Background: an optimization exercise with open tools, aiming at small area. Do not read the settings as production practice.
RTL that was checked went through simulation tests only; none was proved equivalent to the original.
Some runs may be left out. An edit can pass the tests and still lose a function that they never use.
No functional check of the RTL was part of runs 2 and 3.
Power is estimated from default activity; no workload was simulated.

--- design/flow/cos_rom.hex ---
01c
01c
01c
01c
01c
01b
01b
01b
01b
01b
01a
01a
01a
01a
01a
01a
019
019
019
019
019
018
018
018
018
018
017
017
017
017
017
016
016
016
016
016
015
015
015
015
015
014
014
014
014
014
013
013
013
013
012
012
012
012
012
011
011
011
011
010
010
010
010
010
00f
00f
00f
00f
00e
00e
00e
00e
00d
00d
00d
00d
00d
00c
00c
00c
00c
00b
00b
00b
00b
00a
00a
00a
00a
009
009
009
009
009
008
008
008
008
007
007
007
007
006
006
006
006
005
005
005
005
004
004
004
004
003
003
003
003
002
002
002
002
001
001
001
001
000
000
000
000
000
fff
fff
fff
fff
ffe
ffe
ffe
ffe
ffd
ffd
ffd
ffd
ffc
ffc
ffc
ffc
ffb
ffb
ffb
ffb
ffa
ffa
ffa
ffa
ff9
ff9
ff9
ff9
ff8
ff8
ff8
ff8
ff7
ff7
ff7
ff7
ff7
ff6
ff6
ff6
ff6
ff5
ff5
ff5
ff5
ff4
ff4
ff4
ff4
ff3
ff3
ff3
ff3
ff3
ff2
ff2
ff2
ff2
ff1
ff1
ff1
ff1
ff0
ff0
ff0
ff0
ff0
fef
fef
fef
fef
fee
fee
fee
fee
fee
fed
fed
fed
fed
fec
fec
fec
fec
fec
feb
feb
feb
feb
feb
fea
fea
fea
fea
fea
fe9
fe9
fe9
fe9
fe9
fe8
fe8
fe8
fe8
fe8
fe7
fe7
fe7
fe7
fe7
fe6
fe6
fe6
fe6
fe6
fe6
fe5
fe5
fe5
fe5
fe5
fe4
fe4
fe4
fe4
fe4
fe4
fe3
fe3
fe3
fe3
fe3
fe3
fe2
fe2
fe2
fe2
fe2
fe2
fe1
fe1
fe1
fe1
fe1
fe1
fe0
fe0
fe0
fe0
fe0
fe0
fe0
fdf
fdf
fdf
fdf
fdf
fdf
fdf
fde
fde
fde
fde
fde
fde
fde
fde
fdd
fdd
fdd
fdd
fdd
fdd
fdd
fdd
fdc
fdc
fdc
fdc
fdc
fdc
fdc
fdc
fdc
fdc
fdb
fdb
fdb
fdb
fdb
fdb
fdb
fdb
fdb
fdb
fdb
fda
fda
fda
fda
fda
fda
fda
fda
fda
fda
fda
fda
fda
fd9
fd9
fd9
fd9
fd9
fd9
fd9
fd9
fd9
fd9
fd9
fd9
fd9
fd9
fd9
fd9
fd9
fd9
fd9
fd8
fd8
fd8
fd8
fd8
fd8
fd8
fd8
fd8
fd8
fd8
fd8
fd8
fd8
fd8
fd8
fd8
fd8
fd8
fd8
fd8
fd8
fd8
fd8
fd8
fd8
fd8
fd8
fd8
fd8
fd8
fd8
fd8
fd8
fd8
fd8
fd8
fd8
fd8
fd8
fd8
fd8
fd8
fd8
fd8
fd8
fd8
fd8
fd8
fd8
fd8
fd9
fd9
fd9
fd9
fd9
fd9
fd9
fd9
fd9
fd9
fd9
fd9
fd9
fd9
fd9
fd9
fd9
fd9
fd9
fda
fda
fda
fda
fda
fda
fda
fda
fda
fda
fda
fda
fda
fdb
fdb
fdb
fdb
fdb
fdb
fdb
fdb
fdb
fdb
fdb
fdc
fdc
fdc
fdc
fdc
fdc
fdc
fdc
fdc
fdc
fdd
fdd
fdd
fdd
fdd
fdd
fdd
fdd
fde
fde
fde
fde
fde
fde
fde
fde
fdf
fdf
fdf
fdf
fdf
fdf
fdf
fe0
fe0
fe0
fe0
fe0
fe0
fe0
fe1
fe1
fe1
fe1
fe1
fe1
fe2
fe2
fe2
fe2
fe2
fe2
fe3
fe3
fe3
fe3
fe3
fe3
fe4
fe4
fe4
fe4
fe4
fe4
fe5
fe5
fe5
fe5
fe5
fe6
fe6
fe6
fe6
fe6
fe6
fe7
fe7
fe7
fe7
fe7
fe8
fe8
fe8
fe8
fe8
fe9
fe9
fe9
fe9
fe9
fea
fea
fea
fea
fea
feb
feb
feb
feb
feb
fec
fec
fec
fec
fec
fed
fed
fed
fed
fee
fee
fee
fee
fee
fef
fef
fef
fef
ff0
ff0
ff0
ff0
ff0
ff1
ff1
ff1
ff1
ff2
ff2
ff2
ff2
ff3
ff3
ff3
ff3
ff3
ff4
ff4
ff4
ff4
ff5
ff5
ff5
ff5
ff6
ff6
ff6
ff6
ff7
ff7
ff7
ff7
ff7
ff8
ff8
ff8
ff8
ff9
ff9
ff9
ff9
ffa
ffa
ffa
ffa
ffb
ffb
ffb
ffb
ffc
ffc
ffc
ffc
ffd
ffd
ffd
ffd
ffe
ffe
ffe
ffe
fff
fff
fff
fff
000
000
000
000
000
001
001
001
001
002
002
002
002
003
003
003
003
004
004
004
004
005
005
005
005
006
006
006
006
007
007
007
007
008
008
008
008
009
009
009
009
009
00a
00a
00a
00a
00b
00b
00b
00b
00c
00c
00c
00c
00d
00d
00d
00d
00d
00e
00e
00e
00e
00f
00f
00f
00f
010
010
010
010
010
011
011
011
011
012
012
012
012
012
013
013
013
013
014
014
014
014
014
015
015
015
015
015
016
016
016
016
016
017
017
017
017
017
018
018
018
018
018
019
019
019
019
019
01a
01a
01a
01a
01a
01a
01b
01b
01b
01b
01b
01c
01c
01c
01c
01c
01c
01d
01d
01d
01d
01d
01d
01e
01e
01e
01e
01e
01e
01f
01f
01f
01f
01f
01f
020
020
020
020
020
020
020
021
021
021
021
021
021
021
022
022
022
022
022
022
022
022
023
023
023
023
023
023
023
023
024
024
024
024
024
024
024
024
024
024
025
025
025
025
025
025
025
025
025
025
025
026
026
026
026
026
026
026
026
026
026
026
026
026
027
027
027
027
027
027
027
027
027
027
027
027
027
027
027
027
027
027
027
028
028
028
028
028
028
028
028
028
028
028
028
028
028
028
028
028
028
028
028
028
028
028
028
028
028
028
028
028
028
028
028
028
028
028
028
028
028
028
028
028
028
028
028
028
028
028
028
028
028
028
027
027
027
027
027
027
027
027
027
027
027
027
027
027
027
027
027
027
027
026
026
026
026
026
026
026
026
026
026
026
026
026
025
025
025
025
025
025
025
025
025
025
025
024
024
024
024
024
024
024
024
024
024
023
023
023
023
023
023
023
023
022
022
022
022
022
022
022
022
021
021
021
021
021
021
021
020
020
020
020
020
020
020
01f
01f
01f
01f
01f
01f
01e
01e
01e
01e
01e
01e
01d
01d
01d
01d
01d
01d
01c
--- design/flow/sin_rom.hex ---
01c
01c
01d
01d
01d
01d
01d
01d
01e
01e
01e
01e
01e
01e
01f
01f
01f
01f
01f
01f
020
020
020
020
020
020
020
021
021
021
021
021
021
021
022
022
022
022
022
022
022
022
023
023
023
023
023
023
023
023
024
024
024
024
024
024
024
024
024
024
025
025
025
025
025
025
025
025
025
025
025
026
026
026
026
026
026
026
026
026
026
026
026
026
027
027
027
027
027
027
027
027
027
027
027
027
027
027
027
027
027
027
027
028
028
028
028
028
028
028
028
028
028
028
028
028
028
028
028
028
028
028
028
028
028
028
028
028
028
028
028
028
028
028
028
028
028
028
028
028
028
028
028
028
028
028
028
028
028
028
028
028
028
028
027
027
027
027
027
027
027
027
027
027
027
027
027
027
027
027
027
027
027
026
026
026
026
026
026
026
026
026
026
026
026
026
025
025
025
025
025
025
025
025
025
025
025
024
024
024
024
024
024
024
024
024
024
023
023
023
023
023
023
023
023
022
022
022
022
022
022
022
022
021
021
021
021
021
021
021
020
020
020
020
020
020
020
01f
01f
01f
01f
01f
01f
01e
01e
01e
01e
01e
01e
01d
01d
01d
01d
01d
01d
01c
01c
01c
01c
01c
01c
01b
01b
01b
01b
01b
01a
01a
01a
01a
01a
01a
019
019
019
019
019
018
018
018
018
018
017
017
017
017
017
016
016
016
016
016
015
015
015
015
015
014
014
014
014
014
013
013
013
013
012
012
012
012
012
011
011
011
011
010
010
010
010
010
00f
00f
00f
00f
00e
00e
00e
00e
00d
00d
00d
00d
00d
00c
00c
00c
00c
00b
00b
00b
00b
00a
00a
00a
00a
009
009
009
009
009
008
008
008
008
007
007
007
007
006
006
006
006
005
005
005
005
004
004
004
004
003
003
003
003
002
002
002
002
001
001
001
001
000
000
000
000
000
fff
fff
fff
fff
ffe
ffe
ffe
ffe
ffd
ffd
ffd
ffd
ffc
ffc
ffc
ffc
ffb
ffb
ffb
ffb
ffa
ffa
ffa
ffa
ff9
ff9
ff9
ff9
ff8
ff8
ff8
ff8
ff7
ff7
ff7
ff7
ff7
ff6
ff6
ff6
ff6
ff5
ff5
ff5
ff5
ff4
ff4
ff4
ff4
ff3
ff3
ff3
ff3
ff3
ff2
ff2
ff2
ff2
ff1
ff1
ff1
ff1
ff0
ff0
ff0
ff0
ff0
fef
fef
fef
fef
fee
fee
fee
fee
fee
fed
fed
fed
fed
fec
fec
fec
fec
fec
feb
feb
feb
feb
feb
fea
fea
fea
fea
fea
fe9
fe9
fe9
fe9
fe9
fe8
fe8
fe8
fe8
fe8
fe7
fe7
fe7
fe7
fe7
fe6
fe6
fe6
fe6
fe6
fe6
fe5
fe5
fe5
fe5
fe5
fe4
fe4
fe4
fe4
fe4
fe4
fe3
fe3
fe3
fe3
fe3
fe3
fe2
fe2
fe2
fe2
fe2
fe2
fe1
fe1
fe1
fe1
fe1
fe1
fe0
fe0
fe0
fe0
fe0
fe0
fe0
fdf
fdf
fdf
fdf
fdf
fdf
fdf
fde
fde
fde
fde
fde
fde
fde
fde
fdd
fdd
fdd
fdd
fdd
fdd
fdd
fdd
fdc
fdc
fdc
fdc
fdc
fdc
fdc
fdc
fdc
fdc
fdb
fdb
fdb
fdb
fdb
fdb
fdb
fdb
fdb
fdb
fdb
fda
fda
fda
fda
fda
fda
fda
fda
fda
fda
fda
fda
fda
fd9
fd9
fd9
fd9
fd9
fd9
fd9
fd9
fd9
fd9
fd9
fd9
fd9
fd9
fd9
fd9
fd9
fd9
fd9
fd8
fd8
fd8
fd8
fd8
fd8
fd8
fd8
fd8
fd8
fd8
fd8
fd8
fd8
fd8
fd8
fd8
fd8
fd8
fd8
fd8
fd8
fd8
fd8
fd8
fd8
fd8
fd8
fd8
fd8
fd8
fd8
fd8
fd8
fd8
fd8
fd8
fd8
fd8
fd8
fd8
fd8
fd8
fd8
fd8
fd8
fd8
fd8
fd8
fd8
fd8
fd9
fd9
fd9
fd9
fd9
fd9
fd9
fd9
fd9
fd9
fd9
fd9
fd9
fd9
fd9
fd9
fd9
fd9
fd9
fda
fda
fda
fda
fda
fda
fda
fda
fda
fda
fda
fda
fda
fdb
fdb
fdb
fdb
fdb
fdb
fdb
fdb
fdb
fdb
fdb
fdc
fdc
fdc
fdc
fdc
fdc
fdc
fdc
fdc
fdc
fdd
fdd
fdd
fdd
fdd
fdd
fdd
fdd
fde
fde
fde
fde
fde
fde
fde
fde
fdf
fdf
fdf
fdf
fdf
fdf
fdf
fe0
fe0
fe0
fe0
fe0
fe0
fe0
fe1
fe1
fe1
fe1
fe1
fe1
fe2
fe2
fe2
fe2
fe2
fe2
fe3
fe3
fe3
fe3
fe3
fe3
fe4
fe4
fe4
fe4
fe4
fe4
fe5
fe5
fe5
fe5
fe5
fe6
fe6
fe6
fe6
fe6
fe6
fe7
fe7
fe7
fe7
fe7
fe8
fe8
fe8
fe8
fe8
fe9
fe9
fe9
fe9
fe9
fea
fea
fea
fea
fea
feb
feb
feb
feb
feb
fec
fec
fec
fec
fec
fed
fed
fed
fed
fee
fee
fee
fee
fee
fef
fef
fef
fef
ff0
ff0
ff0
ff0
ff0
ff1
ff1
ff1
ff1
ff2
ff2
ff2
ff2
ff3
ff3
ff3
ff3
ff3
ff4
ff4
ff4
ff4
ff5
ff5
ff5
ff5
ff6
ff6
ff6
ff6
ff7
ff7
ff7
ff7
ff7
ff8
ff8
ff8
ff8
ff9
ff9
ff9
ff9
ffa
ffa
ffa
ffa
ffb
ffb
ffb
ffb
ffc
ffc
ffc
ffc
ffd
ffd
ffd
ffd
ffe
ffe
ffe
ffe
fff
fff
fff
fff
000
000
000
000
000
001
001
001
001
002
002
002
002
003
003
003
003
004
004
004
004
005
005
005
005
006
006
006
006
007
007
007
007
008
008
008
008
009
009
009
009
009
00a
00a
00a
00a
00b
00b
00b
00b
00c
00c
00c
00c
00d
00d
00d
00d
00d
00e
00e
00e
00e
00f
00f
00f
00f
010
010
010
010
010
011
011
011
011
012
012
012
012
012
013
013
013
013
014
014
014
014
014
015
015
015
015
015
016
016
016
016
016
017
017
017
017
017
018
018
018
018
018
019
019
019
019
019
01a
01a
01a
01a
01a
01a
01b
01b
01b
01b
01b
01c
01c
01c
01c
--- design/flow/run.sh ---
#!/bin/bash
# synth_recipe.tcl (not shown) runs the flow's synth.tcl, then flattens the netlist and writes it again
# the make line also repeats each setting of config.mk as NAME=value (left out here)
make -C /OpenROAD-flow-scripts/flow DESIGN_CONFIG=/design/flow/config.mk WORK_HOME=/design/flow/orfs CLKGATE_MAP_FILE= SYNTH_SCRIPT=/design/flow/synth_recipe.tcl finish
--- design/flow/config.mk ---
export PLATFORM = sky130hd
export DESIGN_NAME = CO
export DESIGN_NICKNAME = CO
export VERILOG_FILES = /design/flow/design.v
export SDC_FILE = /design/flow/constraint.sdc
export NUM_CORES = 4
export LEC_CHECK = 0
export CAP_MARGIN = 20
export CORE_MARGIN = 2
export CORE_UTILIZATION = 40
export SLEW_MARGIN = 20
export SYNTH_MEMORY_MAX_BITS = 32768
--- design/flow/constraint.sdc ---
create_clock -name core_clock -period 5.0 [get_ports {clk}]
set_input_delay 1.0000 -clock core_clock [delete_from_list [all_inputs] [get_ports {clk}]]
set_output_delay 1.0000 -clock core_clock [all_outputs]
set_load 0.01 [all_outputs]
--- design/flow/design.v ---
module ROM_COS(clka, ena, addra, douta);
input clka, ena;
input [9:0] addra;
output reg [11:0] douta;
reg [11:0] mem [0:1023];
initial begin
	$readmemh("cos_rom.hex", mem);
end
always @(posedge clka) begin
	if (ena) douta <= mem[addra];
end
endmodule
module ROM_SINE(clka, ena, addra, douta);
input clka, ena;
input [9:0] addra;
output reg [11:0] douta;
reg [11:0] mem [0:1023];
initial begin
	$readmemh("sin_rom.hex", mem);
end
always @(posedge clka) begin
	if (ena) douta <= mem[addra];
end
endmodule
module NCO(clk, rst, en, ncos, nsin);
input clk, rst, en;
output [11:0] ncos, nsin;
reg [9:0] addr;
wire [11:0] cos_rom, sin_rom;
ROM_COS u_ROM_COS(.clka(clk),
	              .addra(addr),
	              .douta(cos_rom),
	              .ena(1)
	              );
ROM_SINE u_ROM_SINE(.clka(clk),
	               .addra(addr),
	               .douta(sin_rom),
	               .ena(1)
	               );
always @(posedge clk or posedge rst) begin
	if (rst) begin
	    addr <= 10'd0;
	end
	else if(en) begin
		addr <= addr + 10'd1;
	end
	else begin
		addr <= addr;
	end
end
assign ncos = cos_rom;
assign nsin = sin_rom;
endmodule
module CO(clk, rst, en, I, Q, I_ro, Q_ro);
input clk, rst, en;
input [1:0] I;
input [1:0] Q;
output reg signed [13:0] I_ro;
output reg signed [13:0] Q_ro; 
wire signed [11:0] ncos;
wire signed [11:0] nsin;
wire signed [13:0] I_temp0;
wire signed [13:0] Q_temp0;
reg signed [13:0] I_temp;
reg signed [13:0] Q_temp;
wire signed [13:0] cos_temp;
wire signed [13:0] sin_temp;
wire signed [13:0] sin_minus;
NCO u_NCO(.clk(clk),
	      .rst(rst),
	      .en(1),
	      .ncos(ncos),
	      .nsin(nsin)
	      );
assign I_temp0 ={I[1], I[1], I[1], I[1], I[1], I[1], I[1], I[1], I[1], I[1], I[1], I[1], I};
assign Q_temp0 ={Q[1], Q[1], Q[1], Q[1], Q[1], Q[1], Q[1], Q[1], Q[1], Q[1], Q[1], Q[1], Q};
always @(posedge clk or posedge rst) begin
	if (rst) begin
	    I_temp <= 0;
	    Q_temp <= 0;
	end
	else begin
		I_temp <= I_temp0;
		Q_temp <= Q_temp0;
	end
end
assign cos_temp = {ncos[11], ncos[11] ,ncos};
assign sin_temp = {nsin[11], nsin[11] ,nsin};
assign sin_minus = (~sin_temp) + 1;
always @(posedge clk or posedge rst) begin
	if (rst) begin
	    I_ro <= 13'd0;
	    Q_ro <= 13'd0;
	end
	else if (en) begin
		I_ro <= I_temp*cos_temp + Q_temp*sin_minus;
		Q_ro <= I_temp*sin_temp + Q_temp*cos_temp;
	end
	else begin
		I_ro <= I_ro;
		Q_ro <= Q_ro;
	end
end
endmodule
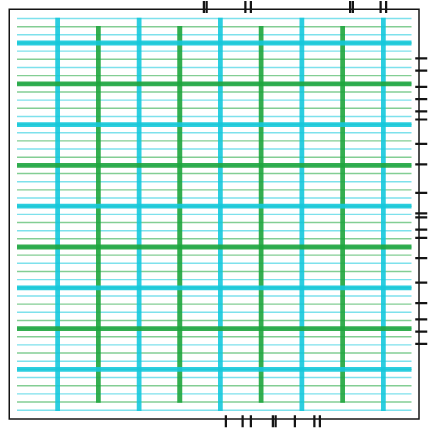
*PDN straps and rails, run 1*
(3 px per µm) Pins as bars on the die edge.
[green] VDD
[cyan] VSS
met4 straps: 9
signal pins: 35
rows: 48
met1 rails: 49
met5 straps: 9
CORE AREA: 17,200 µm²
overall die width: 136 µm
Peak supply drop: 0.151 mV
die height: 136 µm

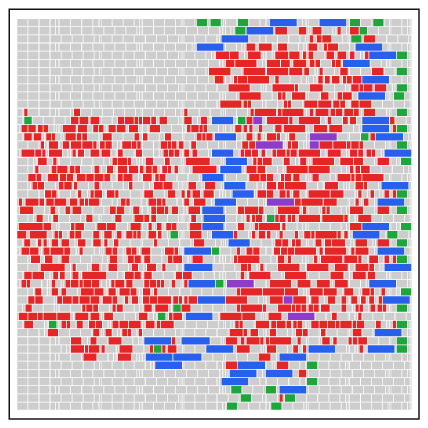
*Cells colored by class, run 1*
(3 px per µm) Fill, decap, tap and diode cells in gray.
[red] remaining logic cells | cells: 709 | share of their area: 74%
[blue] sequential cells | cells: 56 | share of their area: 18%
[green] remaining buffers and delay cells | cells: 46 | share of their area: 5.9%
[purple] clock drivers and dummy loads | cells: 8 | share of their area: 2.1%
register share of the cell area: 0.176
post-route design area: 7600 µm²
Util after Layout: 0.443

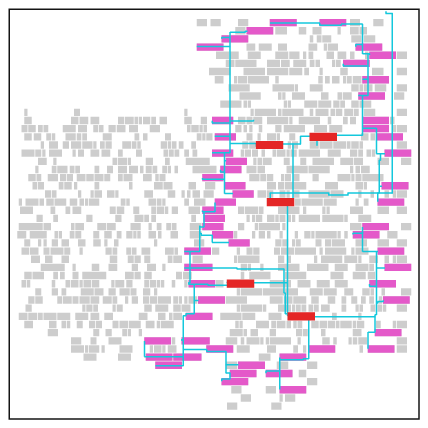
*Clock network drawn from the DEF, run 1*
(3 px per µm)
[magenta] flip-flops | count: 56
[cyan] clock wires | length: 817 µm
[red] clock-net drivers | count: 5
routed clock nets: 6
Clock group: 366 µW
Clock Latency Late Sink: 0.30 ns
clock power share: 0.258
clock skew: 0.00631 ns

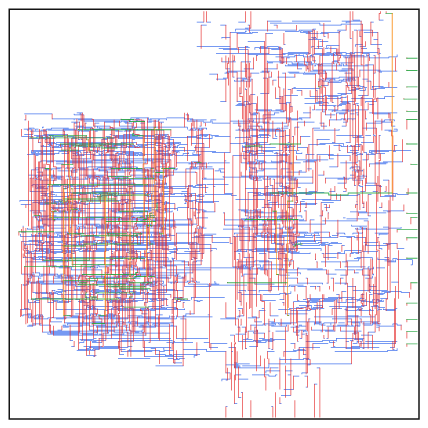
*Signal wires by layer, run 1*
(3 px per µm)
[blue] M1 | wire length: 8,140 µm
[orange] M4 | wire length: 447 µm
[red] M2 | wire length: 8,360 µm
[green] M3 | wire length: 839 µm
drt wl/cell: 17.0 µm
GRT Util Overall: 0.199

## run 1: power breakdown
| group | switching, mW | internal, mW | leakage [nW] |
|---|---|---|---|
| registers | 0.0372 | 0.516 | 0.609 |
| logic | 0.225 | 0.271 | 2.55 |
| clock network | 0.176 | 0.190 | 0.0744 |
## run 1: cells by family (layout without fill, tap and decap cells)
logic type      count (synthesis)  after routing  share of synthesized area
fa+ha+maj                     106            106                      0.235
xor+xnor                       38             38                     0.0477
compound gates                223            223                      0.218
simple gates                  247            247                      0.178
flops                          56             56                      0.191
buf+inv                       115            114                     0.0676
mux                            35             35                     0.0629
## run 1: cell type report
cell class / instances / area share
clock buffer: 5 / 0.0165
timing repair buffer: 46 / 0.0566
clock inverter: 3 / 0.00346
tap: 225 / 0.0370
inverter: 60 / 0.0296
sequential: 56 / 0.176
multi-input combinational: 649 / 0.681
## run 1: flip-flops by register name (all words and copies together) (netlist names)
signal,flops
u_NCO.u_ROM_SINE.douta,7
Q_ro,14
I_temp,2
u_NCO.addr,10
I_ro,14
Q_temp,2
u_NCO.u_ROM_COS.douta,7
## run 1: worst reg2reg max path: stages (launching register included)
cell and delay, ns:
dfxtp_1 0.36, inv_1 0.12, ha_1 0.24, nand2_1 0.10
nor3_1 0.38, xnor2_1 0.13, and2_1 0.19, fa_1 0.53
fa_1 0.42, ha_1 0.31, ha_1 0.34, or2_1 0.23
a21oi_1 0.31, a211oi_1 0.13, a221oi_1 0.36, xnor2_1 0.09
mux2_2 0.26
## run 1: worst min path at each step
stage	to	cells after the start
after global routing	Q_ro[5]	1
after detailed placement	Q_ro[5]	1
after CTS	Q_ro[5]	1
after global placement	Q_ro[5]	1
after floorplan	u_NCO.addr[0]	1
final	Q_ro[5]	1
## run 1: per-stage QoR
| step | power [mW] | std cells |
|---|---|---|
| 3_5_place_dp | 1.07 | 1036 |
| 4_1_cts | 1.44 | 1044 |
| 3_3_place_gp | 1.06 | 1036 |
| 6_report | 1.41 | 1044 |
| 2_1_floorplan | 0.868 | 820 |
| 5_1_grt | 1.52 | 1044 |
## run 1: per-layer routing
metal  vias to the layer above  GRT usage
li1                       2908          -
met1                      2878      0.268
met2                       184      0.332
met4                         0     0.0660
met5                         -          0
met3                        39     0.0220
## run 1: cell usage after synthesis (22+ instances only)
cell type	n	share of area
clkbuf_1	25	0.013
inv_1	57	0.031
ha_1	64	0.11
nand2b_1	22	0.020
dfrtp_1	42	0.15
buf_2	23	0.016
xnor2_1	30	0.038
nor2b_1	27	0.024
a21oi_1	51	0.037
fa_1	42	0.12
nor2_1	61	0.033
nand2_1	58	0.031
o21ai_0	30	0.022
## run 1: layout by cell type (no fill, tap or decap), types with 6 or more instances in the layout
cell	count
ha_1	64
nor2_1	60
nand2_1	58
inv_1	56
a21oi_1	51
fa_1	42
dfrtp_1	39
clkdlybuf4s50_1	34
o21ai_0	30
xnor2_1	30
nor2b_1	27
nand2b_1	22
mux2_2	21
and2_1	21
nor3_1	18
a31oi_1	16
o211ai_1	14
a211oi_1	14
dfxtp_1	14
nand3_1	13
buf_4	12
o21a_1	9
mux2i_1	9
xor2_1	8
o22ai_1	8
o31ai_1	7
o311ai_0	7
a221oi_1	6
==> impl_metrics.json, run 1 <==
{
  "status": "no timing/DRC/antenna violations",
  "vias": 6009,
  "cts_buffers": 5,
  "rsz0062_at_grt": "false",
  "worst_slew_pin_slew_ns": 0.862,
  "firstDrtPassIters": 5,
  "placed_area_um2": 7450,
  "fin_crit_sh": 0.919,
  "syn_inst": 820,
  "cts_sinks": 56,
  "pre_cts_slack_ns": 0.342,
  "min-delay-start": "Q_ro[5]",
  "rows": 48,
  "final.setup.tns_ns": 0,
  "cts_root_buf": "clkbuf_16",
  "yosysWarnings": 7,
  "startpoint_type": "register",
  "crit_path_end": "I_ro[13]",
  "synth_edf_count": 0,
  "met3_length_um": 838,
  "numPortBuffers": 34,
  "relSlewSlack": 0.424,
  "fill_cells": 1740,
  "met2WireLength_um": 8360,
  "r2r_slack_ns": 0.40,
  "diodes": 0,
  "worstPathArrival_ns": 4.78,
  "grt_pass1_vias": 5835,
  "clk_pin_slew_ns": 0.08,
  "postRouteWirelength_um": 17800,
  "crit_path_end_kind": "register",
  "cts.htree.levels": 2,
  "ant_nets": 0,
  "drcViolationCount": 0,
  "power.density_nw_per_um2": 186,
  "startpoint": "u_NCO.u_ROM_SINE.douta[0]"
}
--- run 2 (changed files replaced; the others as in run 1) ---
removed: design/flow/cos_rom.hex
removed: design/flow/sin_rom.hex
==> design/flow/design.v <==
module ROM_COS(clka, ena, addra, douta);
input clka, ena;
input [9:0] addra;
output [11:0] douta;
assign douta = 12'd0;
endmodule
module ROM_SINE(clka, ena, addra, douta);
input clka, ena;
input [9:0] addra;
output [11:0] douta;
assign douta = 12'd0;
endmodule
module NCO(clk, rst, en, ncos, nsin);
input clk, rst, en;
output [11:0] ncos, nsin;
assign ncos = 12'd0;
assign nsin = 12'd0;
endmodule
module CO(clk, rst, en, I, Q, I_ro, Q_ro);
input clk, rst, en;
input [1:0] I;
input [1:0] Q;
output [13:0] I_ro;
output [13:0] Q_ro;
function [6:0] FRONT;
input [6:0] a;
begin
case (a)
  7'd0: FRONT = 7'd0;
  7'd1: FRONT = 7'd49;
  7'd2: FRONT = 7'd82;
  7'd3: FRONT = 7'd81;
  7'd4: FRONT = 7'd1;
  7'd5: FRONT = 7'd5;
  7'd6: FRONT = 7'd86;
  7'd7: FRONT = 7'd85;
  7'd8: FRONT = 7'd98;
  7'd9: FRONT = 7'd57;
  7'd10: FRONT = 7'd106;
  7'd11: FRONT = 7'd102;
  7'd12: FRONT = 7'd97;
  7'd13: FRONT = 7'd53;
  7'd14: FRONT = 7'd105;
  7'd15: FRONT = 7'd101;
  7'd16: FRONT = 7'd48;
  7'd17: FRONT = 7'd97;
  7'd18: FRONT = 7'd2;
  7'd19: FRONT = 7'd1;
  7'd20: FRONT = 7'd49;
  7'd21: FRONT = 7'd53;
  7'd22: FRONT = 7'd6;
  7'd23: FRONT = 7'd5;
  7'd24: FRONT = 7'd82;
  7'd25: FRONT = 7'd105;
  7'd26: FRONT = 7'd90;
  7'd27: FRONT = 7'd86;
  7'd28: FRONT = 7'd81;
  7'd29: FRONT = 7'd101;
  7'd30: FRONT = 7'd89;
  7'd31: FRONT = 7'd85;
  7'd32: FRONT = 7'd96;
  7'd33: FRONT = 7'd81;
  7'd34: FRONT = 7'd50;
  7'd35: FRONT = 7'd49;
  7'd36: FRONT = 7'd97;
  7'd37: FRONT = 7'd101;
  7'd38: FRONT = 7'd54;
  7'd39: FRONT = 7'd53;
  7'd40: FRONT = 7'd2;
  7'd41: FRONT = 7'd89;
  7'd42: FRONT = 7'd10;
  7'd43: FRONT = 7'd6;
  7'd44: FRONT = 7'd1;
  7'd45: FRONT = 7'd85;
  7'd46: FRONT = 7'd9;
  7'd47: FRONT = 7'd5;
  7'd48: FRONT = 7'd80;
  7'd49: FRONT = 7'd1;
  7'd50: FRONT = 7'd98;
  7'd51: FRONT = 7'd97;
  7'd52: FRONT = 7'd81;
  7'd53: FRONT = 7'd85;
  7'd54: FRONT = 7'd102;
  7'd55: FRONT = 7'd101;
  7'd56: FRONT = 7'd50;
  7'd57: FRONT = 7'd9;
  7'd58: FRONT = 7'd58;
  7'd59: FRONT = 7'd54;
  7'd60: FRONT = 7'd49;
  7'd61: FRONT = 7'd5;
  7'd62: FRONT = 7'd57;
  7'd63: FRONT = 7'd53;
  7'd64: FRONT = 7'd16;
  7'd65: FRONT = 7'd33;
  7'd66: FRONT = 7'd66;
  7'd67: FRONT = 7'd65;
  7'd68: FRONT = 7'd17;
  7'd69: FRONT = 7'd37;
  7'd70: FRONT = 7'd25;
  7'd71: FRONT = 7'd21;
  7'd72: FRONT = 7'd114;
  7'd73: FRONT = 7'd118;
  7'd74: FRONT = 7'd74;
  7'd75: FRONT = 7'd73;
  7'd76: FRONT = 7'd113;
  7'd77: FRONT = 7'd117;
  7'd78: FRONT = 7'd70;
  7'd79: FRONT = 7'd69;
  7'd80: FRONT = 7'd32;
  7'd81: FRONT = 7'd113;
  7'd82: FRONT = 7'd18;
  7'd83: FRONT = 7'd17;
  7'd84: FRONT = 7'd33;
  7'd85: FRONT = 7'd117;
  7'd86: FRONT = 7'd41;
  7'd87: FRONT = 7'd37;
  7'd88: FRONT = 7'd66;
  7'd89: FRONT = 7'd70;
  7'd90: FRONT = 7'd26;
  7'd91: FRONT = 7'd25;
  7'd92: FRONT = 7'd65;
  7'd93: FRONT = 7'd69;
  7'd94: FRONT = 7'd22;
  7'd95: FRONT = 7'd21;
  7'd96: FRONT = 7'd112;
  7'd97: FRONT = 7'd65;
  7'd98: FRONT = 7'd34;
  7'd99: FRONT = 7'd33;
  7'd100: FRONT = 7'd113;
  7'd101: FRONT = 7'd69;
  7'd102: FRONT = 7'd121;
  7'd103: FRONT = 7'd117;
  7'd104: FRONT = 7'd18;
  7'd105: FRONT = 7'd22;
  7'd106: FRONT = 7'd42;
  7'd107: FRONT = 7'd41;
  7'd108: FRONT = 7'd17;
  7'd109: FRONT = 7'd21;
  7'd110: FRONT = 7'd38;
  7'd111: FRONT = 7'd37;
  7'd112: FRONT = 7'd64;
  7'd113: FRONT = 7'd17;
  7'd114: FRONT = 7'd114;
  7'd115: FRONT = 7'd113;
  7'd116: FRONT = 7'd65;
  7'd117: FRONT = 7'd21;
  7'd118: FRONT = 7'd73;
  7'd119: FRONT = 7'd69;
  7'd120: FRONT = 7'd34;
  7'd121: FRONT = 7'd38;
  7'd122: FRONT = 7'd122;
  7'd123: FRONT = 7'd121;
  7'd124: FRONT = 7'd33;
  7'd125: FRONT = 7'd37;
  7'd126: FRONT = 7'd118;
  7'd127: FRONT = 7'd117;
  default: FRONT = 7'd0;
endcase
end
endfunction
function [7:0] CNEG; input [7:0] v; input n; CNEG = n ? (~v + 8'd1) : v; endfunction
reg [9:0] m;
reg [1:0] It, Qt;
always @(posedge clk or posedge rst) begin
  if (rst) begin
    m <= 10'd127;
    It <= 2'd0;
    Qt <= 2'd0;
  end else begin
    m <= m + 10'd1;
    It <= I;
    Qt <= Q;
  end
end
wire p = m[7];
wire [6:0] u = m[6:0];
wire [6:0] xf = p ? (~u + 7'd1) : u;
wire sf = p & (u == 7'd0);
wire [6:0] fr = FRONT({p, m[9:8], It, Qt});
reg [6:0] hf, hx;
reg hs;
always @(posedge clk or posedge rst) begin
  if (rst) begin
    hf <= 7'd0; hx <= 7'd0; hs <= 1'b0;
  end else if (en) begin
    hf <= fr; hx <= xf; hs <= sf;
  end
end
wire [1:0] a = hf[1:0], b = hf[3:2];
wire selI = hf[4], nI = hf[5], nQ = hf[6];
wire [6:0] tx = hx;
wire ts = hs;
wire [5:0] bt;
wire [4:0] st;
BIGT u_big(.a(tx), .y(bt));
SMALLT u_small(.a(tx), .y(st));
wire [5:0] TA = ts ? 6'd28 : bt;
wire [4:0] TB = ts ? 5'd28 : st;
wire [5:0] A = TA;
wire [4:0] B = TB;
wire [6:0] A2 = {1'b0, A};
wire [6:0] B2 = {2'b0, B};
wire [7:0] aA = a[1] ? {A2[6:0],1'b0} : a[0] ? {1'b0,A2} : 8'd0;
wire [7:0] bB = b[1] ? {B2[6:0],1'b0} : b[0] ? {1'b0,B2} : 8'd0;
wire [7:0] aB = a[1] ? {B2[6:0],1'b0} : a[0] ? {1'b0,B2} : 8'd0;
wire [7:0] bA = b[1] ? {A2[6:0],1'b0} : b[0] ? {1'b0,A2} : 8'd0;
wire [7:0] X = aA - bB;
wire [7:0] Y = aB + bA;
wire [7:0] ri = CNEG(selI ? Y : X, nI);
wire [7:0] rq = CNEG(selI ? X : Y, nQ);
assign I_ro = {{6{ri[7]}}, ri};
assign Q_ro = {{6{rq[7]}}, rq};
endmodule
module BIGT(a, y);
  input [6:0] a;
  output [5:0] y;
  wire new_n14, new_n15, new_n16, new_n17, new_n18, new_n19, new_n20,
    new_n21, new_n22, new_n23, new_n24, new_n25, new_n26, new_n27, new_n28,
    new_n29, new_n30, new_n31, new_n32, new_n33, new_n34, new_n35, new_n36,
    new_n37, new_n38, new_n39, new_n40, new_n42, new_n43, new_n44, new_n45,
    new_n46, new_n47, new_n48, new_n50, new_n51, new_n52;
  assign new_n14 = ~a[0] & ~a[1];
  assign new_n15 = a[2] & ~new_n14;
  assign new_n16 = a[0] & a[1];
  assign new_n17 = ~a[1] & a[5];
  assign new_n18 = ~a[4] & ~new_n17;
  assign new_n19 = ~new_n16 & ~new_n18;
  assign new_n20 = new_n15 & ~new_n19;
  assign new_n21 = ~a[3] & ~new_n20;
  assign new_n22 = ~a[5] & ~new_n16;
  assign new_n23 = a[3] & new_n15;
  assign new_n24 = ~new_n22 & new_n23;
  assign new_n25 = ~new_n21 & ~new_n24;
  assign new_n26 = a[6] & ~new_n25;
  assign new_n27 = a[0] & a[6];
  assign new_n28 = ~a[1] & ~a[2];
  assign new_n29 = ~new_n27 & new_n28;
  assign new_n30 = a[3] & a[4];
  assign new_n31 = ~new_n29 & new_n30;
  assign new_n32 = a[5] & new_n31;
  assign new_n33 = ~new_n26 & ~new_n32;
  assign new_n34 = ~a[4] & ~new_n24;
  assign new_n35 = a[5] & ~new_n34;
  assign new_n36 = ~a[5] & new_n34;
  assign new_n37 = ~new_n35 & ~new_n36;
  assign new_n38 = a[6] & new_n37;
  assign new_n39 = ~a[5] & ~a[6];
  assign new_n40 = ~new_n31 & new_n39;
  assign y[2] = ~new_n38 & ~new_n40;
  assign new_n42 = new_n37 & y[2];
  assign new_n43 = new_n33 & ~new_n42;
  assign new_n44 = a[2] & ~a[3];
  assign new_n45 = ~new_n16 & ~new_n44;
  assign new_n46 = a[4] & a[5];
  assign new_n47 = ~new_n45 & new_n46;
  assign new_n48 = new_n26 & new_n47;
  assign y[0] = ~new_n43 & ~new_n48;
  assign new_n50 = new_n31 & ~new_n33;
  assign new_n51 = a[6] & new_n34;
  assign new_n52 = ~new_n40 & ~new_n51;
  assign y[1] = ~new_n50 & new_n52;
  assign y[4] = a[6] & new_n35;
  assign y[3] = new_n40 | y[4];
  assign y[5] = ~y[4];
endmodule
module SMALLT(a, y);
  input [6:0] a;
  output [4:0] y;
  wire new_n13, new_n14, new_n15, new_n16, new_n17, new_n18, new_n19,
    new_n20, new_n21, new_n22, new_n23, new_n24, new_n25, new_n26, new_n27,
    new_n28, new_n29, new_n30, new_n31, new_n32, new_n33, new_n34, new_n35,
    new_n36, new_n37, new_n38, new_n39, new_n40, new_n41, new_n42, new_n43,
    new_n44, new_n45, new_n46, new_n47, new_n48, new_n49, new_n50, new_n52,
    new_n53, new_n54, new_n55, new_n56, new_n57, new_n58, new_n59, new_n60,
    new_n61, new_n62, new_n63, new_n64, new_n66, new_n68, new_n69, new_n70,
    new_n72;
  assign new_n13 = ~a[5] & a[6];
  assign new_n14 = ~a[3] & ~a[4];
  assign new_n15 = new_n13 & ~new_n14;
  assign new_n16 = a[0] & ~new_n15;
  assign new_n17 = ~a[4] & a[5];
  assign new_n18 = a[6] & ~new_n17;
  assign new_n19 = a[3] & a[4];
  assign new_n20 = a[5] & new_n19;
  assign new_n21 = ~new_n18 & ~new_n20;
  assign new_n22 = ~a[1] & ~new_n21;
  assign new_n23 = ~new_n16 & new_n22;
  assign new_n24 = ~a[0] & ~a[5];
  assign new_n25 = new_n19 & new_n24;
  assign new_n26 = a[2] & ~new_n25;
  assign new_n27 = new_n23 & ~new_n26;
  assign new_n28 = ~a[3] & ~new_n24;
  assign new_n29 = ~a[2] & a[4];
  assign new_n30 = a[6] & new_n29;
  assign new_n31 = ~new_n28 & new_n30;
  assign new_n32 = ~new_n27 & ~new_n31;
  assign new_n33 = a[6] & new_n14;
  assign new_n34 = a[5] & ~new_n33;
  assign new_n35 = a[0] & a[1];
  assign new_n36 = a[2] & new_n35;
  assign new_n37 = ~new_n13 & new_n36;
  assign new_n38 = ~new_n34 & new_n37;
  assign new_n39 = a[5] & a[6];
  assign new_n40 = new_n32 & ~new_n38;
  assign new_n41 = ~a[3] & ~new_n40;
  assign new_n42 = a[3] & new_n40;
  assign new_n43 = ~new_n41 & ~new_n42;
  assign new_n44 = ~new_n39 & new_n43;
  assign new_n45 = new_n32 & ~new_n43;
  assign new_n46 = ~new_n44 & ~new_n45;
  assign new_n47 = a[3] & new_n38;
  assign new_n48 = ~new_n46 & ~new_n47;
  assign new_n49 = a[4] & ~new_n48;
  assign new_n50 = ~a[4] & new_n48;
  assign y[2] = ~new_n49 & ~new_n50;
  assign new_n52 = new_n36 & ~y[2];
  assign new_n53 = a[2] & ~new_n18;
  assign new_n54 = ~new_n23 & new_n53;
  assign new_n55 = a[0] & ~a[6];
  assign new_n56 = ~a[2] & ~new_n39;
  assign new_n57 = ~new_n55 & new_n56;
  assign new_n58 = ~a[5] & ~a[6];
  assign new_n59 = ~new_n14 & ~new_n58;
  assign new_n60 = a[1] & ~new_n59;
  assign new_n61 = ~new_n57 & new_n60;
  assign new_n62 = ~new_n54 & ~new_n61;
  assign new_n63 = ~new_n52 & new_n62;
  assign new_n64 = ~new_n38 & ~new_n63;
  assign y[0] = ~new_n32 | new_n64;
  assign new_n66 = new_n39 & ~new_n43;
  assign y[1] = ~new_n44 & ~new_n66;
  assign new_n68 = ~a[6] & new_n19;
  assign new_n69 = ~new_n33 & ~new_n68;
  assign new_n70 = ~new_n40 & ~new_n69;
  assign y[3] = new_n34 | new_n70;
  assign new_n72 = ~a[5] & new_n70;
  assign y[4] = a[6] & ~new_n72;
endmodule
==> design/flow/config.mk <==
export PLATFORM = sky130hd
export DESIGN_NAME = CO
export DESIGN_NICKNAME = CO
export VERILOG_FILES = /design/flow/design.v
export SDC_FILE = /design/flow/constraint.sdc
export NUM_CORES = 4
export LEC_CHECK = 0
export ABC_AREA = 1
export CAP_MARGIN = 20
export CORE_MARGIN = 2
export CORE_UTILIZATION = 40
export SLEW_MARGIN = 20
export SYNTH_MEMORY_MAX_BITS = 32768
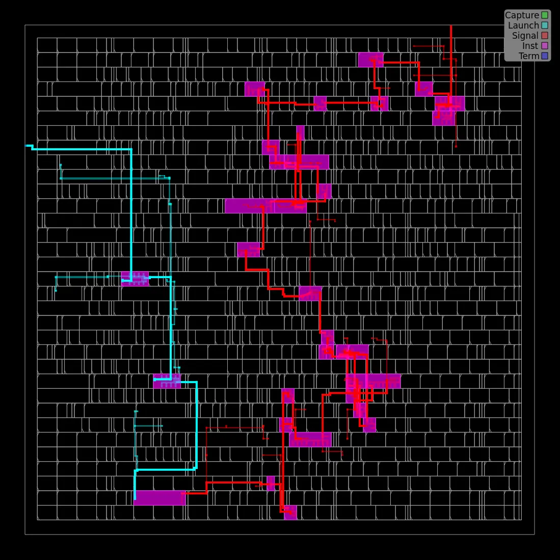
*Path with the least slack, run 2*
Util after Layout: 0.569
setup TNS: -4.31 ns
fin cells: 685

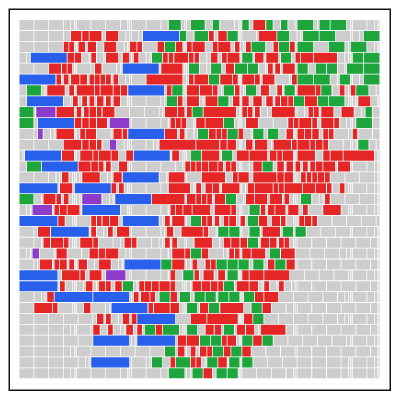
*Cells colored by class, run 2*
(4 px per µm) Fill, decap, tap and diode cells in gray.
[blue] sequential cells | cells: 29 | share of their area: 16%
[red] remaining logic cells | cells: 420 | share of their area: 59%
[green] remaining buffers and delay cells | cells: 123 | share of their area: 22%
[purple] clock drivers and dummy loads | cells: 8 | share of their area: 1.8%
row count: 33
post-route design area: 4610 µm²
register share of the cell area: 0.160

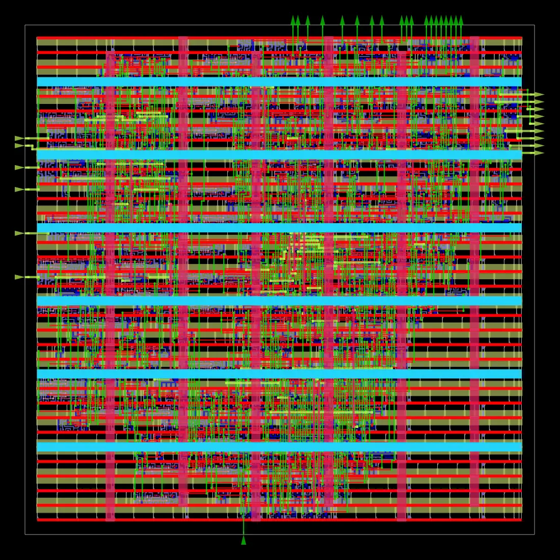
*The whole layout, all layers, run 2*
IO Count: 35
die footprint: 9000 µm²
die height: 94.9 µm

==> impl_metrics.json, run 2 <==
{
  "wl_per_cell_um": 13.0,
  "postRouteWirelength_um": 8940,
  "startpoint_type": "register",
  "relSlewSlack": 0.593,
  "finalHoldViolations": 0,
  "cts_buffer_depth": 2,
  "finClkSkew_ns": 0.00450,
  "synthArstFlopShare": 1.00,
  "numPortBuffers": 34,
  "synth_edf_count": 0,
  "layout_commonest_cell": "buf_4",
  "fmax_mhz": 189,
  "yosysTopAreaCellShare": 0.167,
  "clk_pin_slew_ns": 0.06,
  "crit_path_end_kind": "output port",
  "worst_slew_pin_slew_ns": 0.610,
  "drcViolationCount": 0,
  "worst_slack_ns": -0.301,
  "insertion_delay_ns": 0.28,
  "place.gp.congestion": 0.876,
  "grt_usage": 0.207,
  "ys_types": 46,
  "vias": 3520,
  "layout_common_cells": "buf_4, nand2_1, inv_1, o21ai_0",
  "placed_cells": 645,
  "power.density_nw_per_um2": 298,
  "fill_cells": 757,
  "cts_root_buf": "clkbuf_8",
  "largest_reg_flops": 10,
  "path_common_cell": "nand2_2",
  "vdd_drop_max_mv": 0.209,
  "synthTopCellsByArea": "dfrtp_1, nand2_1, ha_1",
  "drt_iter0_drc": 198,
  "core_um2": 8090,
  "synth_top_area_cell": "dfrtp_1",
  "violations": "negative setup slack",
  "die_w_um": 94.9,
  "rsz0062_at_grt": "true",
  "synth.most_common_cell": "nand2_1",
  "diodes": 0,
  "firstDrtPassIters": 5,
  "placed_area_um2": 4040,
  "setup_viol": 21,
  "ys_top_cells_by_count": "nand2_1, inv_1, o21ai_0, nor2_1, xor2_1",
  "grt_pass1_vias": 3523,
  "syn_inst": 474,
  "cts_sinks": 29,
  "fin_crit_sh": 1.06,
  "status": "failed layout checks",
  "yosysWarnings": 1,
  "largest_register": "m",
  "fin_crit_ns": 5.30,
  "reg.largest.list": "m x10, hf x7, hx x7",
  "cts.htree.levels": 2,
  "cts_buffers": 5,
  "pre_cts_slack_ns": -0.372,
  "ant_nets": 0,
  "worstPathArrival_ns": 4.30
}
## run 2: path summary, 6_finish.rpt
check | startpoint | to | slack (ns) | depth (start not counted)
worst min-delay path | m[0] | m[0] | 0.52 | 1
min in group asynchronous | rst | hx[2] | 1.10 | 3
worst max-delay path | hx[4] | I_ro[12] | -0.30 | 33
worst min register to register | m[0] | m[0] | 0.52 | 1
worst max register to register | m[2] | m[9] | 3.16 | 7
max in group asynchronous | rst | m[6] | 3.59 | 3
## run 2: layout make-up
cell class	count	area [µm²]	share of cell area
Tap cell	105	131	0.0285
Sequential cell	29	738	0.160
Inverter	71	267	0.0579
Clock inverter	2	10.0	0.00217
Clock buffer	6	72.6	0.0158
Timing Repair Buffer	123	1000	0.218
Multi-Input combinational cell	349	2380	0.518
## run 2: metal layers
layer / vias to the layer above / global-route usage / routed length [µm]
met4: 0 / 0.0700 / 248
met2: 96 / 0.378 / 4480
met1: 1612 / 0.251 / 3900
met3: 27 / 0.0255 / 310
li1: 1785 / - / -
met5: - / 0 / 0
## run 2: cell families after synthesis
kind of cell	share of synthesized area
flip-flops	0.222
AND/OR/NAND/NOR	0.236
adder cells (fa/ha/maj)	0.0992
XOR/XNOR	0.0981
AO/OA/AOI/OAI	0.214
buffers and inverters	0.130
## run 2: repair_timing
item                                    4_1_cts  5_1_grt
setup buffers                                25        7
gates resized for setup                     138       37
pin swaps                                    25       24
hold buffers                                  0        0
endpoints found under the setup margin       26       26
## run 2: worst register-to-register path: cells and delay by family, from the launching register on
family,cells,cell delay (ns)
flip-flops,1,0.56
XOR/XNOR,1,0.17
buffers and inverters,2,0.17
AND/OR/NAND/NOR,4,0.87
## run 2: report_power, final
part	total, mW	switching (mW)	internal, mW	leakage, nW
Sequential	0.268	0.0221	0.246	0.343
Combinational	0.924	0.454	0.470	1.88
Clock	0.180	0.0843	0.0960	0.0450
## run 2: metrics by stage
step | TNS (ns) | power, mW
after global placement | -3.06 | 1.05
after global routing | -11.85 | 1.49
after CTS | -1.99 | 1.31
final | -4.31 | 1.37
after detailed placement | -5.38 | 1.05
after floorplan | 0 | 0.715
==> run 3, diff against run 2 <==
--- a/design/flow/design.v
+++ b/design/flow/design.v
@@ -178,17 +178,8 @@
 wire sf = p & (u == 7'd0);
 wire [6:0] fr = FRONT({p, m[9:8], It, Qt});
-reg [6:0] hf, hx;
-reg hs;
-always @(posedge clk or posedge rst) begin
-  if (rst) begin
-    hf <= 7'd0; hx <= 7'd0; hs <= 1'b0;
-  end else if (en) begin
-    hf <= fr; hx <= xf; hs <= sf;
-  end
-end
-wire [1:0] a = hf[1:0], b = hf[3:2];
-wire selI = hf[4], nI = hf[5], nQ = hf[6];
-wire [6:0] tx = hx;
-wire ts = hs;
+wire [1:0] a = fr[1:0], b = fr[3:2];
+wire selI = fr[4], nI = fr[5], nQ = fr[6];
+wire [6:0] tx = xf;
+wire ts = sf;
 wire [5:0] bt;
 wire [4:0] st;
@@ -209,6 +200,14 @@
 wire [7:0] ri = CNEG(selI ? Y : X, nI);
 wire [7:0] rq = CNEG(selI ? X : Y, nQ);
-assign I_ro = {{6{ri[7]}}, ri};
-assign Q_ro = {{6{rq[7]}}, rq};
+reg [7:0] ir, qr;
+always @(posedge clk or posedge rst) begin
+  if (rst) begin
+    ir <= 8'd0; qr <= 8'd0;
+  end else if (en) begin
+    ir <= ri; qr <= rq;
+  end
+end
+assign I_ro = {{6{ir[7]}}, ir};
+assign Q_ro = {{6{qr[7]}}, qr};
 endmodule
 module BIGT(a, y);
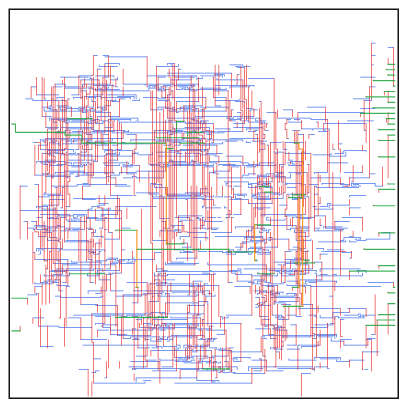
*Signal wires by layer, run 3*
(4 px per µm)
[blue] M1 | wire length: 3,880 µm
[red] M2 | wire length: 4,120 µm
[green] M3 | wire length: 293 µm
[orange] M4 | wire length: 112 µm
drt wl/cell: 13.1 µm
drt total wl: 8400 µm
DR vias: 3,298
GRT Util Overall: 0.175

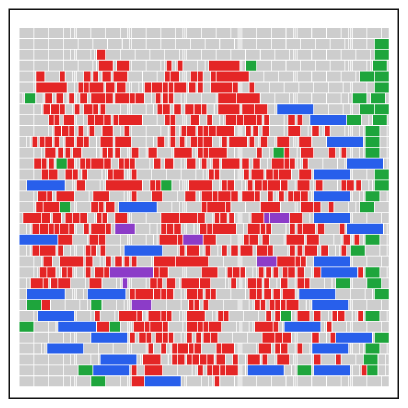
*Cells colored by class, run 3*
(4 px per µm) Fill, decap, tap and diode cells in gray.
[purple] clock drivers and dummy loads | cells: 8 | share of their area: 2.7%
[blue] sequential cells | cells: 30 | share of their area: 19%
[red] remaining logic cells | cells: 453 | share of their area: 68%
[green] remaining buffers and delay cells | cells: 44 | share of their area: 11%
register share of the cell area: 0.186
Util after Layout: 0.492

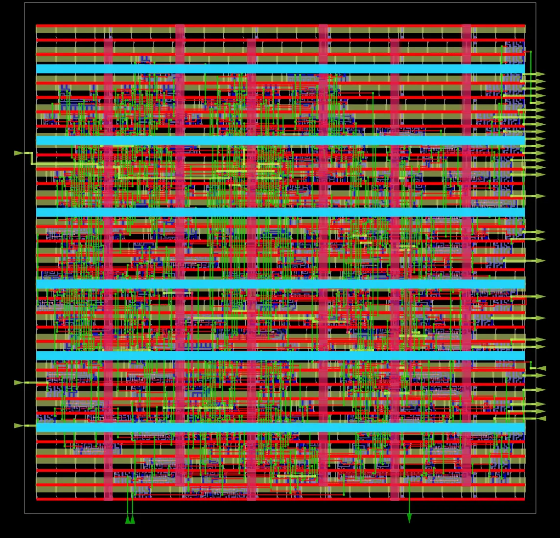
*The whole layout, all layers, run 3*
fin cells: 640
overall die width: 96.9 µm
die height: 96.9 µm

==> impl_metrics.json, run 3 <==
{
  "status": "no timing/DRC/antenna violations",
  "worst_slew_pin_slew_ns": 0.735,
  "power.density_nw_per_um2": 245,
  "setup_viol": 0,
  "largest_reg_flops": 10,
  "diodes": 0,
  "yosysTopAreaCellShare": 0.167,
  "ant_nets": 0,
  "postLayoutCellArea_um2": 4090,
  "core_um2": 8300,
  "fmax_mhz": 212,
  "synth_edf_count": 0,
  "syn_inst": 509,
  "layout_commonest_cell": "nand2_1",
  "ys_top_cells_by_count": "nand2_1, inv_1, o21ai_0, nor2_1",
  "cts_buffers": 5,
  "cts.htree.levels": 2,
  "crit_path_end_kind": "register",
  "synth.most_common_cell": "nand2_1",
  "reg2reg_depth": 27,
  "postCtsHoldBufs": 0,
  "vdd_drop_max_mv": 0.106,
  "r2r_slack_ns": 0.28,
  "worst_slack_ns": 0.283,
  "reg.largest.list": "m x10, ir x8, qr x8",
  "layout_common_cells": "nand2_1, inv_1, o21ai_0, clkdlybuf4s50_1, nor2_1",
  "cts_sinks": 30,
  "fin_crit_ns": 4.72,
  "cts_buffer_depth": 2,
  "antenna_found_initial": 0,
  "placed_area_um2": 3780,
  "firstDrtPassIters": 5,
  "pre_cts_slack_ns": 0.00735,
  "finClkSkew_ns": 0.00677,
  "synthTopCellsByArea": "dfrtp_1, nand2_1, ha_1",
  "fin_crit_sh": 0.943,
  "ys_types": 45,
  "die_area_um2": 9390,
  "synth_top_area_cell": "dfrtp_1",
  "synthArstFlopShare": 1.00,
  "drcViolationCount": 0,
  "io_pins": 35,
  "startpoint_type": "register",
  "largest_register": "m",
  "grt_pass1_vias": 3078,
  "clk_pin_slew_ns": 0.07,
  "relSlewSlack": 0.509,
  "insertion_delay_ns": 0.28,
  "p_total_mw": 1.00,
  "worstPathArrival_ns": 4.85,
  "holdPathStages": 1
}
run 3: changes by cell type after synthesis, moves of 5 or more:
| cell | delta |
|---|---|
| a31oi_1 | -5 |
| inv_1 | -14 |
| inv_2 | +5 |
| nand2_1 | +44 |
| nand3_1 | +5 |
| o21ai_0 | +5 |
run 3: worst paths after layout:
kind | start | endpoint
setup / recovery | m[1] | ir[6]
hold / removal | m[9] | m[9]
setup reg to reg | m[1] | ir[6]
hold reg to reg | m[9] | m[9]
max in group asynchronous | rst | m[2]
min in group asynchronous | rst | ir[4]
run 3: area by class of cell:
type	count	area, µm²
Clock buffer	7	76.3
Sequential cell	30	759
Inverter	61	234
Timing Repair Buffer	44	415
Tap cell	105	131
Fill cell	871	4210
Clock inverter	1	30.0
Multi-Input combinational cell	392	2440
run 3: worst max-delay path, cell delays in order, from the launching register on:
cell	delay [ns]
dfstp_2	0.59
inv_1	0.08
ha_1	0.29
or2_2	0.33
o21ai_4	0.12
inv_2	0.06
o21ai_1	0.12
inv_1	0.06
o211ai_1	0.10
nand2_1	0.16
ha_4	0.26
a21oi_4	0.15
nand2_1	0.07
nand3_1	0.10
nand2_2	0.09
nor2_1	0.13
ha_2	0.19
inv_1	0.05
fa_2	0.56
nand2_1	0.08
nand2_1	0.10
ha_1	0.17
nand2_1	0.07
nor2_2	0.11
nand2_1	0.12
o21ai_2	0.18
xor2_1	0.15
o21ai_1	0.07
run 3: cell families (layout without fill, tap and decap cells):
| group | after synthesis | count (layout) | share of synthesized area |
|---|---|---|---|
| AO/OA/AOI/OAI | 116 | 116 | 0.197 |
| XOR/XNOR | 32 | 32 | 0.0812 |
| adder cells (fa/ha/maj) | 25 | 25 | 0.0950 |
| buffers and inverters | 87 | 113 | 0.120 |
| flip-flops | 30 | 30 | 0.220 |
| multiplexers | 1 | 1 | 0.00290 |
| AND/OR/NAND/NOR | 218 | 218 | 0.284 |
run 3: per-stage QoR:
step | util | setup TNS, ns
5_1_grt | 0.492 | -0.157
3_5_place_dp | 0.456 | 0
3_3_place_gp | 0.456 | 0
6_report | 0.492 | 0
2_1_floorplan | - | 0
4_1_cts | 0.469 | 0
run 3: timing repair:
item,4_1_cts,5_1_grt
cloned,0,0
setup buffers,0,4
resized for setup,1,46
pin swaps,0,13
endpoints found under the setup margin,1,10
run 3: routing by layer:
layer	vias to the layer above	wire (µm)	share of wire	track usage
li1	1715	-	-	-
met1	1497	3880	0.46	0.213
met2	74	4120	0.49	0.312
met3	12	293	0.035	0.0311
met4	0	112	0.013	0.0531
met5	-	0	0	0
run 3: report_power, final:
| group | leakage, nW | internal, mW | total (mW) | switching [mW] |
|---|---|---|---|---|
| sequential | 0.358 | 0.280 | 0.307 | 0.0274 |
| clock | 0.0524 | 0.149 | 0.242 | 0.0932 |
| combinational | 1.46 | 0.221 | 0.453 | 0.232 |
## Run 4: files that changed since run 3, shown whole
==> design/flow/design.v <==
module ROM_COS(clka, ena, addra, douta);
input clka, ena;
input [9:0] addra;
output [11:0] douta;
assign douta = 12'd0;
endmodule
module ROM_SINE(clka, ena, addra, douta);
input clka, ena;
input [9:0] addra;
output [11:0] douta;
assign douta = 12'd0;
endmodule
module NCO(clk, rst, en, ncos, nsin);
input clk, rst, en;
output [11:0] ncos, nsin;
assign ncos = 12'd0;
assign nsin = 12'd0;
endmodule
module CO(clk, rst, en, I, Q, I_ro, Q_ro);
input clk, rst, en;
input [1:0] I;
input [1:0] Q;
output [13:0] I_ro;
output [13:0] Q_ro;
function [11:0] FRONTF;
input [6:0] a;
begin
case (a)
  7'd0: FRONTF = 12'd16;
  7'd1: FRONTF = 12'd1124;
  7'd2: FRONTF = 12'd3208;
  7'd3: FRONTF = 12'd3140;
  7'd4: FRONTF = 12'd273;
  7'd5: FRONTF = 12'd341;
  7'd6: FRONTF = 12'd3465;
  7'd7: FRONTF = 12'd3397;
  7'd8: FRONTF = 12'd2610;
  7'd9: FRONTF = 12'd1638;
  7'd10: FRONTF = 12'd2746;
  7'd11: FRONTF = 12'd2678;
  7'd12: FRONTF = 12'd2353;
  7'd13: FRONTF = 12'd1381;
  7'd14: FRONTF = 12'd2489;
  7'd15: FRONTF = 12'd2421;
  7'd16: FRONTF = 12'd1056;
  7'd17: FRONTF = 12'd2353;
  7'd18: FRONTF = 12'd530;
  7'd19: FRONTF = 12'd273;
  7'd20: FRONTF = 12'd1124;
  7'd21: FRONTF = 12'd1381;
  7'd22: FRONTF = 12'd598;
  7'd23: FRONTF = 12'd341;
  7'd24: FRONTF = 12'd3208;
  7'd25: FRONTF = 12'd2489;
  7'd26: FRONTF = 12'd3722;
  7'd27: FRONTF = 12'd3465;
  7'd28: FRONTF = 12'd3140;
  7'd29: FRONTF = 12'd2421;
  7'd30: FRONTF = 12'd3654;
  7'd31: FRONTF = 12'd3397;
  7'd32: FRONTF = 12'd2096;
  7'd33: FRONTF = 12'd3140;
  7'd34: FRONTF = 12'd1192;
  7'd35: FRONTF = 12'd1124;
  7'd36: FRONTF = 12'd2353;
  7'd37: FRONTF = 12'd2421;
  7'd38: FRONTF = 12'd1449;
  7'd39: FRONTF = 12'd1381;
  7'd40: FRONTF = 12'd530;
  7'd41: FRONTF = 12'd3654;
  7'd42: FRONTF = 12'd666;
  7'd43: FRONTF = 12'd598;
  7'd44: FRONTF = 12'd273;
  7'd45: FRONTF = 12'd3397;
  7'd46: FRONTF = 12'd409;
  7'd47: FRONTF = 12'd341;
  7'd48: FRONTF = 12'd3072;
  7'd49: FRONTF = 12'd273;
  7'd50: FRONTF = 12'd2610;
  7'd51: FRONTF = 12'd2353;
  7'd52: FRONTF = 12'd3140;
  7'd53: FRONTF = 12'd3397;
  7'd54: FRONTF = 12'd2678;
  7'd55: FRONTF = 12'd2421;
  7'd56: FRONTF = 12'd1192;
  7'd57: FRONTF = 12'd409;
  7'd58: FRONTF = 12'd1706;
  7'd59: FRONTF = 12'd1449;
  7'd60: FRONTF = 12'd1124;
  7'd61: FRONTF = 12'd341;
  7'd62: FRONTF = 12'd1638;
  7'd63: FRONTF = 12'd1381;
  7'd64: FRONTF = 12'd1024;
  7'd65: FRONTF = 12'd305;
  7'd66: FRONTF = 12'd2578;
  7'd67: FRONTF = 12'd2321;
  7'd68: FRONTF = 12'd1092;
  7'd69: FRONTF = 12'd373;
  7'd70: FRONTF = 12'd1606;
  7'd71: FRONTF = 12'd1349;
  7'd72: FRONTF = 12'd3240;
  7'd73: FRONTF = 12'd3497;
  7'd74: FRONTF = 12'd2714;
  7'd75: FRONTF = 12'd2457;
  7'd76: FRONTF = 12'd3172;
  7'd77: FRONTF = 12'd3429;
  7'd78: FRONTF = 12'd2646;
  7'd79: FRONTF = 12'd2389;
  7'd80: FRONTF = 12'd48;
  7'd81: FRONTF = 12'd3172;
  7'd82: FRONTF = 12'd1160;
  7'd83: FRONTF = 12'd1092;
  7'd84: FRONTF = 12'd305;
  7'd85: FRONTF = 12'd3429;
  7'd86: FRONTF = 12'd441;
  7'd87: FRONTF = 12'd373;
  7'd88: FRONTF = 12'd2578;
  7'd89: FRONTF = 12'd2646;
  7'd90: FRONTF = 12'd1674;
  7'd91: FRONTF = 12'd1606;
  7'd92: FRONTF = 12'd2321;
  7'd93: FRONTF = 12'd2389;
  7'd94: FRONTF = 12'd1417;
  7'd95: FRONTF = 12'd1349;
  7'd96: FRONTF = 12'd3104;
  7'd97: FRONTF = 12'd2321;
  7'd98: FRONTF = 12'd562;
  7'd99: FRONTF = 12'd305;
  7'd100: FRONTF = 12'd3172;
  7'd101: FRONTF = 12'd2389;
  7'd102: FRONTF = 12'd3686;
  7'd103: FRONTF = 12'd3429;
  7'd104: FRONTF = 12'd1160;
  7'd105: FRONTF = 12'd1417;
  7'd106: FRONTF = 12'd698;
  7'd107: FRONTF = 12'd441;
  7'd108: FRONTF = 12'd1092;
  7'd109: FRONTF = 12'd1349;
  7'd110: FRONTF = 12'd630;
  7'd111: FRONTF = 12'd373;
  7'd112: FRONTF = 12'd2064;
  7'd113: FRONTF = 12'd1092;
  7'd114: FRONTF = 12'd3240;
  7'd115: FRONTF = 12'd3172;
  7'd116: FRONTF = 12'd2321;
  7'd117: FRONTF = 12'd1349;
  7'd118: FRONTF = 12'd2457;
  7'd119: FRONTF = 12'd2389;
  7'd120: FRONTF = 12'd562;
  7'd121: FRONTF = 12'd630;
  7'd122: FRONTF = 12'd3754;
  7'd123: FRONTF = 12'd3686;
  7'd124: FRONTF = 12'd305;
  7'd125: FRONTF = 12'd373;
  7'd126: FRONTF = 12'd3497;
  7'd127: FRONTF = 12'd3429;
  default: FRONTF = 12'd0;
endcase
end
endfunction
function [7:0] ADD; input [7:0] x; input [7:0] y; input ci;
  integer i; reg cy;
  begin
    cy = ci;
    for (i = 0; i < 8; i = i + 1) begin
      ADD[i] = x[i] ^ y[i] ^ cy;
      cy = (x[i] & y[i]) | (cy & (x[i] ^ y[i]));
    end
  end
endfunction
function [7:0] CNEG; input [7:0] x; input n;
  integer i; reg any;
  begin
    any = 1'b0;
    for (i = 0; i < 8; i = i + 1) begin
      CNEG[i] = x[i] ^ (n & any);
      any = any | x[i];
    end
  end
endfunction
function [7:0] MUL; input [1:0] k; input [5:0] s;
  MUL = ({8{k[1]}} & {1'b0, s, 1'b0}) | ({8{k[0]}} & {2'b0, s});
endfunction
reg [9:0] m;
reg [1:0] It, Qt;
reg [9:0] mi;
integer j;
reg cy;
always @(*) begin
  cy = 1'b1;
  for (j = 0; j < 10; j = j + 1) begin
    mi[j] = m[j] ^ cy;
    cy = cy & m[j];
  end
end
always @(posedge clk or posedge rst) begin
  if (rst) begin
    m <= 10'd127;
    It <= 2'd0;
    Qt <= 2'd0;
  end else begin
    m <= mi;
    It <= I;
    Qt <= Q;
  end
end
wire p = m[7];
wire [6:0] u = m[6:0];
reg [6:0] x;
reg anyu;
always @(*) begin
  anyu = 1'b0;
  for (j = 0; j < 7; j = j + 1) begin
    x[j] = u[j] ^ (p & anyu);
    anyu = anyu | u[j];
  end
end
wire s = p & ~anyu;
wire [5:0] bt;
wire [4:0] st;
BIGT u_big(.a(x), .y(bt));
SMALLT u_small(.a(x), .y(st));
wire [5:0] A = s ? 6'd28 : bt;
wire [5:0] B = s ? 6'd28 : {1'b0, st};
wire [11:0] fr;
assign fr = FRONTF({p, m[9:8], It, Qt});
wire [5:0] fi = fr[5:0];
wire [5:0] fq = fr[11:6];
wire [7:0] ri = CNEG(ADD(MUL(fi[1:0], A), MUL(fi[3:2], B) ^ {8{fi[4]}}, fi[4]), fi[5]);
wire [7:0] rq = CNEG(ADD(MUL(fq[1:0], A), MUL(fq[3:2], B) ^ {8{fq[4]}}, fq[4]), fq[5]);
reg [7:0] ir, qr;
always @(posedge clk or posedge rst) begin
  if (rst) begin
    ir <= 8'd0;
    qr <= 8'd0;
  end else if (en) begin
    ir <= ri;
    qr <= rq;
  end
end
assign I_ro = {{6{ir[7]}}, ir};
assign Q_ro = {{6{qr[7]}}, qr};
endmodule
module BIGT(a, y);
  input [6:0] a;
  output [5:0] y;
  wire new_n14, new_n15, new_n16, new_n17, new_n18, new_n19, new_n20,
    new_n21, new_n22, new_n23, new_n24, new_n25, new_n26, new_n27, new_n28,
    new_n29, new_n30, new_n31, new_n32, new_n33, new_n34, new_n35, new_n36,
    new_n37, new_n38, new_n39, new_n40, new_n42, new_n43, new_n44, new_n45,
    new_n46, new_n47, new_n48, new_n50, new_n51, new_n52;
  assign new_n14 = ~a[0] & ~a[1];
  assign new_n15 = a[2] & ~new_n14;
  assign new_n16 = a[0] & a[1];
  assign new_n17 = ~a[1] & a[5];
  assign new_n18 = ~a[4] & ~new_n17;
  assign new_n19 = ~new_n16 & ~new_n18;
  assign new_n20 = new_n15 & ~new_n19;
  assign new_n21 = ~a[3] & ~new_n20;
  assign new_n22 = ~a[5] & ~new_n16;
  assign new_n23 = a[3] & new_n15;
  assign new_n24 = ~new_n22 & new_n23;
  assign new_n25 = ~new_n21 & ~new_n24;
  assign new_n26 = a[6] & ~new_n25;
  assign new_n27 = a[0] & a[6];
  assign new_n28 = ~a[1] & ~a[2];
  assign new_n29 = ~new_n27 & new_n28;
  assign new_n30 = a[3] & a[4];
  assign new_n31 = ~new_n29 & new_n30;
  assign new_n32 = a[5] & new_n31;
  assign new_n33 = ~new_n26 & ~new_n32;
  assign new_n34 = ~a[4] & ~new_n24;
  assign new_n35 = a[5] & ~new_n34;
  assign new_n36 = ~a[5] & new_n34;
  assign new_n37 = ~new_n35 & ~new_n36;
  assign new_n38 = a[6] & new_n37;
  assign new_n39 = ~a[5] & ~a[6];
  assign new_n40 = ~new_n31 & new_n39;
  assign y[2] = ~new_n38 & ~new_n40;
  assign new_n42 = new_n37 & y[2];
  assign new_n43 = new_n33 & ~new_n42;
  assign new_n44 = a[2] & ~a[3];
  assign new_n45 = ~new_n16 & ~new_n44;
  assign new_n46 = a[4] & a[5];
  assign new_n47 = ~new_n45 & new_n46;
  assign new_n48 = new_n26 & new_n47;
  assign y[0] = ~new_n43 & ~new_n48;
  assign new_n50 = new_n31 & ~new_n33;
  assign new_n51 = a[6] & new_n34;
  assign new_n52 = ~new_n40 & ~new_n51;
  assign y[1] = ~new_n50 & new_n52;
  assign y[4] = a[6] & new_n35;
  assign y[3] = new_n40 | y[4];
  assign y[5] = ~y[4];
endmodule
module SMALLT(a, y);
  input [6:0] a;
  output [4:0] y;
  wire new_n13, new_n14, new_n15, new_n16, new_n17, new_n18, new_n19,
    new_n20, new_n21, new_n22, new_n23, new_n24, new_n25, new_n26, new_n27,
    new_n28, new_n29, new_n30, new_n31, new_n32, new_n33, new_n34, new_n35,
    new_n36, new_n37, new_n38, new_n39, new_n40, new_n41, new_n42, new_n43,
    new_n44, new_n45, new_n46, new_n47, new_n48, new_n49, new_n50, new_n52,
    new_n53, new_n54, new_n55, new_n56, new_n57, new_n58, new_n59, new_n60,
    new_n61, new_n62, new_n63, new_n64, new_n66, new_n68, new_n69, new_n70,
    new_n72;
  assign new_n13 = ~a[5] & a[6];
  assign new_n14 = ~a[3] & ~a[4];
  assign new_n15 = new_n13 & ~new_n14;
  assign new_n16 = a[0] & ~new_n15;
  assign new_n17 = ~a[4] & a[5];
  assign new_n18 = a[6] & ~new_n17;
  assign new_n19 = a[3] & a[4];
  assign new_n20 = a[5] & new_n19;
  assign new_n21 = ~new_n18 & ~new_n20;
  assign new_n22 = ~a[1] & ~new_n21;
  assign new_n23 = ~new_n16 & new_n22;
  assign new_n24 = ~a[0] & ~a[5];
  assign new_n25 = new_n19 & new_n24;
  assign new_n26 = a[2] & ~new_n25;
  assign new_n27 = new_n23 & ~new_n26;
  assign new_n28 = ~a[3] & ~new_n24;
  assign new_n29 = ~a[2] & a[4];
  assign new_n30 = a[6] & new_n29;
  assign new_n31 = ~new_n28 & new_n30;
  assign new_n32 = ~new_n27 & ~new_n31;
  assign new_n33 = a[6] & new_n14;
  assign new_n34 = a[5] & ~new_n33;
  assign new_n35 = a[0] & a[1];
  assign new_n36 = a[2] & new_n35;
  assign new_n37 = ~new_n13 & new_n36;
  assign new_n38 = ~new_n34 & new_n37;
  assign new_n39 = a[5] & a[6];
  assign new_n40 = new_n32 & ~new_n38;
  assign new_n41 = ~a[3] & ~new_n40;
  assign new_n42 = a[3] & new_n40;
  assign new_n43 = ~new_n41 & ~new_n42;
  assign new_n44 = ~new_n39 & new_n43;
  assign new_n45 = new_n32 & ~new_n43;
  assign new_n46 = ~new_n44 & ~new_n45;
  assign new_n47 = a[3] & new_n38;
  assign new_n48 = ~new_n46 & ~new_n47;
  assign new_n49 = a[4] & ~new_n48;
  assign new_n50 = ~a[4] & new_n48;
  assign y[2] = ~new_n49 & ~new_n50;
  assign new_n52 = new_n36 & ~y[2];
  assign new_n53 = a[2] & ~new_n18;
  assign new_n54 = ~new_n23 & new_n53;
  assign new_n55 = a[0] & ~a[6];
  assign new_n56 = ~a[2] & ~new_n39;
  assign new_n57 = ~new_n55 & new_n56;
  assign new_n58 = ~a[5] & ~a[6];
  assign new_n59 = ~new_n14 & ~new_n58;
  assign new_n60 = a[1] & ~new_n59;
  assign new_n61 = ~new_n57 & new_n60;
  assign new_n62 = ~new_n54 & ~new_n61;
  assign new_n63 = ~new_n52 & new_n62;
  assign new_n64 = ~new_n38 & ~new_n63;
  assign y[0] = ~new_n32 | new_n64;
  assign new_n66 = new_n39 & ~new_n43;
  assign y[1] = ~new_n44 & ~new_n66;
  assign new_n68 = ~a[6] & new_n19;
  assign new_n69 = ~new_n33 & ~new_n68;
  assign new_n70 = ~new_n40 & ~new_n69;
  assign y[3] = new_n34 | new_n70;
  assign new_n72 = ~a[5] & new_n70;
  assign y[4] = a[6] & ~new_n72;
endmodule
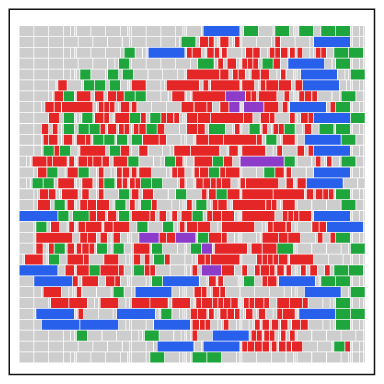
*Cells colored by class, run 4*
(4 px per µm) Fill, decap, tap and diode cells in gray.
[red] remaining logic cells | cells: 361 | share of their area: 56%
[purple] clock drivers and dummy loads | cells: 8 | share of their area: 2.8%
[green] remaining buffers and delay cells | cells: 110 | share of their area: 22%
[blue] sequential cells | cells: 30 | share of their area: 18%
post-route design area: 4260 µm²
row count: 31
register share of the cell area: 0.178
CORE AREA: 7290 µm²
Util after Layout: 0.584

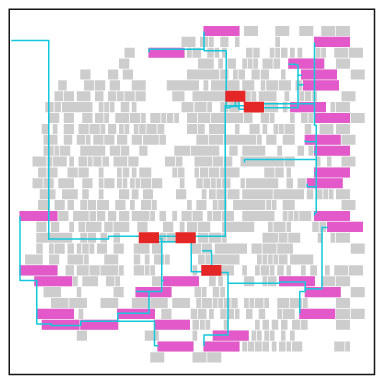
*Clock network drawn from the DEF, run 4*
(4 px per µm)
[cyan] clock wires | length: 519 µm
[magenta] flip-flops | count: 30
[red] clock-net drivers | count: 5
routed clock nets: 6
clock skew: 0.00377 ns
Clock Latency Late Sink: 0.29 ns
Clock group: 252 µW
clock power share: 0.262

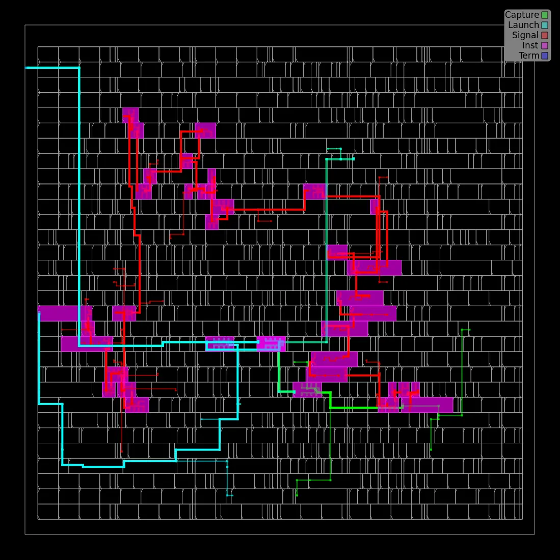
*Path with the least slack, run 4*
setup TNS: -1.67 ns
fin cells: 608
min Tclk post-route: 5.45 ns
worst setup margin: -0.449 ns

==> impl_metrics.json, run 4 <==
{
  "status": "failed layout checks",
  "violations": "negative setup slack",
  "firstDrtPassIters": 4,
  "fin_crit_sh": 1.09,
  "largest_reg_flops": 10,
  "vias": 3045,
  "worst_slack_ns": -0.449,
  "vdd_drop_max_mv": 0.111,
  "r2r_slack_ns": -0.45,
  "yosysTopAreaCellShare": 0.190,
  "wl_per_cell_um": 12.1,
  "path_common_cell": "nand2_1",
  "fill_cells": 690,
  "r2r_end": "ir[7]",
  "power.density_nw_per_um2": 227,
  "die_h_um": 90.9,
  "crit_path_end": "ir[7]",
  "ys_types": 37,
  "synth_top_area_cell": "dfrtp_1",
  "reg2reg_depth": 34,
  "synth_edf_count": 0,
  "setup_viol": 5,
  "synthArstFlopShare": 1.00,
  "ys_top_cells_by_count": "nand2_1, inv_1, nand3_1, dfrtp_1, o21ai_0",
  "diodes": 0
}
run 4: cell types whose count changed after synthesis, moves of 8 or more:
cell	before	now
nand2_1	125	101
inv_1	51	39
fa_1	2	12
ha_1	23	10
nor2_1	30	19
a21oi_1	20	12
o21ai_0	47	22
run 4: worst max-delay path, delay by kind of cell (launching register included):
kind                       cells  cell delay [ns]
AOI/OAI and AO/OA              1             0.15
adders and majority gates      7             2.46
buffers and inverters          7             0.72
DFF                            1             0.56
and+or+nand+nor               19             1.43
run 4: per-layer routing:
layer	vias up	wire [µm]	global-route usage
met3	16	283	0.0282
met1	1413	3220	0.226
met5	-	0	0
li1	1545	-	-
met4	0	212	0.0783
met2	71	3640	0.339
run 4: kinds of logic (layout without fill, tap and decap cells):
logic type,count (synthesis),after routing,synth area share
AO/OA/AOI/OAI,71,71,0.135
XOR/XNOR,23,23,0.0666
adder cells (fa/ha/maj),22,22,0.121
buffers and inverters,67,166,0.101
flip-flops,30,30,0.251
AND/OR/NAND/NOR,197,197,0.325
run 4: layout make-up:
cell class	count	share of cell area
clock buffers	5	0.0162
clock inverters	3	0.0106
inverters	48	0.0435
multi-input cells	313	0.505
flip-flops and latches	30	0.178
well taps	99	0.0291
repair buffers	110	0.218
run 4: per-stage QoR:
stage	hold slack, ns	cell area [µm²]	total power, mW	utilization
6_report	0.479	4260	0.964	0.584
5_1_grt	0.497	4260	1.03	0.584
4_1_cts	0.485	4210	0.976	0.578
3_5_place_dp	0.468	3930	0.709	0.539
3_3_place_gp	0.464	3930	0.699	0.539
2_1_floorplan	0.497	3090	0.566	-
run 4: worst min-delay path by stage:
stage                     endpoint  slack, ns
after floorplan               m[9]       0.50
after global placement       qr[6]       0.46
after detailed placement     ir[6]       0.47
after CTS                    qr[6]       0.49
after global routing         qr[6]       0.50
final                        ir[6]       0.48
run 4: timing repair:
item,CTS,global route
setup buffers,8,1
pin swaps,23,13
cloned,0,0
gates resized for setup,29,8
hold buffers,0,0
endpoints found under the setup margin,6,7
run 4: report_power, final:
| group | switching, mW | internal [mW] | leakage [nW] |
|---|---|---|---|
| registers | 0.0251 | 0.280 | 0.356 |
| logic | 0.196 | 0.211 | 1.58 |
| clock network | 0.104 | 0.148 | 0.0504 |
==> run 5: a larger rewrite; changed files in full <==
removed: design/flow/run.sh
==> design/flow/design.v <==
module ROM_COS(clka, ena, addra, douta);
input clka, ena;
input [9:0] addra;
output [11:0] douta;
assign douta = 12'd0;
endmodule
module ROM_SINE(clka, ena, addra, douta);
input clka, ena;
input [9:0] addra;
output [11:0] douta;
assign douta = 12'd0;
endmodule
module NCO(clk, rst, en, ncos, nsin);
input clk, rst, en;
output [11:0] ncos, nsin;
assign ncos = 12'd0;
assign nsin = 12'd0;
endmodule
module CO(clk, rst, en, I, Q, I_ro, Q_ro);
input clk, rst, en;
input [1:0] I;
input [1:0] Q;
output [13:0] I_ro;
output [13:0] Q_ro;
function [11:0] FRONTF;
input [6:0] a;
begin
case (a)
  7'd0: FRONTF = 12'd16;
  7'd1: FRONTF = 12'd1124;
  7'd2: FRONTF = 12'd3208;
  7'd3: FRONTF = 12'd3140;
  7'd4: FRONTF = 12'd273;
  7'd5: FRONTF = 12'd341;
  7'd6: FRONTF = 12'd3465;
  7'd7: FRONTF = 12'd3397;
  7'd8: FRONTF = 12'd2610;
  7'd9: FRONTF = 12'd1638;
  7'd10: FRONTF = 12'd2746;
  7'd11: FRONTF = 12'd2678;
  7'd12: FRONTF = 12'd2353;
  7'd13: FRONTF = 12'd1381;
  7'd14: FRONTF = 12'd2489;
  7'd15: FRONTF = 12'd2421;
  7'd16: FRONTF = 12'd1056;
  7'd17: FRONTF = 12'd2353;
  7'd18: FRONTF = 12'd530;
  7'd19: FRONTF = 12'd273;
  7'd20: FRONTF = 12'd1124;
  7'd21: FRONTF = 12'd1381;
  7'd22: FRONTF = 12'd598;
  7'd23: FRONTF = 12'd341;
  7'd24: FRONTF = 12'd3208;
  7'd25: FRONTF = 12'd2489;
  7'd26: FRONTF = 12'd3722;
  7'd27: FRONTF = 12'd3465;
  7'd28: FRONTF = 12'd3140;
  7'd29: FRONTF = 12'd2421;
  7'd30: FRONTF = 12'd3654;
  7'd31: FRONTF = 12'd3397;
  7'd32: FRONTF = 12'd2096;
  7'd33: FRONTF = 12'd3140;
  7'd34: FRONTF = 12'd1192;
  7'd35: FRONTF = 12'd1124;
  7'd36: FRONTF = 12'd2353;
  7'd37: FRONTF = 12'd2421;
  7'd38: FRONTF = 12'd1449;
  7'd39: FRONTF = 12'd1381;
  7'd40: FRONTF = 12'd530;
  7'd41: FRONTF = 12'd3654;
  7'd42: FRONTF = 12'd666;
  7'd43: FRONTF = 12'd598;
  7'd44: FRONTF = 12'd273;
  7'd45: FRONTF = 12'd3397;
  7'd46: FRONTF = 12'd409;
  7'd47: FRONTF = 12'd341;
  7'd48: FRONTF = 12'd3072;
  7'd49: FRONTF = 12'd273;
  7'd50: FRONTF = 12'd2610;
  7'd51: FRONTF = 12'd2353;
  7'd52: FRONTF = 12'd3140;
  7'd53: FRONTF = 12'd3397;
  7'd54: FRONTF = 12'd2678;
  7'd55: FRONTF = 12'd2421;
  7'd56: FRONTF = 12'd1192;
  7'd57: FRONTF = 12'd409;
  7'd58: FRONTF = 12'd1706;
  7'd59: FRONTF = 12'd1449;
  7'd60: FRONTF = 12'd1124;
  7'd61: FRONTF = 12'd341;
  7'd62: FRONTF = 12'd1638;
  7'd63: FRONTF = 12'd1381;
  7'd64: FRONTF = 12'd1024;
  7'd65: FRONTF = 12'd305;
  7'd66: FRONTF = 12'd2578;
  7'd67: FRONTF = 12'd2321;
  7'd68: FRONTF = 12'd1092;
  7'd69: FRONTF = 12'd373;
  7'd70: FRONTF = 12'd1606;
  7'd71: FRONTF = 12'd1349;
  7'd72: FRONTF = 12'd3240;
  7'd73: FRONTF = 12'd3497;
  7'd74: FRONTF = 12'd2714;
  7'd75: FRONTF = 12'd2457;
  7'd76: FRONTF = 12'd3172;
  7'd77: FRONTF = 12'd3429;
  7'd78: FRONTF = 12'd2646;
  7'd79: FRONTF = 12'd2389;
  7'd80: FRONTF = 12'd48;
  7'd81: FRONTF = 12'd3172;
  7'd82: FRONTF = 12'd1160;
  7'd83: FRONTF = 12'd1092;
  7'd84: FRONTF = 12'd305;
  7'd85: FRONTF = 12'd3429;
  7'd86: FRONTF = 12'd441;
  7'd87: FRONTF = 12'd373;
  7'd88: FRONTF = 12'd2578;
  7'd89: FRONTF = 12'd2646;
  7'd90: FRONTF = 12'd1674;
  7'd91: FRONTF = 12'd1606;
  7'd92: FRONTF = 12'd2321;
  7'd93: FRONTF = 12'd2389;
  7'd94: FRONTF = 12'd1417;
  7'd95: FRONTF = 12'd1349;
  7'd96: FRONTF = 12'd3104;
  7'd97: FRONTF = 12'd2321;
  7'd98: FRONTF = 12'd562;
  7'd99: FRONTF = 12'd305;
  7'd100: FRONTF = 12'd3172;
  7'd101: FRONTF = 12'd2389;
  7'd102: FRONTF = 12'd3686;
  7'd103: FRONTF = 12'd3429;
  7'd104: FRONTF = 12'd1160;
  7'd105: FRONTF = 12'd1417;
  7'd106: FRONTF = 12'd698;
  7'd107: FRONTF = 12'd441;
  7'd108: FRONTF = 12'd1092;
  7'd109: FRONTF = 12'd1349;
  7'd110: FRONTF = 12'd630;
  7'd111: FRONTF = 12'd373;
  7'd112: FRONTF = 12'd2064;
  7'd113: FRONTF = 12'd1092;
  7'd114: FRONTF = 12'd3240;
  7'd115: FRONTF = 12'd3172;
  7'd116: FRONTF = 12'd2321;
  7'd117: FRONTF = 12'd1349;
  7'd118: FRONTF = 12'd2457;
  7'd119: FRONTF = 12'd2389;
  7'd120: FRONTF = 12'd562;
  7'd121: FRONTF = 12'd630;
  7'd122: FRONTF = 12'd3754;
  7'd123: FRONTF = 12'd3686;
  7'd124: FRONTF = 12'd305;
  7'd125: FRONTF = 12'd373;
  7'd126: FRONTF = 12'd3497;
  7'd127: FRONTF = 12'd3429;
  default: FRONTF = 12'd0;
endcase
end
endfunction
function [7:0] ADD; input [7:0] x; input [7:0] y; input ci;
  integer i; reg cy;
  begin
    cy = ci;
    for (i = 0; i < 8; i = i + 1) begin
      ADD[i] = x[i] ^ y[i] ^ cy;
      cy = (x[i] & y[i]) | (cy & (x[i] ^ y[i]));
    end
  end
endfunction
function [7:0] CNEG; input [7:0] x; input n;
  integer i; reg any;
  begin
    any = 1'b0;
    for (i = 0; i < 8; i = i + 1) begin
      CNEG[i] = x[i] ^ (n & any);
      any = any | x[i];
    end
  end
endfunction
function [7:0] MUL; input [1:0] k; input [5:0] s;
  MUL = ({8{k[1]}} & {1'b0, s, 1'b0}) | ({8{k[0]}} & {2'b0, s});
endfunction
reg [1:0] q;
reg p;
reg [6:0] x;
reg [1:0] It, Qt;
integer j;
reg [6:0] xn;
reg cy;
always @(*) begin
  cy = 1'b1;
  for (j = 0; j < 7; j = j + 1) begin
    xn[j] = x[j] ^ cy;
    cy = cy & (x[j] ^ p);
  end
end
wire w = x[0] & (&(x[6:1] ^ {6{p}}));
always @(posedge clk or posedge rst) begin
  if (rst) begin
    q <= 2'd0;
    p <= 1'b0;
    x <= 7'd127;
    It <= 2'd0;
    Qt <= 2'd0;
  end else begin
    q <= {q[1] ^ (q[0] & p & w), q[0] ^ (p & w)};
    p <= p ^ w;
    x <= xn;
    It <= I;
    Qt <= Q;
  end
end
wire s = p & ~(|x);
wire [5:0] bt;
wire [4:0] st;
BIGT u_big(.a(x), .y(bt));
SMALLT u_small(.a(x), .y(st));
wire [5:0] A = s ? 6'd28 : bt;
wire [5:0] B = s ? 6'd28 : {1'b0, st};
wire [11:0] fr;
assign fr = FRONTF({p, q, It, Qt});
wire [5:0] fi = fr[5:0];
wire [5:0] fq = fr[11:6];
wire [7:0] wi = ADD(MUL(fi[1:0], A), MUL(fi[3:2], B) ^ {8{fi[4]}}, fi[4]);
wire [7:0] wq = ADD(MUL(fq[1:0], A), MUL(fq[3:2], B) ^ {8{fq[4]}}, fq[4]);
reg [7:0] ir, qr;
reg ineg, qneg;
always @(posedge clk or posedge rst) begin
  if (rst) begin
    ir <= 8'd0;
    qr <= 8'd0;
    ineg <= 1'b0;
    qneg <= 1'b0;
  end else if (en) begin
    ir <= wi;
    qr <= wq;
    ineg <= fi[5];
    qneg <= fq[5];
  end
end
wire [7:0] ri = CNEG(ir, ineg);
wire [7:0] rq = CNEG(qr, qneg);
assign I_ro = {{6{ri[7]}}, ri};
assign Q_ro = {{6{rq[7]}}, rq};
endmodule
module BIGT(a, y);
  input [6:0] a;
  output [5:0] y;
  wire new_n14, new_n15, new_n16, new_n17, new_n18, new_n19, new_n20,
    new_n21, new_n22, new_n23, new_n24, new_n25, new_n26, new_n27, new_n28,
    new_n29, new_n30, new_n31, new_n32, new_n33, new_n34, new_n35, new_n36,
    new_n37, new_n38, new_n39, new_n40, new_n42, new_n43, new_n44, new_n45,
    new_n46, new_n47, new_n48, new_n50, new_n51, new_n52;
  assign new_n14 = ~a[0] & ~a[1];
  assign new_n15 = a[2] & ~new_n14;
  assign new_n16 = a[0] & a[1];
  assign new_n17 = ~a[1] & a[5];
  assign new_n18 = ~a[4] & ~new_n17;
  assign new_n19 = ~new_n16 & ~new_n18;
  assign new_n20 = new_n15 & ~new_n19;
  assign new_n21 = ~a[3] & ~new_n20;
  assign new_n22 = ~a[5] & ~new_n16;
  assign new_n23 = a[3] & new_n15;
  assign new_n24 = ~new_n22 & new_n23;
  assign new_n25 = ~new_n21 & ~new_n24;
  assign new_n26 = a[6] & ~new_n25;
  assign new_n27 = a[0] & a[6];
  assign new_n28 = ~a[1] & ~a[2];
  assign new_n29 = ~new_n27 & new_n28;
  assign new_n30 = a[3] & a[4];
  assign new_n31 = ~new_n29 & new_n30;
  assign new_n32 = a[5] & new_n31;
  assign new_n33 = ~new_n26 & ~new_n32;
  assign new_n34 = ~a[4] & ~new_n24;
  assign new_n35 = a[5] & ~new_n34;
  assign new_n36 = ~a[5] & new_n34;
  assign new_n37 = ~new_n35 & ~new_n36;
  assign new_n38 = a[6] & new_n37;
  assign new_n39 = ~a[5] & ~a[6];
  assign new_n40 = ~new_n31 & new_n39;
  assign y[2] = ~new_n38 & ~new_n40;
  assign new_n42 = new_n37 & y[2];
  assign new_n43 = new_n33 & ~new_n42;
  assign new_n44 = a[2] & ~a[3];
  assign new_n45 = ~new_n16 & ~new_n44;
  assign new_n46 = a[4] & a[5];
  assign new_n47 = ~new_n45 & new_n46;
  assign new_n48 = new_n26 & new_n47;
  assign y[0] = ~new_n43 & ~new_n48;
  assign new_n50 = new_n31 & ~new_n33;
  assign new_n51 = a[6] & new_n34;
  assign new_n52 = ~new_n40 & ~new_n51;
  assign y[1] = ~new_n50 & new_n52;
  assign y[4] = a[6] & new_n35;
  assign y[3] = new_n40 | y[4];
  assign y[5] = ~y[4];
endmodule
module SMALLT(a, y);
  input [6:0] a;
  output [4:0] y;
  wire new_n13, new_n14, new_n15, new_n16, new_n17, new_n18, new_n19,
    new_n20, new_n21, new_n22, new_n23, new_n24, new_n25, new_n26, new_n27,
    new_n28, new_n29, new_n30, new_n31, new_n32, new_n33, new_n34, new_n35,
    new_n36, new_n37, new_n38, new_n39, new_n40, new_n41, new_n42, new_n43,
    new_n44, new_n45, new_n46, new_n47, new_n49, new_n50, new_n51, new_n52,
    new_n53, new_n54, new_n55, new_n57, new_n58, new_n59, new_n60, new_n61,
    new_n62, new_n63, new_n65, new_n66, new_n67, new_n69;
  assign new_n13 = ~a[1] & a[4];
  assign new_n14 = ~a[0] & new_n13;
  assign new_n15 = a[3] & a[5];
  assign new_n16 = new_n14 & new_n15;
  assign new_n17 = a[0] & ~a[3];
  assign new_n18 = ~new_n13 & new_n17;
  assign new_n19 = ~a[1] & ~a[5];
  assign new_n20 = ~a[4] & ~new_n19;
  assign new_n21 = a[6] & ~new_n20;
  assign new_n22 = ~new_n18 & new_n21;
  assign new_n23 = ~new_n16 & ~new_n22;
  assign new_n24 = a[3] & ~a[5];
  assign new_n25 = a[2] & ~new_n24;
  assign new_n26 = new_n14 & ~new_n25;
  assign new_n27 = ~a[3] & a[5];
  assign new_n28 = ~a[2] & ~new_n27;
  assign new_n29 = ~new_n26 & ~new_n28;
  assign new_n30 = ~new_n23 & ~new_n29;
  assign new_n31 = ~a[5] & a[6];
  assign new_n32 = a[2] & ~new_n31;
  assign new_n33 = ~a[5] & ~a[6];
  assign new_n34 = ~a[4] & ~new_n28;
  assign new_n35 = ~new_n33 & ~new_n34;
  assign new_n36 = ~a[3] & a[6];
  assign new_n37 = ~a[0] & ~new_n36;
  assign new_n38 = a[1] & ~new_n37;
  assign new_n39 = ~new_n35 & new_n38;
  assign new_n40 = ~new_n32 & ~new_n39;
  assign new_n41 = ~a[4] & new_n36;
  assign new_n42 = a[5] & ~new_n41;
  assign new_n43 = a[0] & a[1];
  assign new_n44 = new_n32 & new_n43;
  assign new_n45 = ~new_n42 & new_n44;
  assign new_n46 = new_n23 & ~new_n45;
  assign new_n47 = ~new_n40 & new_n46;
  assign y[0] = new_n30 | new_n47;
  assign new_n49 = ~new_n30 & ~new_n45;
  assign new_n50 = a[5] & a[6];
  assign new_n51 = new_n49 & ~new_n50;
  assign new_n52 = ~new_n49 & new_n50;
  assign new_n53 = ~new_n51 & ~new_n52;
  assign new_n54 = ~a[3] & ~new_n53;
  assign new_n55 = a[3] & new_n53;
  assign y[1] = ~new_n54 & ~new_n55;
  assign new_n57 = a[3] & ~a[6];
  assign new_n58 = ~new_n36 & ~new_n57;
  assign new_n59 = ~new_n51 & ~new_n58;
  assign new_n60 = ~a[4] & ~new_n59;
  assign new_n61 = a[4] & ~new_n15;
  assign new_n62 = new_n59 & new_n61;
  assign new_n63 = ~new_n52 & ~new_n62;
  assign y[2] = ~new_n60 & new_n63;
  assign new_n65 = a[4] & new_n57;
  assign new_n66 = ~new_n41 & ~new_n65;
  assign new_n67 = ~new_n49 & ~new_n66;
  assign y[3] = new_n42 | new_n67;
  assign new_n69 = ~a[5] & new_n67;
  assign y[4] = a[6] & ~new_n69;
endmodule
==> design/flow/flow/run.sh <==
#!/bin/bash
# Own layout flow: the standard layout (standard.sh), with two changes:
#  - synthesis maps with an area-only ABC script (flow/abc_area.script) instead of
#    ORFS's, which sizes and buffers for speed; everything else in synthesis is
#    the standard script (synth_recipe.tcl), so the registers are the same;
#  - port buffering uses the smallest buffer cell.
# Each step's full output goes to logs under orfs/logs (ORFS's own logs) and to
# flow_*.log in the work folder.
set -euo pipefail
W=$PWD
rm -rf "$W/myscripts"
cp -r "$FLOW_HOME/scripts" "$W/myscripts"
cp "$W/flow/abc_area.script" "$W/myscripts/abc_area.script"
export SCRIPTS_DIR="$W/myscripts"
export BUFFER_PORTS_ARGS="-buffer_cell sky130_fd_sc_hd__buf_1"
bash "$W/standard.sh" synth > "$W/flow_synth.log" 2>&1
bash "$W/standard.sh" finish > "$W/flow_finish.log" 2>&1
test -f "$W/out/final.def"
==> design/flow/flow/abc_area.script <==
strash
dch
map -a
topo
==> design/flow/standard.sh <==
#!/bin/bash
# synth_recipe.tcl (not shown) runs the flow's synth.tcl, then flattens the netlist and writes it again
# the make line also repeats each setting of config.mk as NAME=value (left out here)
make -C /OpenROAD-flow-scripts/flow DESIGN_CONFIG=/design/flow/config.mk WORK_HOME=/design/flow/orfs CLKGATE_MAP_FILE= SYNTH_SCRIPT=/design/flow/synth_recipe.tcl "${@:-finish}"
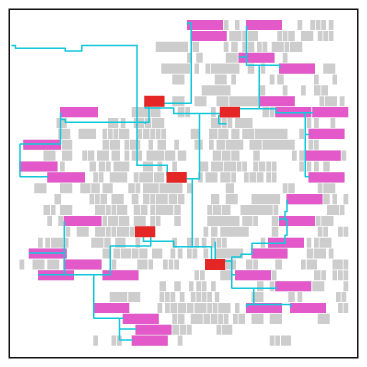
*Clock network drawn from the DEF, run 5*
(4 px per µm)
[magenta] flip-flops | count: 32
[cyan] clock wires | length: 502 µm
[red] clock-net drivers | count: 5
routed clock nets: 6
Clock group: 193 µW
clock skew: 0.00342 ns
clock power share: 0.246

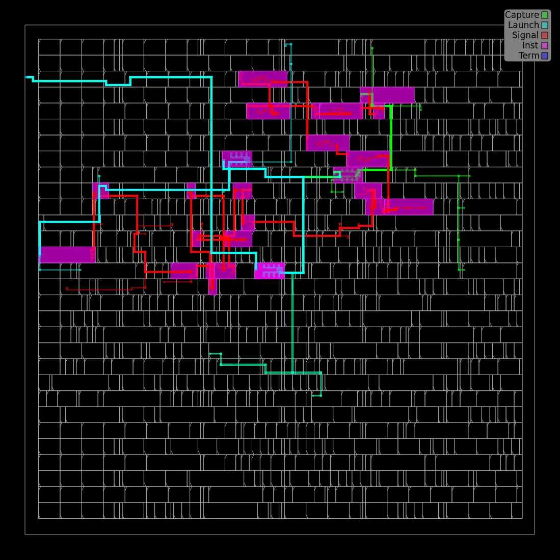
*Path with the least slack, run 5*
Util after Layout: 0.473
setup TNS: 0 ns
worst setup margin: 0.131 ns

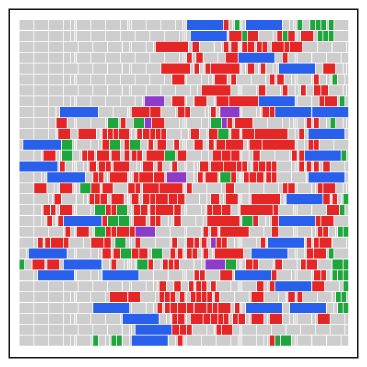
*Cells colored by class, run 5*
(4 px per µm) Fill, decap, tap and diode cells in gray.
[purple] clock drivers and dummy loads | cells: 8 | share of their area: 2.6%
[red] remaining logic cells | cells: 310 | share of their area: 61%
[green] remaining buffers and delay cells | cells: 58 | share of their area: 10%
[blue] sequential cells | cells: 32 | share of their area: 26%
post-route design area: 3180 µm²
CORE AREA: 6720 µm²

==> impl_metrics.json, run 5 <==
{
  "viasPerCell": 5.15,
  "placed_area_um2": 3030,
  "synth_fa_ha_area_frac": 0.115,
  "wl_per_cell_um": 12.8,
  "vdd_drop_max_mv": 0.0837,
  "fill_cells": 679,
  "synth_top_area_cell": "dfrtp_1",
  "synth_edf_count": 0,
  "diodes": 0,
  "synth_top_family_by_area": "compound AO/OA/AOI/OAI gates",
  "yosysTopAreaCellShare": 0.229,
  "insertion_delay_ns": 0.29,
  "synthArstFlopShare": 1.00,
  "holdWs_ns": 0.522,
  "synthSimpleGateAreaFrac": 0.166,
  "ys_types": 27,
  "vias": 2512,
  "synth_xor_area_frac": 0.138,
  "ys_top_cells_by_count": "nand2_1, nor2_1, clkinv_1, o21ai_0, xor2_1",
  "setup_viol": 0,
  "r2r_slack_ns": 0.13,
  "fin_crit_sh": 0.974,
  "power.density_nw_per_um2": 247,
  "status": "no timing/DRC/antenna violations",
  "syn_nets": 381,
  "synth_mux_area_frac": 0,
  "postCtsHoldBufs": 0,
  "fin_crit_ns": 4.87,
  "cap_violations": 0,
  "cts.htree.levels": 2,
  "synth_compound_area_frac": 0.184,
  "rows": 30,
  "synthesis.area_um2": 2740,
  "firstDrtPassIters": 4,
  "die_h_um": 86.7
}
## run 5: cell types whose count changed after synthesis, sizes merged, moves of 4 or more
cell and change:
a22oi -4, clkbuf -4, clkinv +46, ha -4, inv -48, nand2 -57
nand3 -33, nand4 -15, nor2 +22, o22ai +8, xnor2 +5, xor2 +15
## run 5: power by group
part	switching (mW)	internal, mW
registers	0.0246	0.290
clock network	0.0953	0.0976
logic	0.175	0.103
## run 5: worst max-delay path: stages (launching register included)
cell and delay [ns]:
dfstp_2 0.56, clkinvlp_4 0.15, ha_1 0.25, clkinv_1 0.06
nor2_1 0.05, nor2_1 0.15, nor3_2 0.08, nor2_1 0.17
ha_1 0.27, xor2_1 0.17, nand2_2 0.12, o22ai_2 0.16
xor2_1 0.11, fa_2 0.38, fa_1 0.38, fa_1 0.40
fa_2 0.35, fa_1 0.38, clkinv_1 0.07, fa_1 0.40
a21oi_1 0.14
## run 5: layout make-up
cell class | count | area (µm²) | area share
Multi-Input combinational cell | 264 | 1700 | 0.535
Sequential cell | 32 | 810 | 0.255
Timing Repair Buffer | 58 | 308 | 0.0969
Inverter | 46 | 178 | 0.0559
Tap cell | 80 | 100 | 0.0315
Clock buffer | 7 | 76.3 | 0.0240
Clock inverter | 1 | 5.00 | 0.00157
## run 5: cells by family (layout without fill, tap and decap cells)
group / Yosys count / in the layout
simple gates: 117 / 117
compound gates: 86 / 86
buf+inv: 60 / 112
xor+xnor: 43 / 43
flops: 32 / 32
fa+ha+maj: 18 / 18
## run 5: what timing repair did
action                                  CTS  global route
pin swaps                                 0             3
gates resized for setup                   5            13
buffers inserted                          0             2
endpoints found under the setup margin    2             4
## run 5: final timing paths
path / from / to / depth (start not counted)
worst max-delay path: x[3] / qr[6] / 20
max in group asynchronous: rst / x[5] / 3
min in group asynchronous: rst / q[0] / 3
worst min register to register: qr[7] / qr[7] / 2
worst min-delay path: qr[7] / qr[7] / 2
worst max register to register: x[3] / qr[6] / 20
## run 5: through the flow
step	power, mW	utilization	instances
after global placement	0.596	0.450	478
after detailed placement	0.601	0.450	478
final	0.785	0.473	488
after CTS	0.797	0.465	486
after floorplan	0.560	-	356
after global routing	0.855	0.473	488
## run 5: per-layer routing
layer | track usage | vias to the layer above | part of all wire
li1 | - | 1270 | -
met1 | 0.224 | 1157 | 0.47
met2 | 0.287 | 69 | 0.47
met3 | 0.0314 | 16 | 0.036
met4 | 0.0582 | 0 | 0.023
met5 | 0 | - | 0
==> run 6, diff against run 5 <==
--- a/design/flow/config.mk
+++ b/design/flow/config.mk
@@ -10,4 +10,5 @@
 export CORE_MARGIN = 2
 export CORE_UTILIZATION = 40
+export GPL_TIMING_DRIVEN = 0
 export SLEW_MARGIN = 20
 export SYNTH_MEMORY_MAX_BITS = 32768
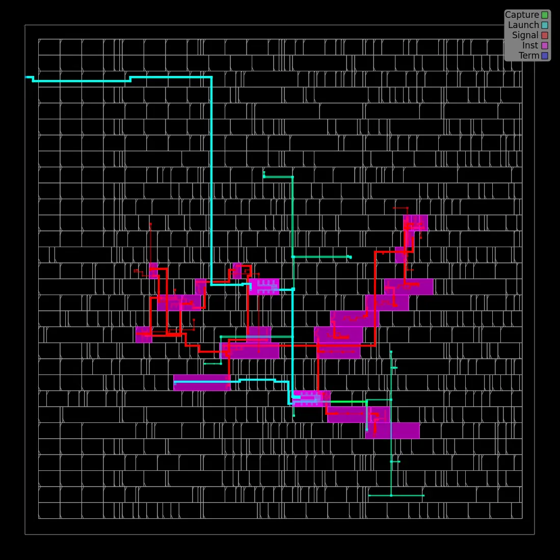
*Path with the least slack, run 6*
Util after Layout: 0.495
fin cells: 492

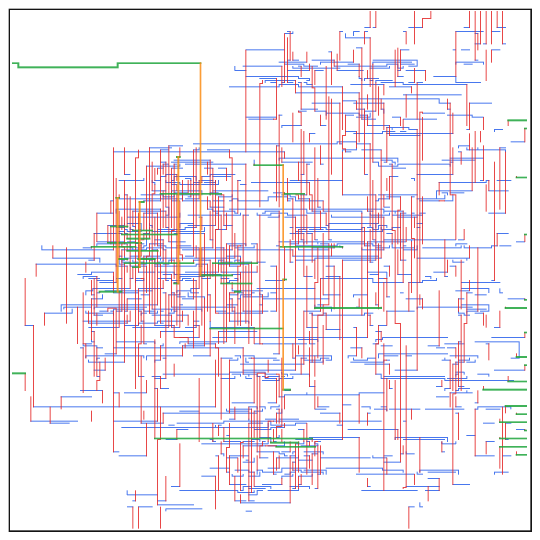
*Signal wires by layer, run 6*
(6 px per µm)
[blue] M1 | wire length: 2,780 µm
[red] M2 | wire length: 2,980 µm
[orange] M4 | wire length: 115 µm
[green] M3 | wire length: 243 µm
DR vias: 2,517
GRT Util Overall: 0.174
drt wl/cell: 12.4 µm
drt total wl: 6120 µm

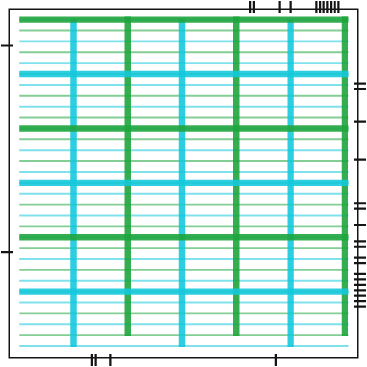
*PDN straps and rails, run 6*
(4 px per µm) Pins as bars on the die edge.
[green] VDD
[cyan] VSS
signal pins: 35
met1 rails: 31
met4 straps: 6
met5 straps: 6
die height: 86.7 µm
overall die width: 86.7 µm
Peak supply drop: 0.103 mV

==> impl_metrics.json, run 6 <==
{
  "layout_commonest_cell": "nand2_1",
  "fin_crit_ns": 4.88,
  "viasPerCell": 5.12,
  "cap_violations": 0,
  "startpoint": "x[1]",
  "min-delay-start": "ir[7]",
  "p_total_uw": 926,
  "firstDrtPassIters": 4,
  "status": "no timing/DRC/antenna violations",
  "synthArstFlopShare": 1.00,
  "grt.overflow.total": 0,
  "diodes": 0,
  "synth_edf_count": 0,
  "relSlewSlack": 0.391,
  "critPathSlowestCell": "dfstp_2",
  "drive_gt1_frac": 0.194,
  "insertion_delay_ns": 0.29,
  "critPathBufInv": 5,
  "finClkSkew_ns": 0.0101,
  "antenna_found_initial": 0,
  "synth_xor_area_frac": 0.138,
  "synthesis.area_um2": 2740,
  "yosysTopAreaCellShare": 0.229,
  "synth_top_area_cell": "dfrtp_1",
  "drcViolationCount": 0,
  "cts.htree.levels": 2,
  "synth_compound_area_frac": 0.184,
  "fin_crit_sh": 0.977,
  "slew_viol_final": 0,
  "required_ns": 5.21,
  "crit_chain": "inv_2, nor2_4, buf_4, o221ai_1, a21oi_1, nor2_1, a221o_2, o41ai_4, nor2_1, clkinv_1, nor2_1, clkinv_1, o21ai_0, fa_2, fa_1, fa_2, fa_2, fa_1, clkinv_1, fa_1, a21oi_2",
  "core_um2": 6720,
  "rows": 30,
  "placed_cells": 470,
  "ys_ff_latch": 32,
  "ys_top_cells_by_count": "nand2_1, nor2_1, clkinv_1, o21ai_0, xor2_1",
  "die_area_um2": 7520,
  "synth_mux_area_frac": 0,
  "max_stage_delay_ns": 0.60,
  "ys_types": 27,
  "p_leak_nw": 1.36,
  "synth_fa_ha_area_frac": 0.115,
  "place.gp.congestion": 0.815,
  "power.density_nw_per_um2": 278,
  "cpLargestDelayFamily": "adder cells",
  "finalHoldViolations": 0,
  "synthSimpleGateAreaFrac": 0.166,
  "synth_top_family_by_area": "compound AO/OA/AOI/OAI gates",
  "r2r-start": "x[1]",
  "ant_nets": 0,
  "setup_viol": 0,
  "syn_nets": 381
}
[run 6: logic make-up (layout without fill, tap and decap cells)]
| logic type | Yosys count | in the layout |
|---|---|---|
| flops | 32 | 32 |
| xor+xnor | 43 | 43 |
| simple gates | 117 | 117 |
| fa+ha+maj | 18 | 18 |
| compound gates | 86 | 86 |
| buf+inv | 60 | 116 |
[run 6: worst register-to-register path, stage by stage (launching register included)]
cell and delay, ns:
dfstp_2 0.60, inv_2 0.08, nor2_4 0.16, buf_4 0.13, o221ai_1 0.09, a21oi_1 0.35, nor2_1 0.11, a221o_2 0.34
o41ai_4 0.09, nor2_1 0.13, clkinv_1 0.06, nor2_1 0.04, clkinv_1 0.05, o21ai_0 0.10, fa_2 0.38, fa_1 0.38
fa_2 0.35, fa_2 0.35, fa_1 0.43, clkinv_1 0.07, fa_1 0.42, a21oi_2 0.12
[run 6: through the flow]
step / worst slack [ns] / utilization / setup TNS (ns) / hold slack, ns / area [µm²]
6_report: 0.116 / 0.495 / 0 / 0.508 / 3330
5_1_grt: -0.0291 / 0.495 / -0.0426 / 0.528 / 3330
4_1_cts: 0.000954 / 0.472 / 0 / 0.508 / 3170
3_5_place_dp: -0.396 / 0.442 / -1.49 / 0.495 / 2970
3_3_place_gp: -0.401 / 0.441 / -1.36 / 0.490 / 2970
2_1_floorplan: 0.112 / - / 0 / 0.472 / 2740
[run 6: repair_timing]
item,4_1_cts,5_1_grt
gates cloned,0,0
pin swaps,1,7
setup endpoints to repair,6,4
hold buffers,0,0
resized for setup,13,29
setup buffers,5,9
[run 6: cell type report]
class,count,area (µm²)
clock inverters,1,30.0
inverters,46,191
flip-flops and latches,32,811
fillers,653,3390
multi-input cells,264,1760
plain buffers,14,105
clock buffers,7,96.3
well taps,80,100
repair buffers,48,233
[run 6: worst paths after layout]
path / endpoint / slack [ns] / depth (start not counted)
setup / recovery: ir[6] / 0.12 / 21
hold reg to reg: ir[7] / 0.51 / 2
hold / removal: ir[7] / 0.51 / 2
max in group asynchronous: p / 3.90 / 2
min in group asynchronous: qneg / 0.72 / 2
setup reg to reg: ir[6] / 0.12 / 21
[run 6: layer usage]
layer,routed length [µm],share of wire,GRT usage
met2,2980,0.49,0.298
met4,114,0.019,0.0540
met5,0,0,0
met1,2780,0.45,0.227
met3,242,0.040,0.0267
[run 6: power breakdown]
part / internal (mW) / switching [mW]
clock network: 0.176 / 0.104
registers: 0.290 / 0.0240
logic: 0.146 / 0.186
total: 0.612 / 0.314
==> run 7, diff against run 6 <==
--- a/design/flow/config.mk
+++ b/design/flow/config.mk
@@ -10,5 +10,5 @@
 export CORE_MARGIN = 2
 export CORE_UTILIZATION = 40
-export GPL_TIMING_DRIVEN = 0
+export CTS_BUF_LIST = sky130_fd_sc_hd__clkbuf_4
 export SLEW_MARGIN = 20
 export SYNTH_MEMORY_MAX_BITS = 32768
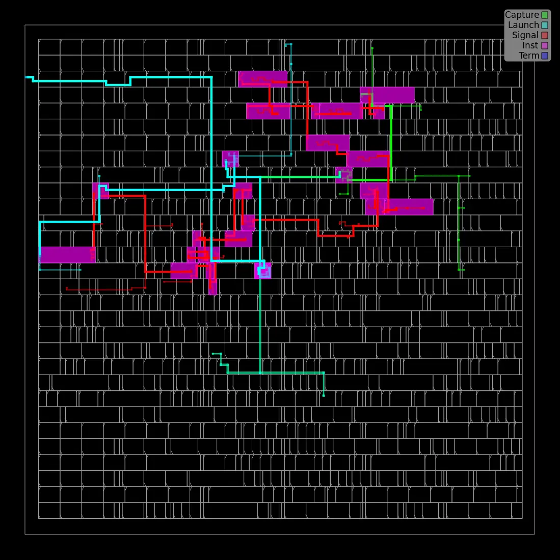
*Path with the least slack, run 7*
min Tclk post-route: 4.82 ns
Util after Layout: 0.472
fin cells: 491
worst setup margin: 0.179 ns

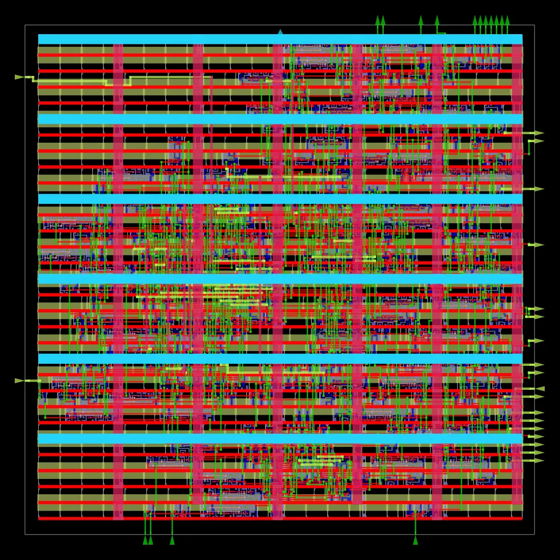
*The whole layout, all layers, run 7*
post-route design area: 3170 µm²
drt total wl: 6120 µm
die footprint: 7520 µm²

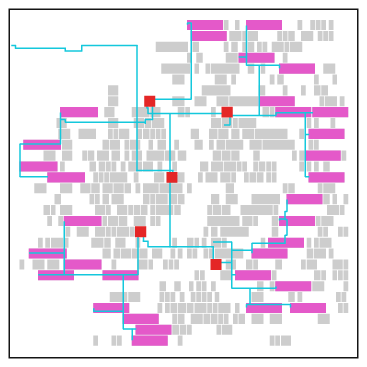
*Clock network drawn from the DEF, run 7*
(4 px per µm)
[red] clock-net drivers | count: 5
[cyan] clock wires | length: 495 µm
[magenta] flip-flops | count: 32
flops lie: all over the die
routed clock nets: 6
Clock group: 155 µW
clock skew: 0.00476 ns
clock power share: 0.207
Clock Latency Late Sink: 0.33 ns

==> impl_metrics.json, run 7 <==
{
  "status": "no timing/DRC/antenna violations",
  "setup_viol": 0,
  "core_um2": 6720,
  "p_leak_nw": 1.31,
  "die_w_um": 86.7,
  "pre_cts_slack_ns": -0.0634,
  "wl_per_cell_um": 12.5,
  "max_stage_delay_ns": 0.57,
  "vias": 2491,
  "place.gp.congestion": 0.929,
  "holdPathEnd": "qr[7]",
  "firstDrtPassIters": 4,
  "viasPerCell": 5.07,
  "relSlewSlack": 0.593,
  "r2r_end": "qr[6]",
  "r2r-start": "x[3]",
  "syn_nets": 381,
  "holdPathStages": 2,
  "r2r_slack_ns": 0.18,
  "ys_top_cells_by_count": "nand2_1, nor2_1, clkinv_1, o21ai_0, xor2_1",
  "slew_viol_final": 0,
  "rows": 30,
  "ys_types": 27,
  "power.density_nw_per_um2": 235,
  "crit_chain": "clkinvlp_4, ha_1, clkinv_1, nor2_1, nor2_1, nor3_2, nor2_1, ha_1, xor2_1, nand2_2, o22ai_2, xor2_1, fa_2, fa_1, fa_1, fa_2, fa_1, clkinv_1, fa_1, a21oi_1",
  "synthesis.area_um2": 2740,
  "fin_crit_sh": 0.964,
  "critPathSlowestCell": "dfstp_2",
  "cpLargestDelayFamily": "adder cells",
  "holdWs_ns": 0.530,
  "grt_usage": 0.172
}
-- run 7: cell counts after synthesis --
Identical to the previous run, type by type.
-- run 7: report_power, final --
part / total, mW / switching [mW] / internal, mW
Sequential: 0.314 / 0.0246 / 0.290
Combinational: 0.278 / 0.175 / 0.103
Clock: 0.155 / 0.0889 / 0.0656
-- run 7: stage by stage --
stage | cell area [µm²] | utilization | cells | power [mW]
2_1_floorplan | 2740 | - | 356 | 0.560
3_3_place_gp | 3030 | 0.450 | 478 | 0.596
3_5_place_dp | 3030 | 0.450 | 478 | 0.601
4_1_cts | 3110 | 0.463 | 489 | 0.760
5_1_grt | 3170 | 0.472 | 491 | 0.816
6_report | 3170 | 0.472 | 491 | 0.747
-- run 7: worst max path at each step --
| stage | start | endpoint | slack (ns) | depth (start not counted) |
|---|---|---|---|---|
| floorplan | x[0] | ir[6] | 0.11 | 22 |
| global placement | x[6] | ir[6] | 0.04 | 19 |
| detailed placement | x[1] | ir[6] | -0.06 | 22 |
| CTS | x[1] | ir[6] | 0.02 | 22 |
| global route | x[3] | ir[6] | -0.02 | 21 |
| finish | x[3] | qr[6] | 0.18 | 20 |
-- run 7: worst min-delay path, cell delays in order, from the launching register on --
cell	delay, ns
dfrtp_1	0.38
nand2_1	0.06
o21ai_0	0.06
-- run 7: area by class of cell --
type / instances / area [µm²] / share of cell area
multi-input cells: 264 / 1700 / 0.535
well taps: 80 / 100 / 0.0316
inverters: 46 / 176 / 0.0556
repair buffers: 61 / 330 / 0.104
clock buffers: 7 / 52.6 / 0.0166
clock inverters: 1 / 5.00 / 0.00158
flip-flops and latches: 32 / 810 / 0.255
-- run 7: repair_timing --
| item | in CTS | in global routing |
|---|---|---|
| pin swaps | 0 | 3 |
| setup buffers | 3 | 2 |
| endpoints found under the setup margin | 2 | 4 |
| gates resized for setup | 2 | 14 |
| hold buffers | 0 | 0 |
-- run 7: routing by layer --
layer	global-route usage	vias to the layer above	part of all wire
met2	0.286	72	0.46
met3	0.0324	16	0.042
met1	0.221	1128	0.47
met5	0	-	0
li1	-	1275	-
met4	0.0668	0	0.028
-- run 7: logic make-up after synthesis --
family	share of synthesized area
adders and majority gates	0.115
and+or+nand+nor	0.166
buffers and inverters	0.101
AOI/OAI and AO/OA	0.184
DFF	0.296
xor gates and xnor gates	0.138
==> run 8, diff against run 7 <==
==> design/flow/run.sh (new file) <==
#!/bin/bash
# synth_recipe.tcl (not shown) runs the flow's synth.tcl, then flattens the netlist and writes it again
# the make line also repeats each setting of config.mk as NAME=value (left out here)
make -C /OpenROAD-flow-scripts/flow DESIGN_CONFIG=/design/flow/config.mk WORK_HOME=/design/flow/orfs CLKGATE_MAP_FILE= SYNTH_SCRIPT=/design/flow/synth_recipe.tcl finish
--- a/design/flow/config.mk
+++ b/design/flow/config.mk
@@ -10,5 +10,4 @@
 export CORE_MARGIN = 2
 export CORE_UTILIZATION = 40
-export CTS_BUF_LIST = sky130_fd_sc_hd__clkbuf_4
 export SLEW_MARGIN = 20
 export SYNTH_MEMORY_MAX_BITS = 32768
removed: design/flow/flow/run.sh
removed: design/flow/flow/abc_area.script
removed: design/flow/standard.sh
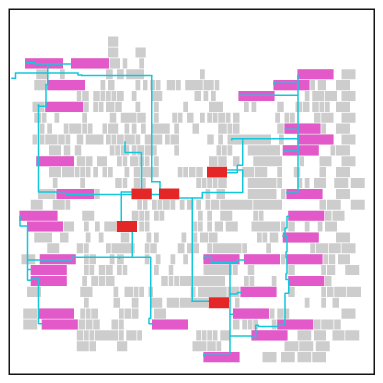
*Clock network drawn from the DEF, run 8*
(4 px per µm)
[cyan] clock wires | length: 528 µm
[red] clock-net drivers | count: 5
[magenta] flip-flops | count: 32
flops lie: all over the die
Clock Latency Late Sink: 0.29 ns
Clock group: 252 µW

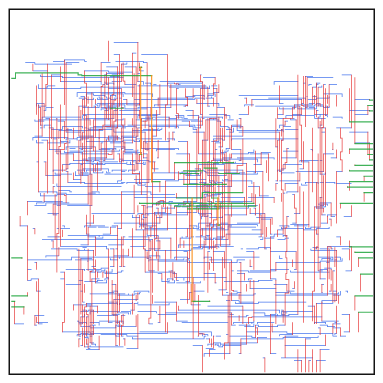
*Signal wires by layer, run 8*
(4 px per µm)
[blue] M1 | wire length: 3,140 µm
[green] M3 | wire length: 255 µm
[orange] M4 | wire length: 80.9 µm
[red] M2 | wire length: 3,240 µm
DR vias: 2,642
drt total wl: 6710 µm
GRT Util Overall: 0.173
drt wl/cell: 12.4 µm

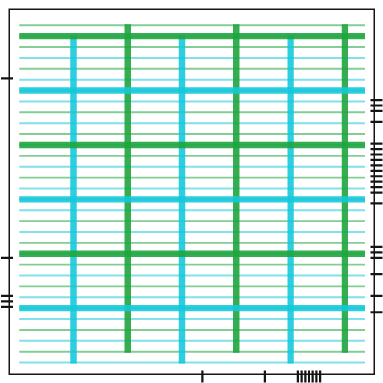
*PDN straps and rails, run 8*
(4 px per µm) Pins as bars on the die edge.
[green] VDD
[cyan] VSS
met1 rails: 32
signal pins: 35
rows: 31
met4 straps: 6
met5 straps: 6
die height: 90.9 µm
overall die width: 90.9 µm
CORE AREA: 7290 µm²
Peak supply drop: 0.117 mV

==> impl_metrics.json, run 8 <==
{
  "synthTopCellsByArea": "dfrtp_1, nand2_1, xor2_1",
  "drt_iter0_drc": 155,
  "cap_violations": 0,
  "syn_nets": 442,
  "die_area_um2": 8260,
  "synth_compound_area_frac": 0.133,
  "setup_viol": 0,
  "grt.overflow.total": 0,
  "grt_pass1_wl_um": 11900,
  "firstDrtPassIters": 4,
  "p_total_uw": 968,
  "start_util": 0.414,
  "status": "no timing/DRC/antenna violations",
  "rows": 31,
  "postLayoutCellArea_um2": 3480,
  "slew_viol_final": 0,
  "clk_pin_slew_ns": 0.07,
  "fin_crit_ns": 4.72,
  "final-seq-area_um2": 810,
  "viasPerCell": 4.87,
  "synth_mux_area_frac": 0,
  "critPathMaxFanout": 7,
  "rsz0062_at_grt": "false",
  "p_leak_nw": 1.73,
  "multi_input_area_um2": 1820,
  "pre_cts_slack_ns": 0.0519,
  "ys_top_cells_by_count": "nand2_1, inv_1, xor2_1, o21ai_0, nand3_1",
  "finClkSkew_ns": 0.00351,
  "worst_slack_ns": 0.278,
  "relSlewSlack": 0.525,
  "ys.flop_type": "dfrtp_1",
  "ys_types": 34,
  "reg.largest.list": "ir x8, qr x8, x x7",
  "worst_slew_pin_slew_ns": 0.710,
  "cts_tree": "yes",
  "layout_commonest_cell": "nand2_1",
  "synth.most_common_cell": "nand2_1",
  "synthesis.area_um2": 3020,
  "power.density_nw_per_um2": 278,
  "dp_hpwl_um": 5310,
  "synth_fa_ha_area_frac": 0.104,
  "finalNonFillerCells": 542,
  "finalHoldViolations": 0,
  "place.gp.congestion": 0.883,
  "ys_seq_area_frac": 0.268,
  "fin_crit_sh": 0.944,
  "synth_xor_area_frac": 0.104,
  "synth_top_family_by_area": "simple AND/OR/NAND/NOR gates",
  "nets": 467,
  "synth_edf_count": 0,
  "synthSimpleGateAreaFrac": 0.256,
  "final_core_util": 0.477,
  "placed_area_um2": 3330,
  "holdWs_ns": 0.512,
  "fill_cells": 771,
  "cts_sinks": 32,
  "drcViolationCount": 0,
  "placed_cells": 530
}
-- run 8: changes by cell type after synthesis, sizes merged, moves of 9 or more --
cell | previous run | this run
o22ai | 17 | 8
clkinv | 46 | 0
buf | 14 | 24
inv | 0 | 53
nand3 | 4 | 28
nor2 | 47 | 16
nand2 | 60 | 135
-- run 8: final cells by class --
class,count,area share
multi-input cells,306,0.522
flip-flops and latches,32,0.233
repair buffers,44,0.119
inverters,53,0.0586
well taps,99,0.0356
clock buffers,5,0.0198
clock inverters,3,0.0122
-- run 8: worst paths after layout --
check                      start    end  slack, ns  depth (start not counted)
min in group asynchronous    rst  ir[7]       1.10                          3
setup / recovery            x[3]  ir[6]       0.28                         22
max in group asynchronous    rst   x[1]       3.57                          3
hold reg to reg            qr[6]  qr[6]       0.51                          2
hold / removal             qr[6]  qr[6]       0.51                          2
setup reg to reg            x[3]  ir[6]       0.28                         22
-- run 8: per-layer routing --
layer	global-route usage	share of wire	wire (µm)
met1	0.225	0.47	3140
met2	0.304	0.48	3240
met3	0.0234	0.038	255
met4	0.0429	0.012	80
met5	0	0	0
-- run 8: cell families (layout without fill, tap and decap cells) --
kind of cell / count (synthesis) / in the layout
fa+ha+maj: 18 / 18
buf+inv: 79 / 105
simple gates: 184 / 184
flops: 32 / 32
xor+xnor: 35 / 35
compound gates: 69 / 69
-- run 8: critical path: stages, from the launching register on --
cell,delay [ns]
dfstp_2,0.60
inv_2,0.08
ha_1,0.22
nand2_1,0.09
nand2_1,0.07
nand2_1,0.10
nand2_2,0.07
inv_1,0.05
ha_1,0.23
xor2_1,0.14
nand2_1,0.10
inv_1,0.06
nand2_1,0.06
nand2_1,0.06
xor2_1,0.15
fa_2,0.35
fa_1,0.39
fa_1,0.39
fa_2,0.36
fa_1,0.42
inv_1,0.08
fa_1,0.42
o21ai_2,0.14
-- run 8: where the power goes --
group / internal, mW / switching [mW] / total [mW]
Sequential: 0.288 / 0.0215 / 0.309
Clock: 0.147 / 0.105 / 0.252
Combinational: 0.216 / 0.191 / 0.406
-- run 8: timing repair --
action | 4_1_cts | 5_1_grt
setup endpoints to repair | 0 | 4
setup buffers | 0 | 4
resized for setup | 0 | 6
hold buffers | 0 | 0

==> screenshots <==
The whole layout, all layers.
(a)
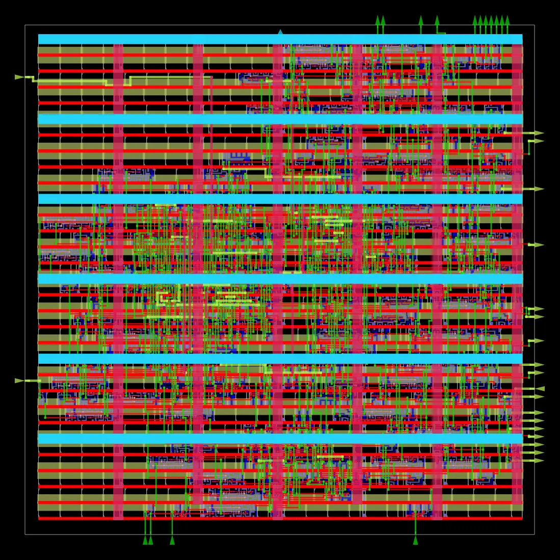
(b)
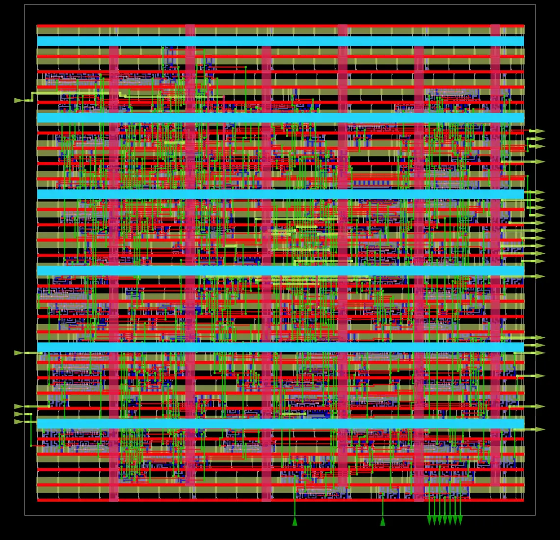
(c)
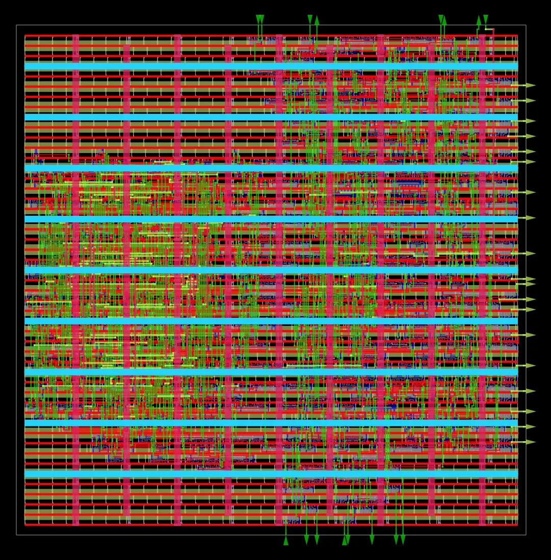
Run 1 is (c).
Run 8 is (b).
Run 5 is (a).
- most wire: (c)
- most cells: (c)


==> gallery <==
Clock network drawn from the DEF.
(4 px per µm)
picture 1
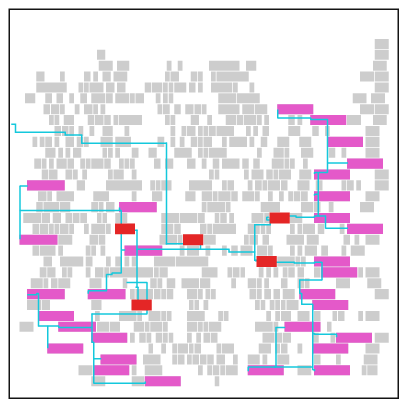
picture 2
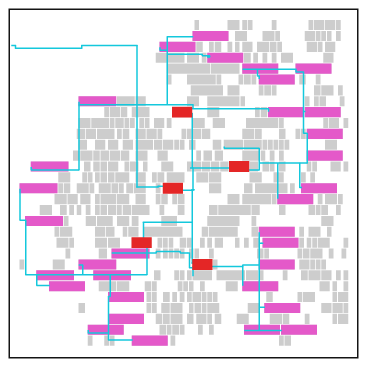
picture 3
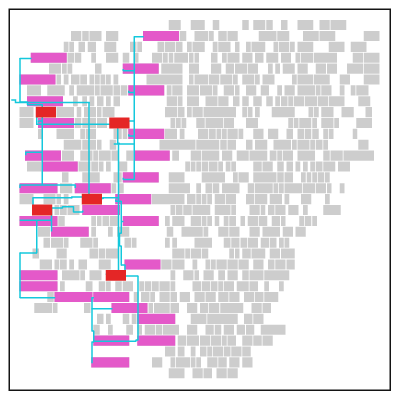
| from | picture |
|---|---|
| run 2 | picture 3 |
| run 6 | picture 2 |
| run 3 | picture 1 |

Key to picture 2:
[red] clock-net drivers | count: 5
[magenta] flip-flops | count: 32
[cyan] clock wires | length: 545 µm
routed clock nets: 6
flops lie: all over the die

-- separate check: timing with driven ports --
In the flow no input, the clock included, has a driving cell. The finished layouts below were timed again as built, in two steps.
Step 1 assumes that a clkbuf_16 drives the clock port and a buf_2 every other input.
Step 2 moves the port delays by t, midway between the first and last clock arrival at a register: inputs arrive t later, outputs are due t later. That takes back most of the time a late clock gives input paths.
Three values: no drivers, after step 1, after step 2; two values: the first two.
run | t (ns) | setup WS [ns] | hold WS [ns] | slew at the worst register clock pin (ns) | worst data-port slew with drivers (ns)
run 1 | 0.335 | 0.404 / 0.404 / 0.404 | 0.483 / 0.483 / 0.483 | 0.08 / 0.08 | 0.03
run 2 | 0.302 | -0.301 / -0.327 / -0.025 | 0.518 / 0.518 / 0.518 | 0.06 / 0.06 | 0.03
run 3 | 0.310 | 0.283 / 0.283 / 0.283 | 0.468 / 0.468 / 0.468 | 0.07 / 0.07 | 0.03
run 4 | 0.317 | -0.449 / -0.449 / -0.449 | 0.479 / 0.479 / 0.479 | 0.07 / 0.07 | 0.03
run 5 | 0.312 | 0.131 / 0.131 / 0.131 | 0.522 / 0.522 / 0.522 | 0.07 / 0.07 | 0.03
run 6 | 0.316 | 0.116 / 0.116 / 0.116 | 0.508 / 0.508 / 0.508 | 0.08 / 0.08 | 0.03
run 7 | 0.357 | 0.179 / 0.179 / 0.179 | 0.530 / 0.530 / 0.530 | 0.10 / 0.10 | 0.03
run 8 | 0.315 | 0.278 / 0.278 / 0.278 | 0.512 / 0.512 / 0.512 | 0.07 / 0.07 | 0.03
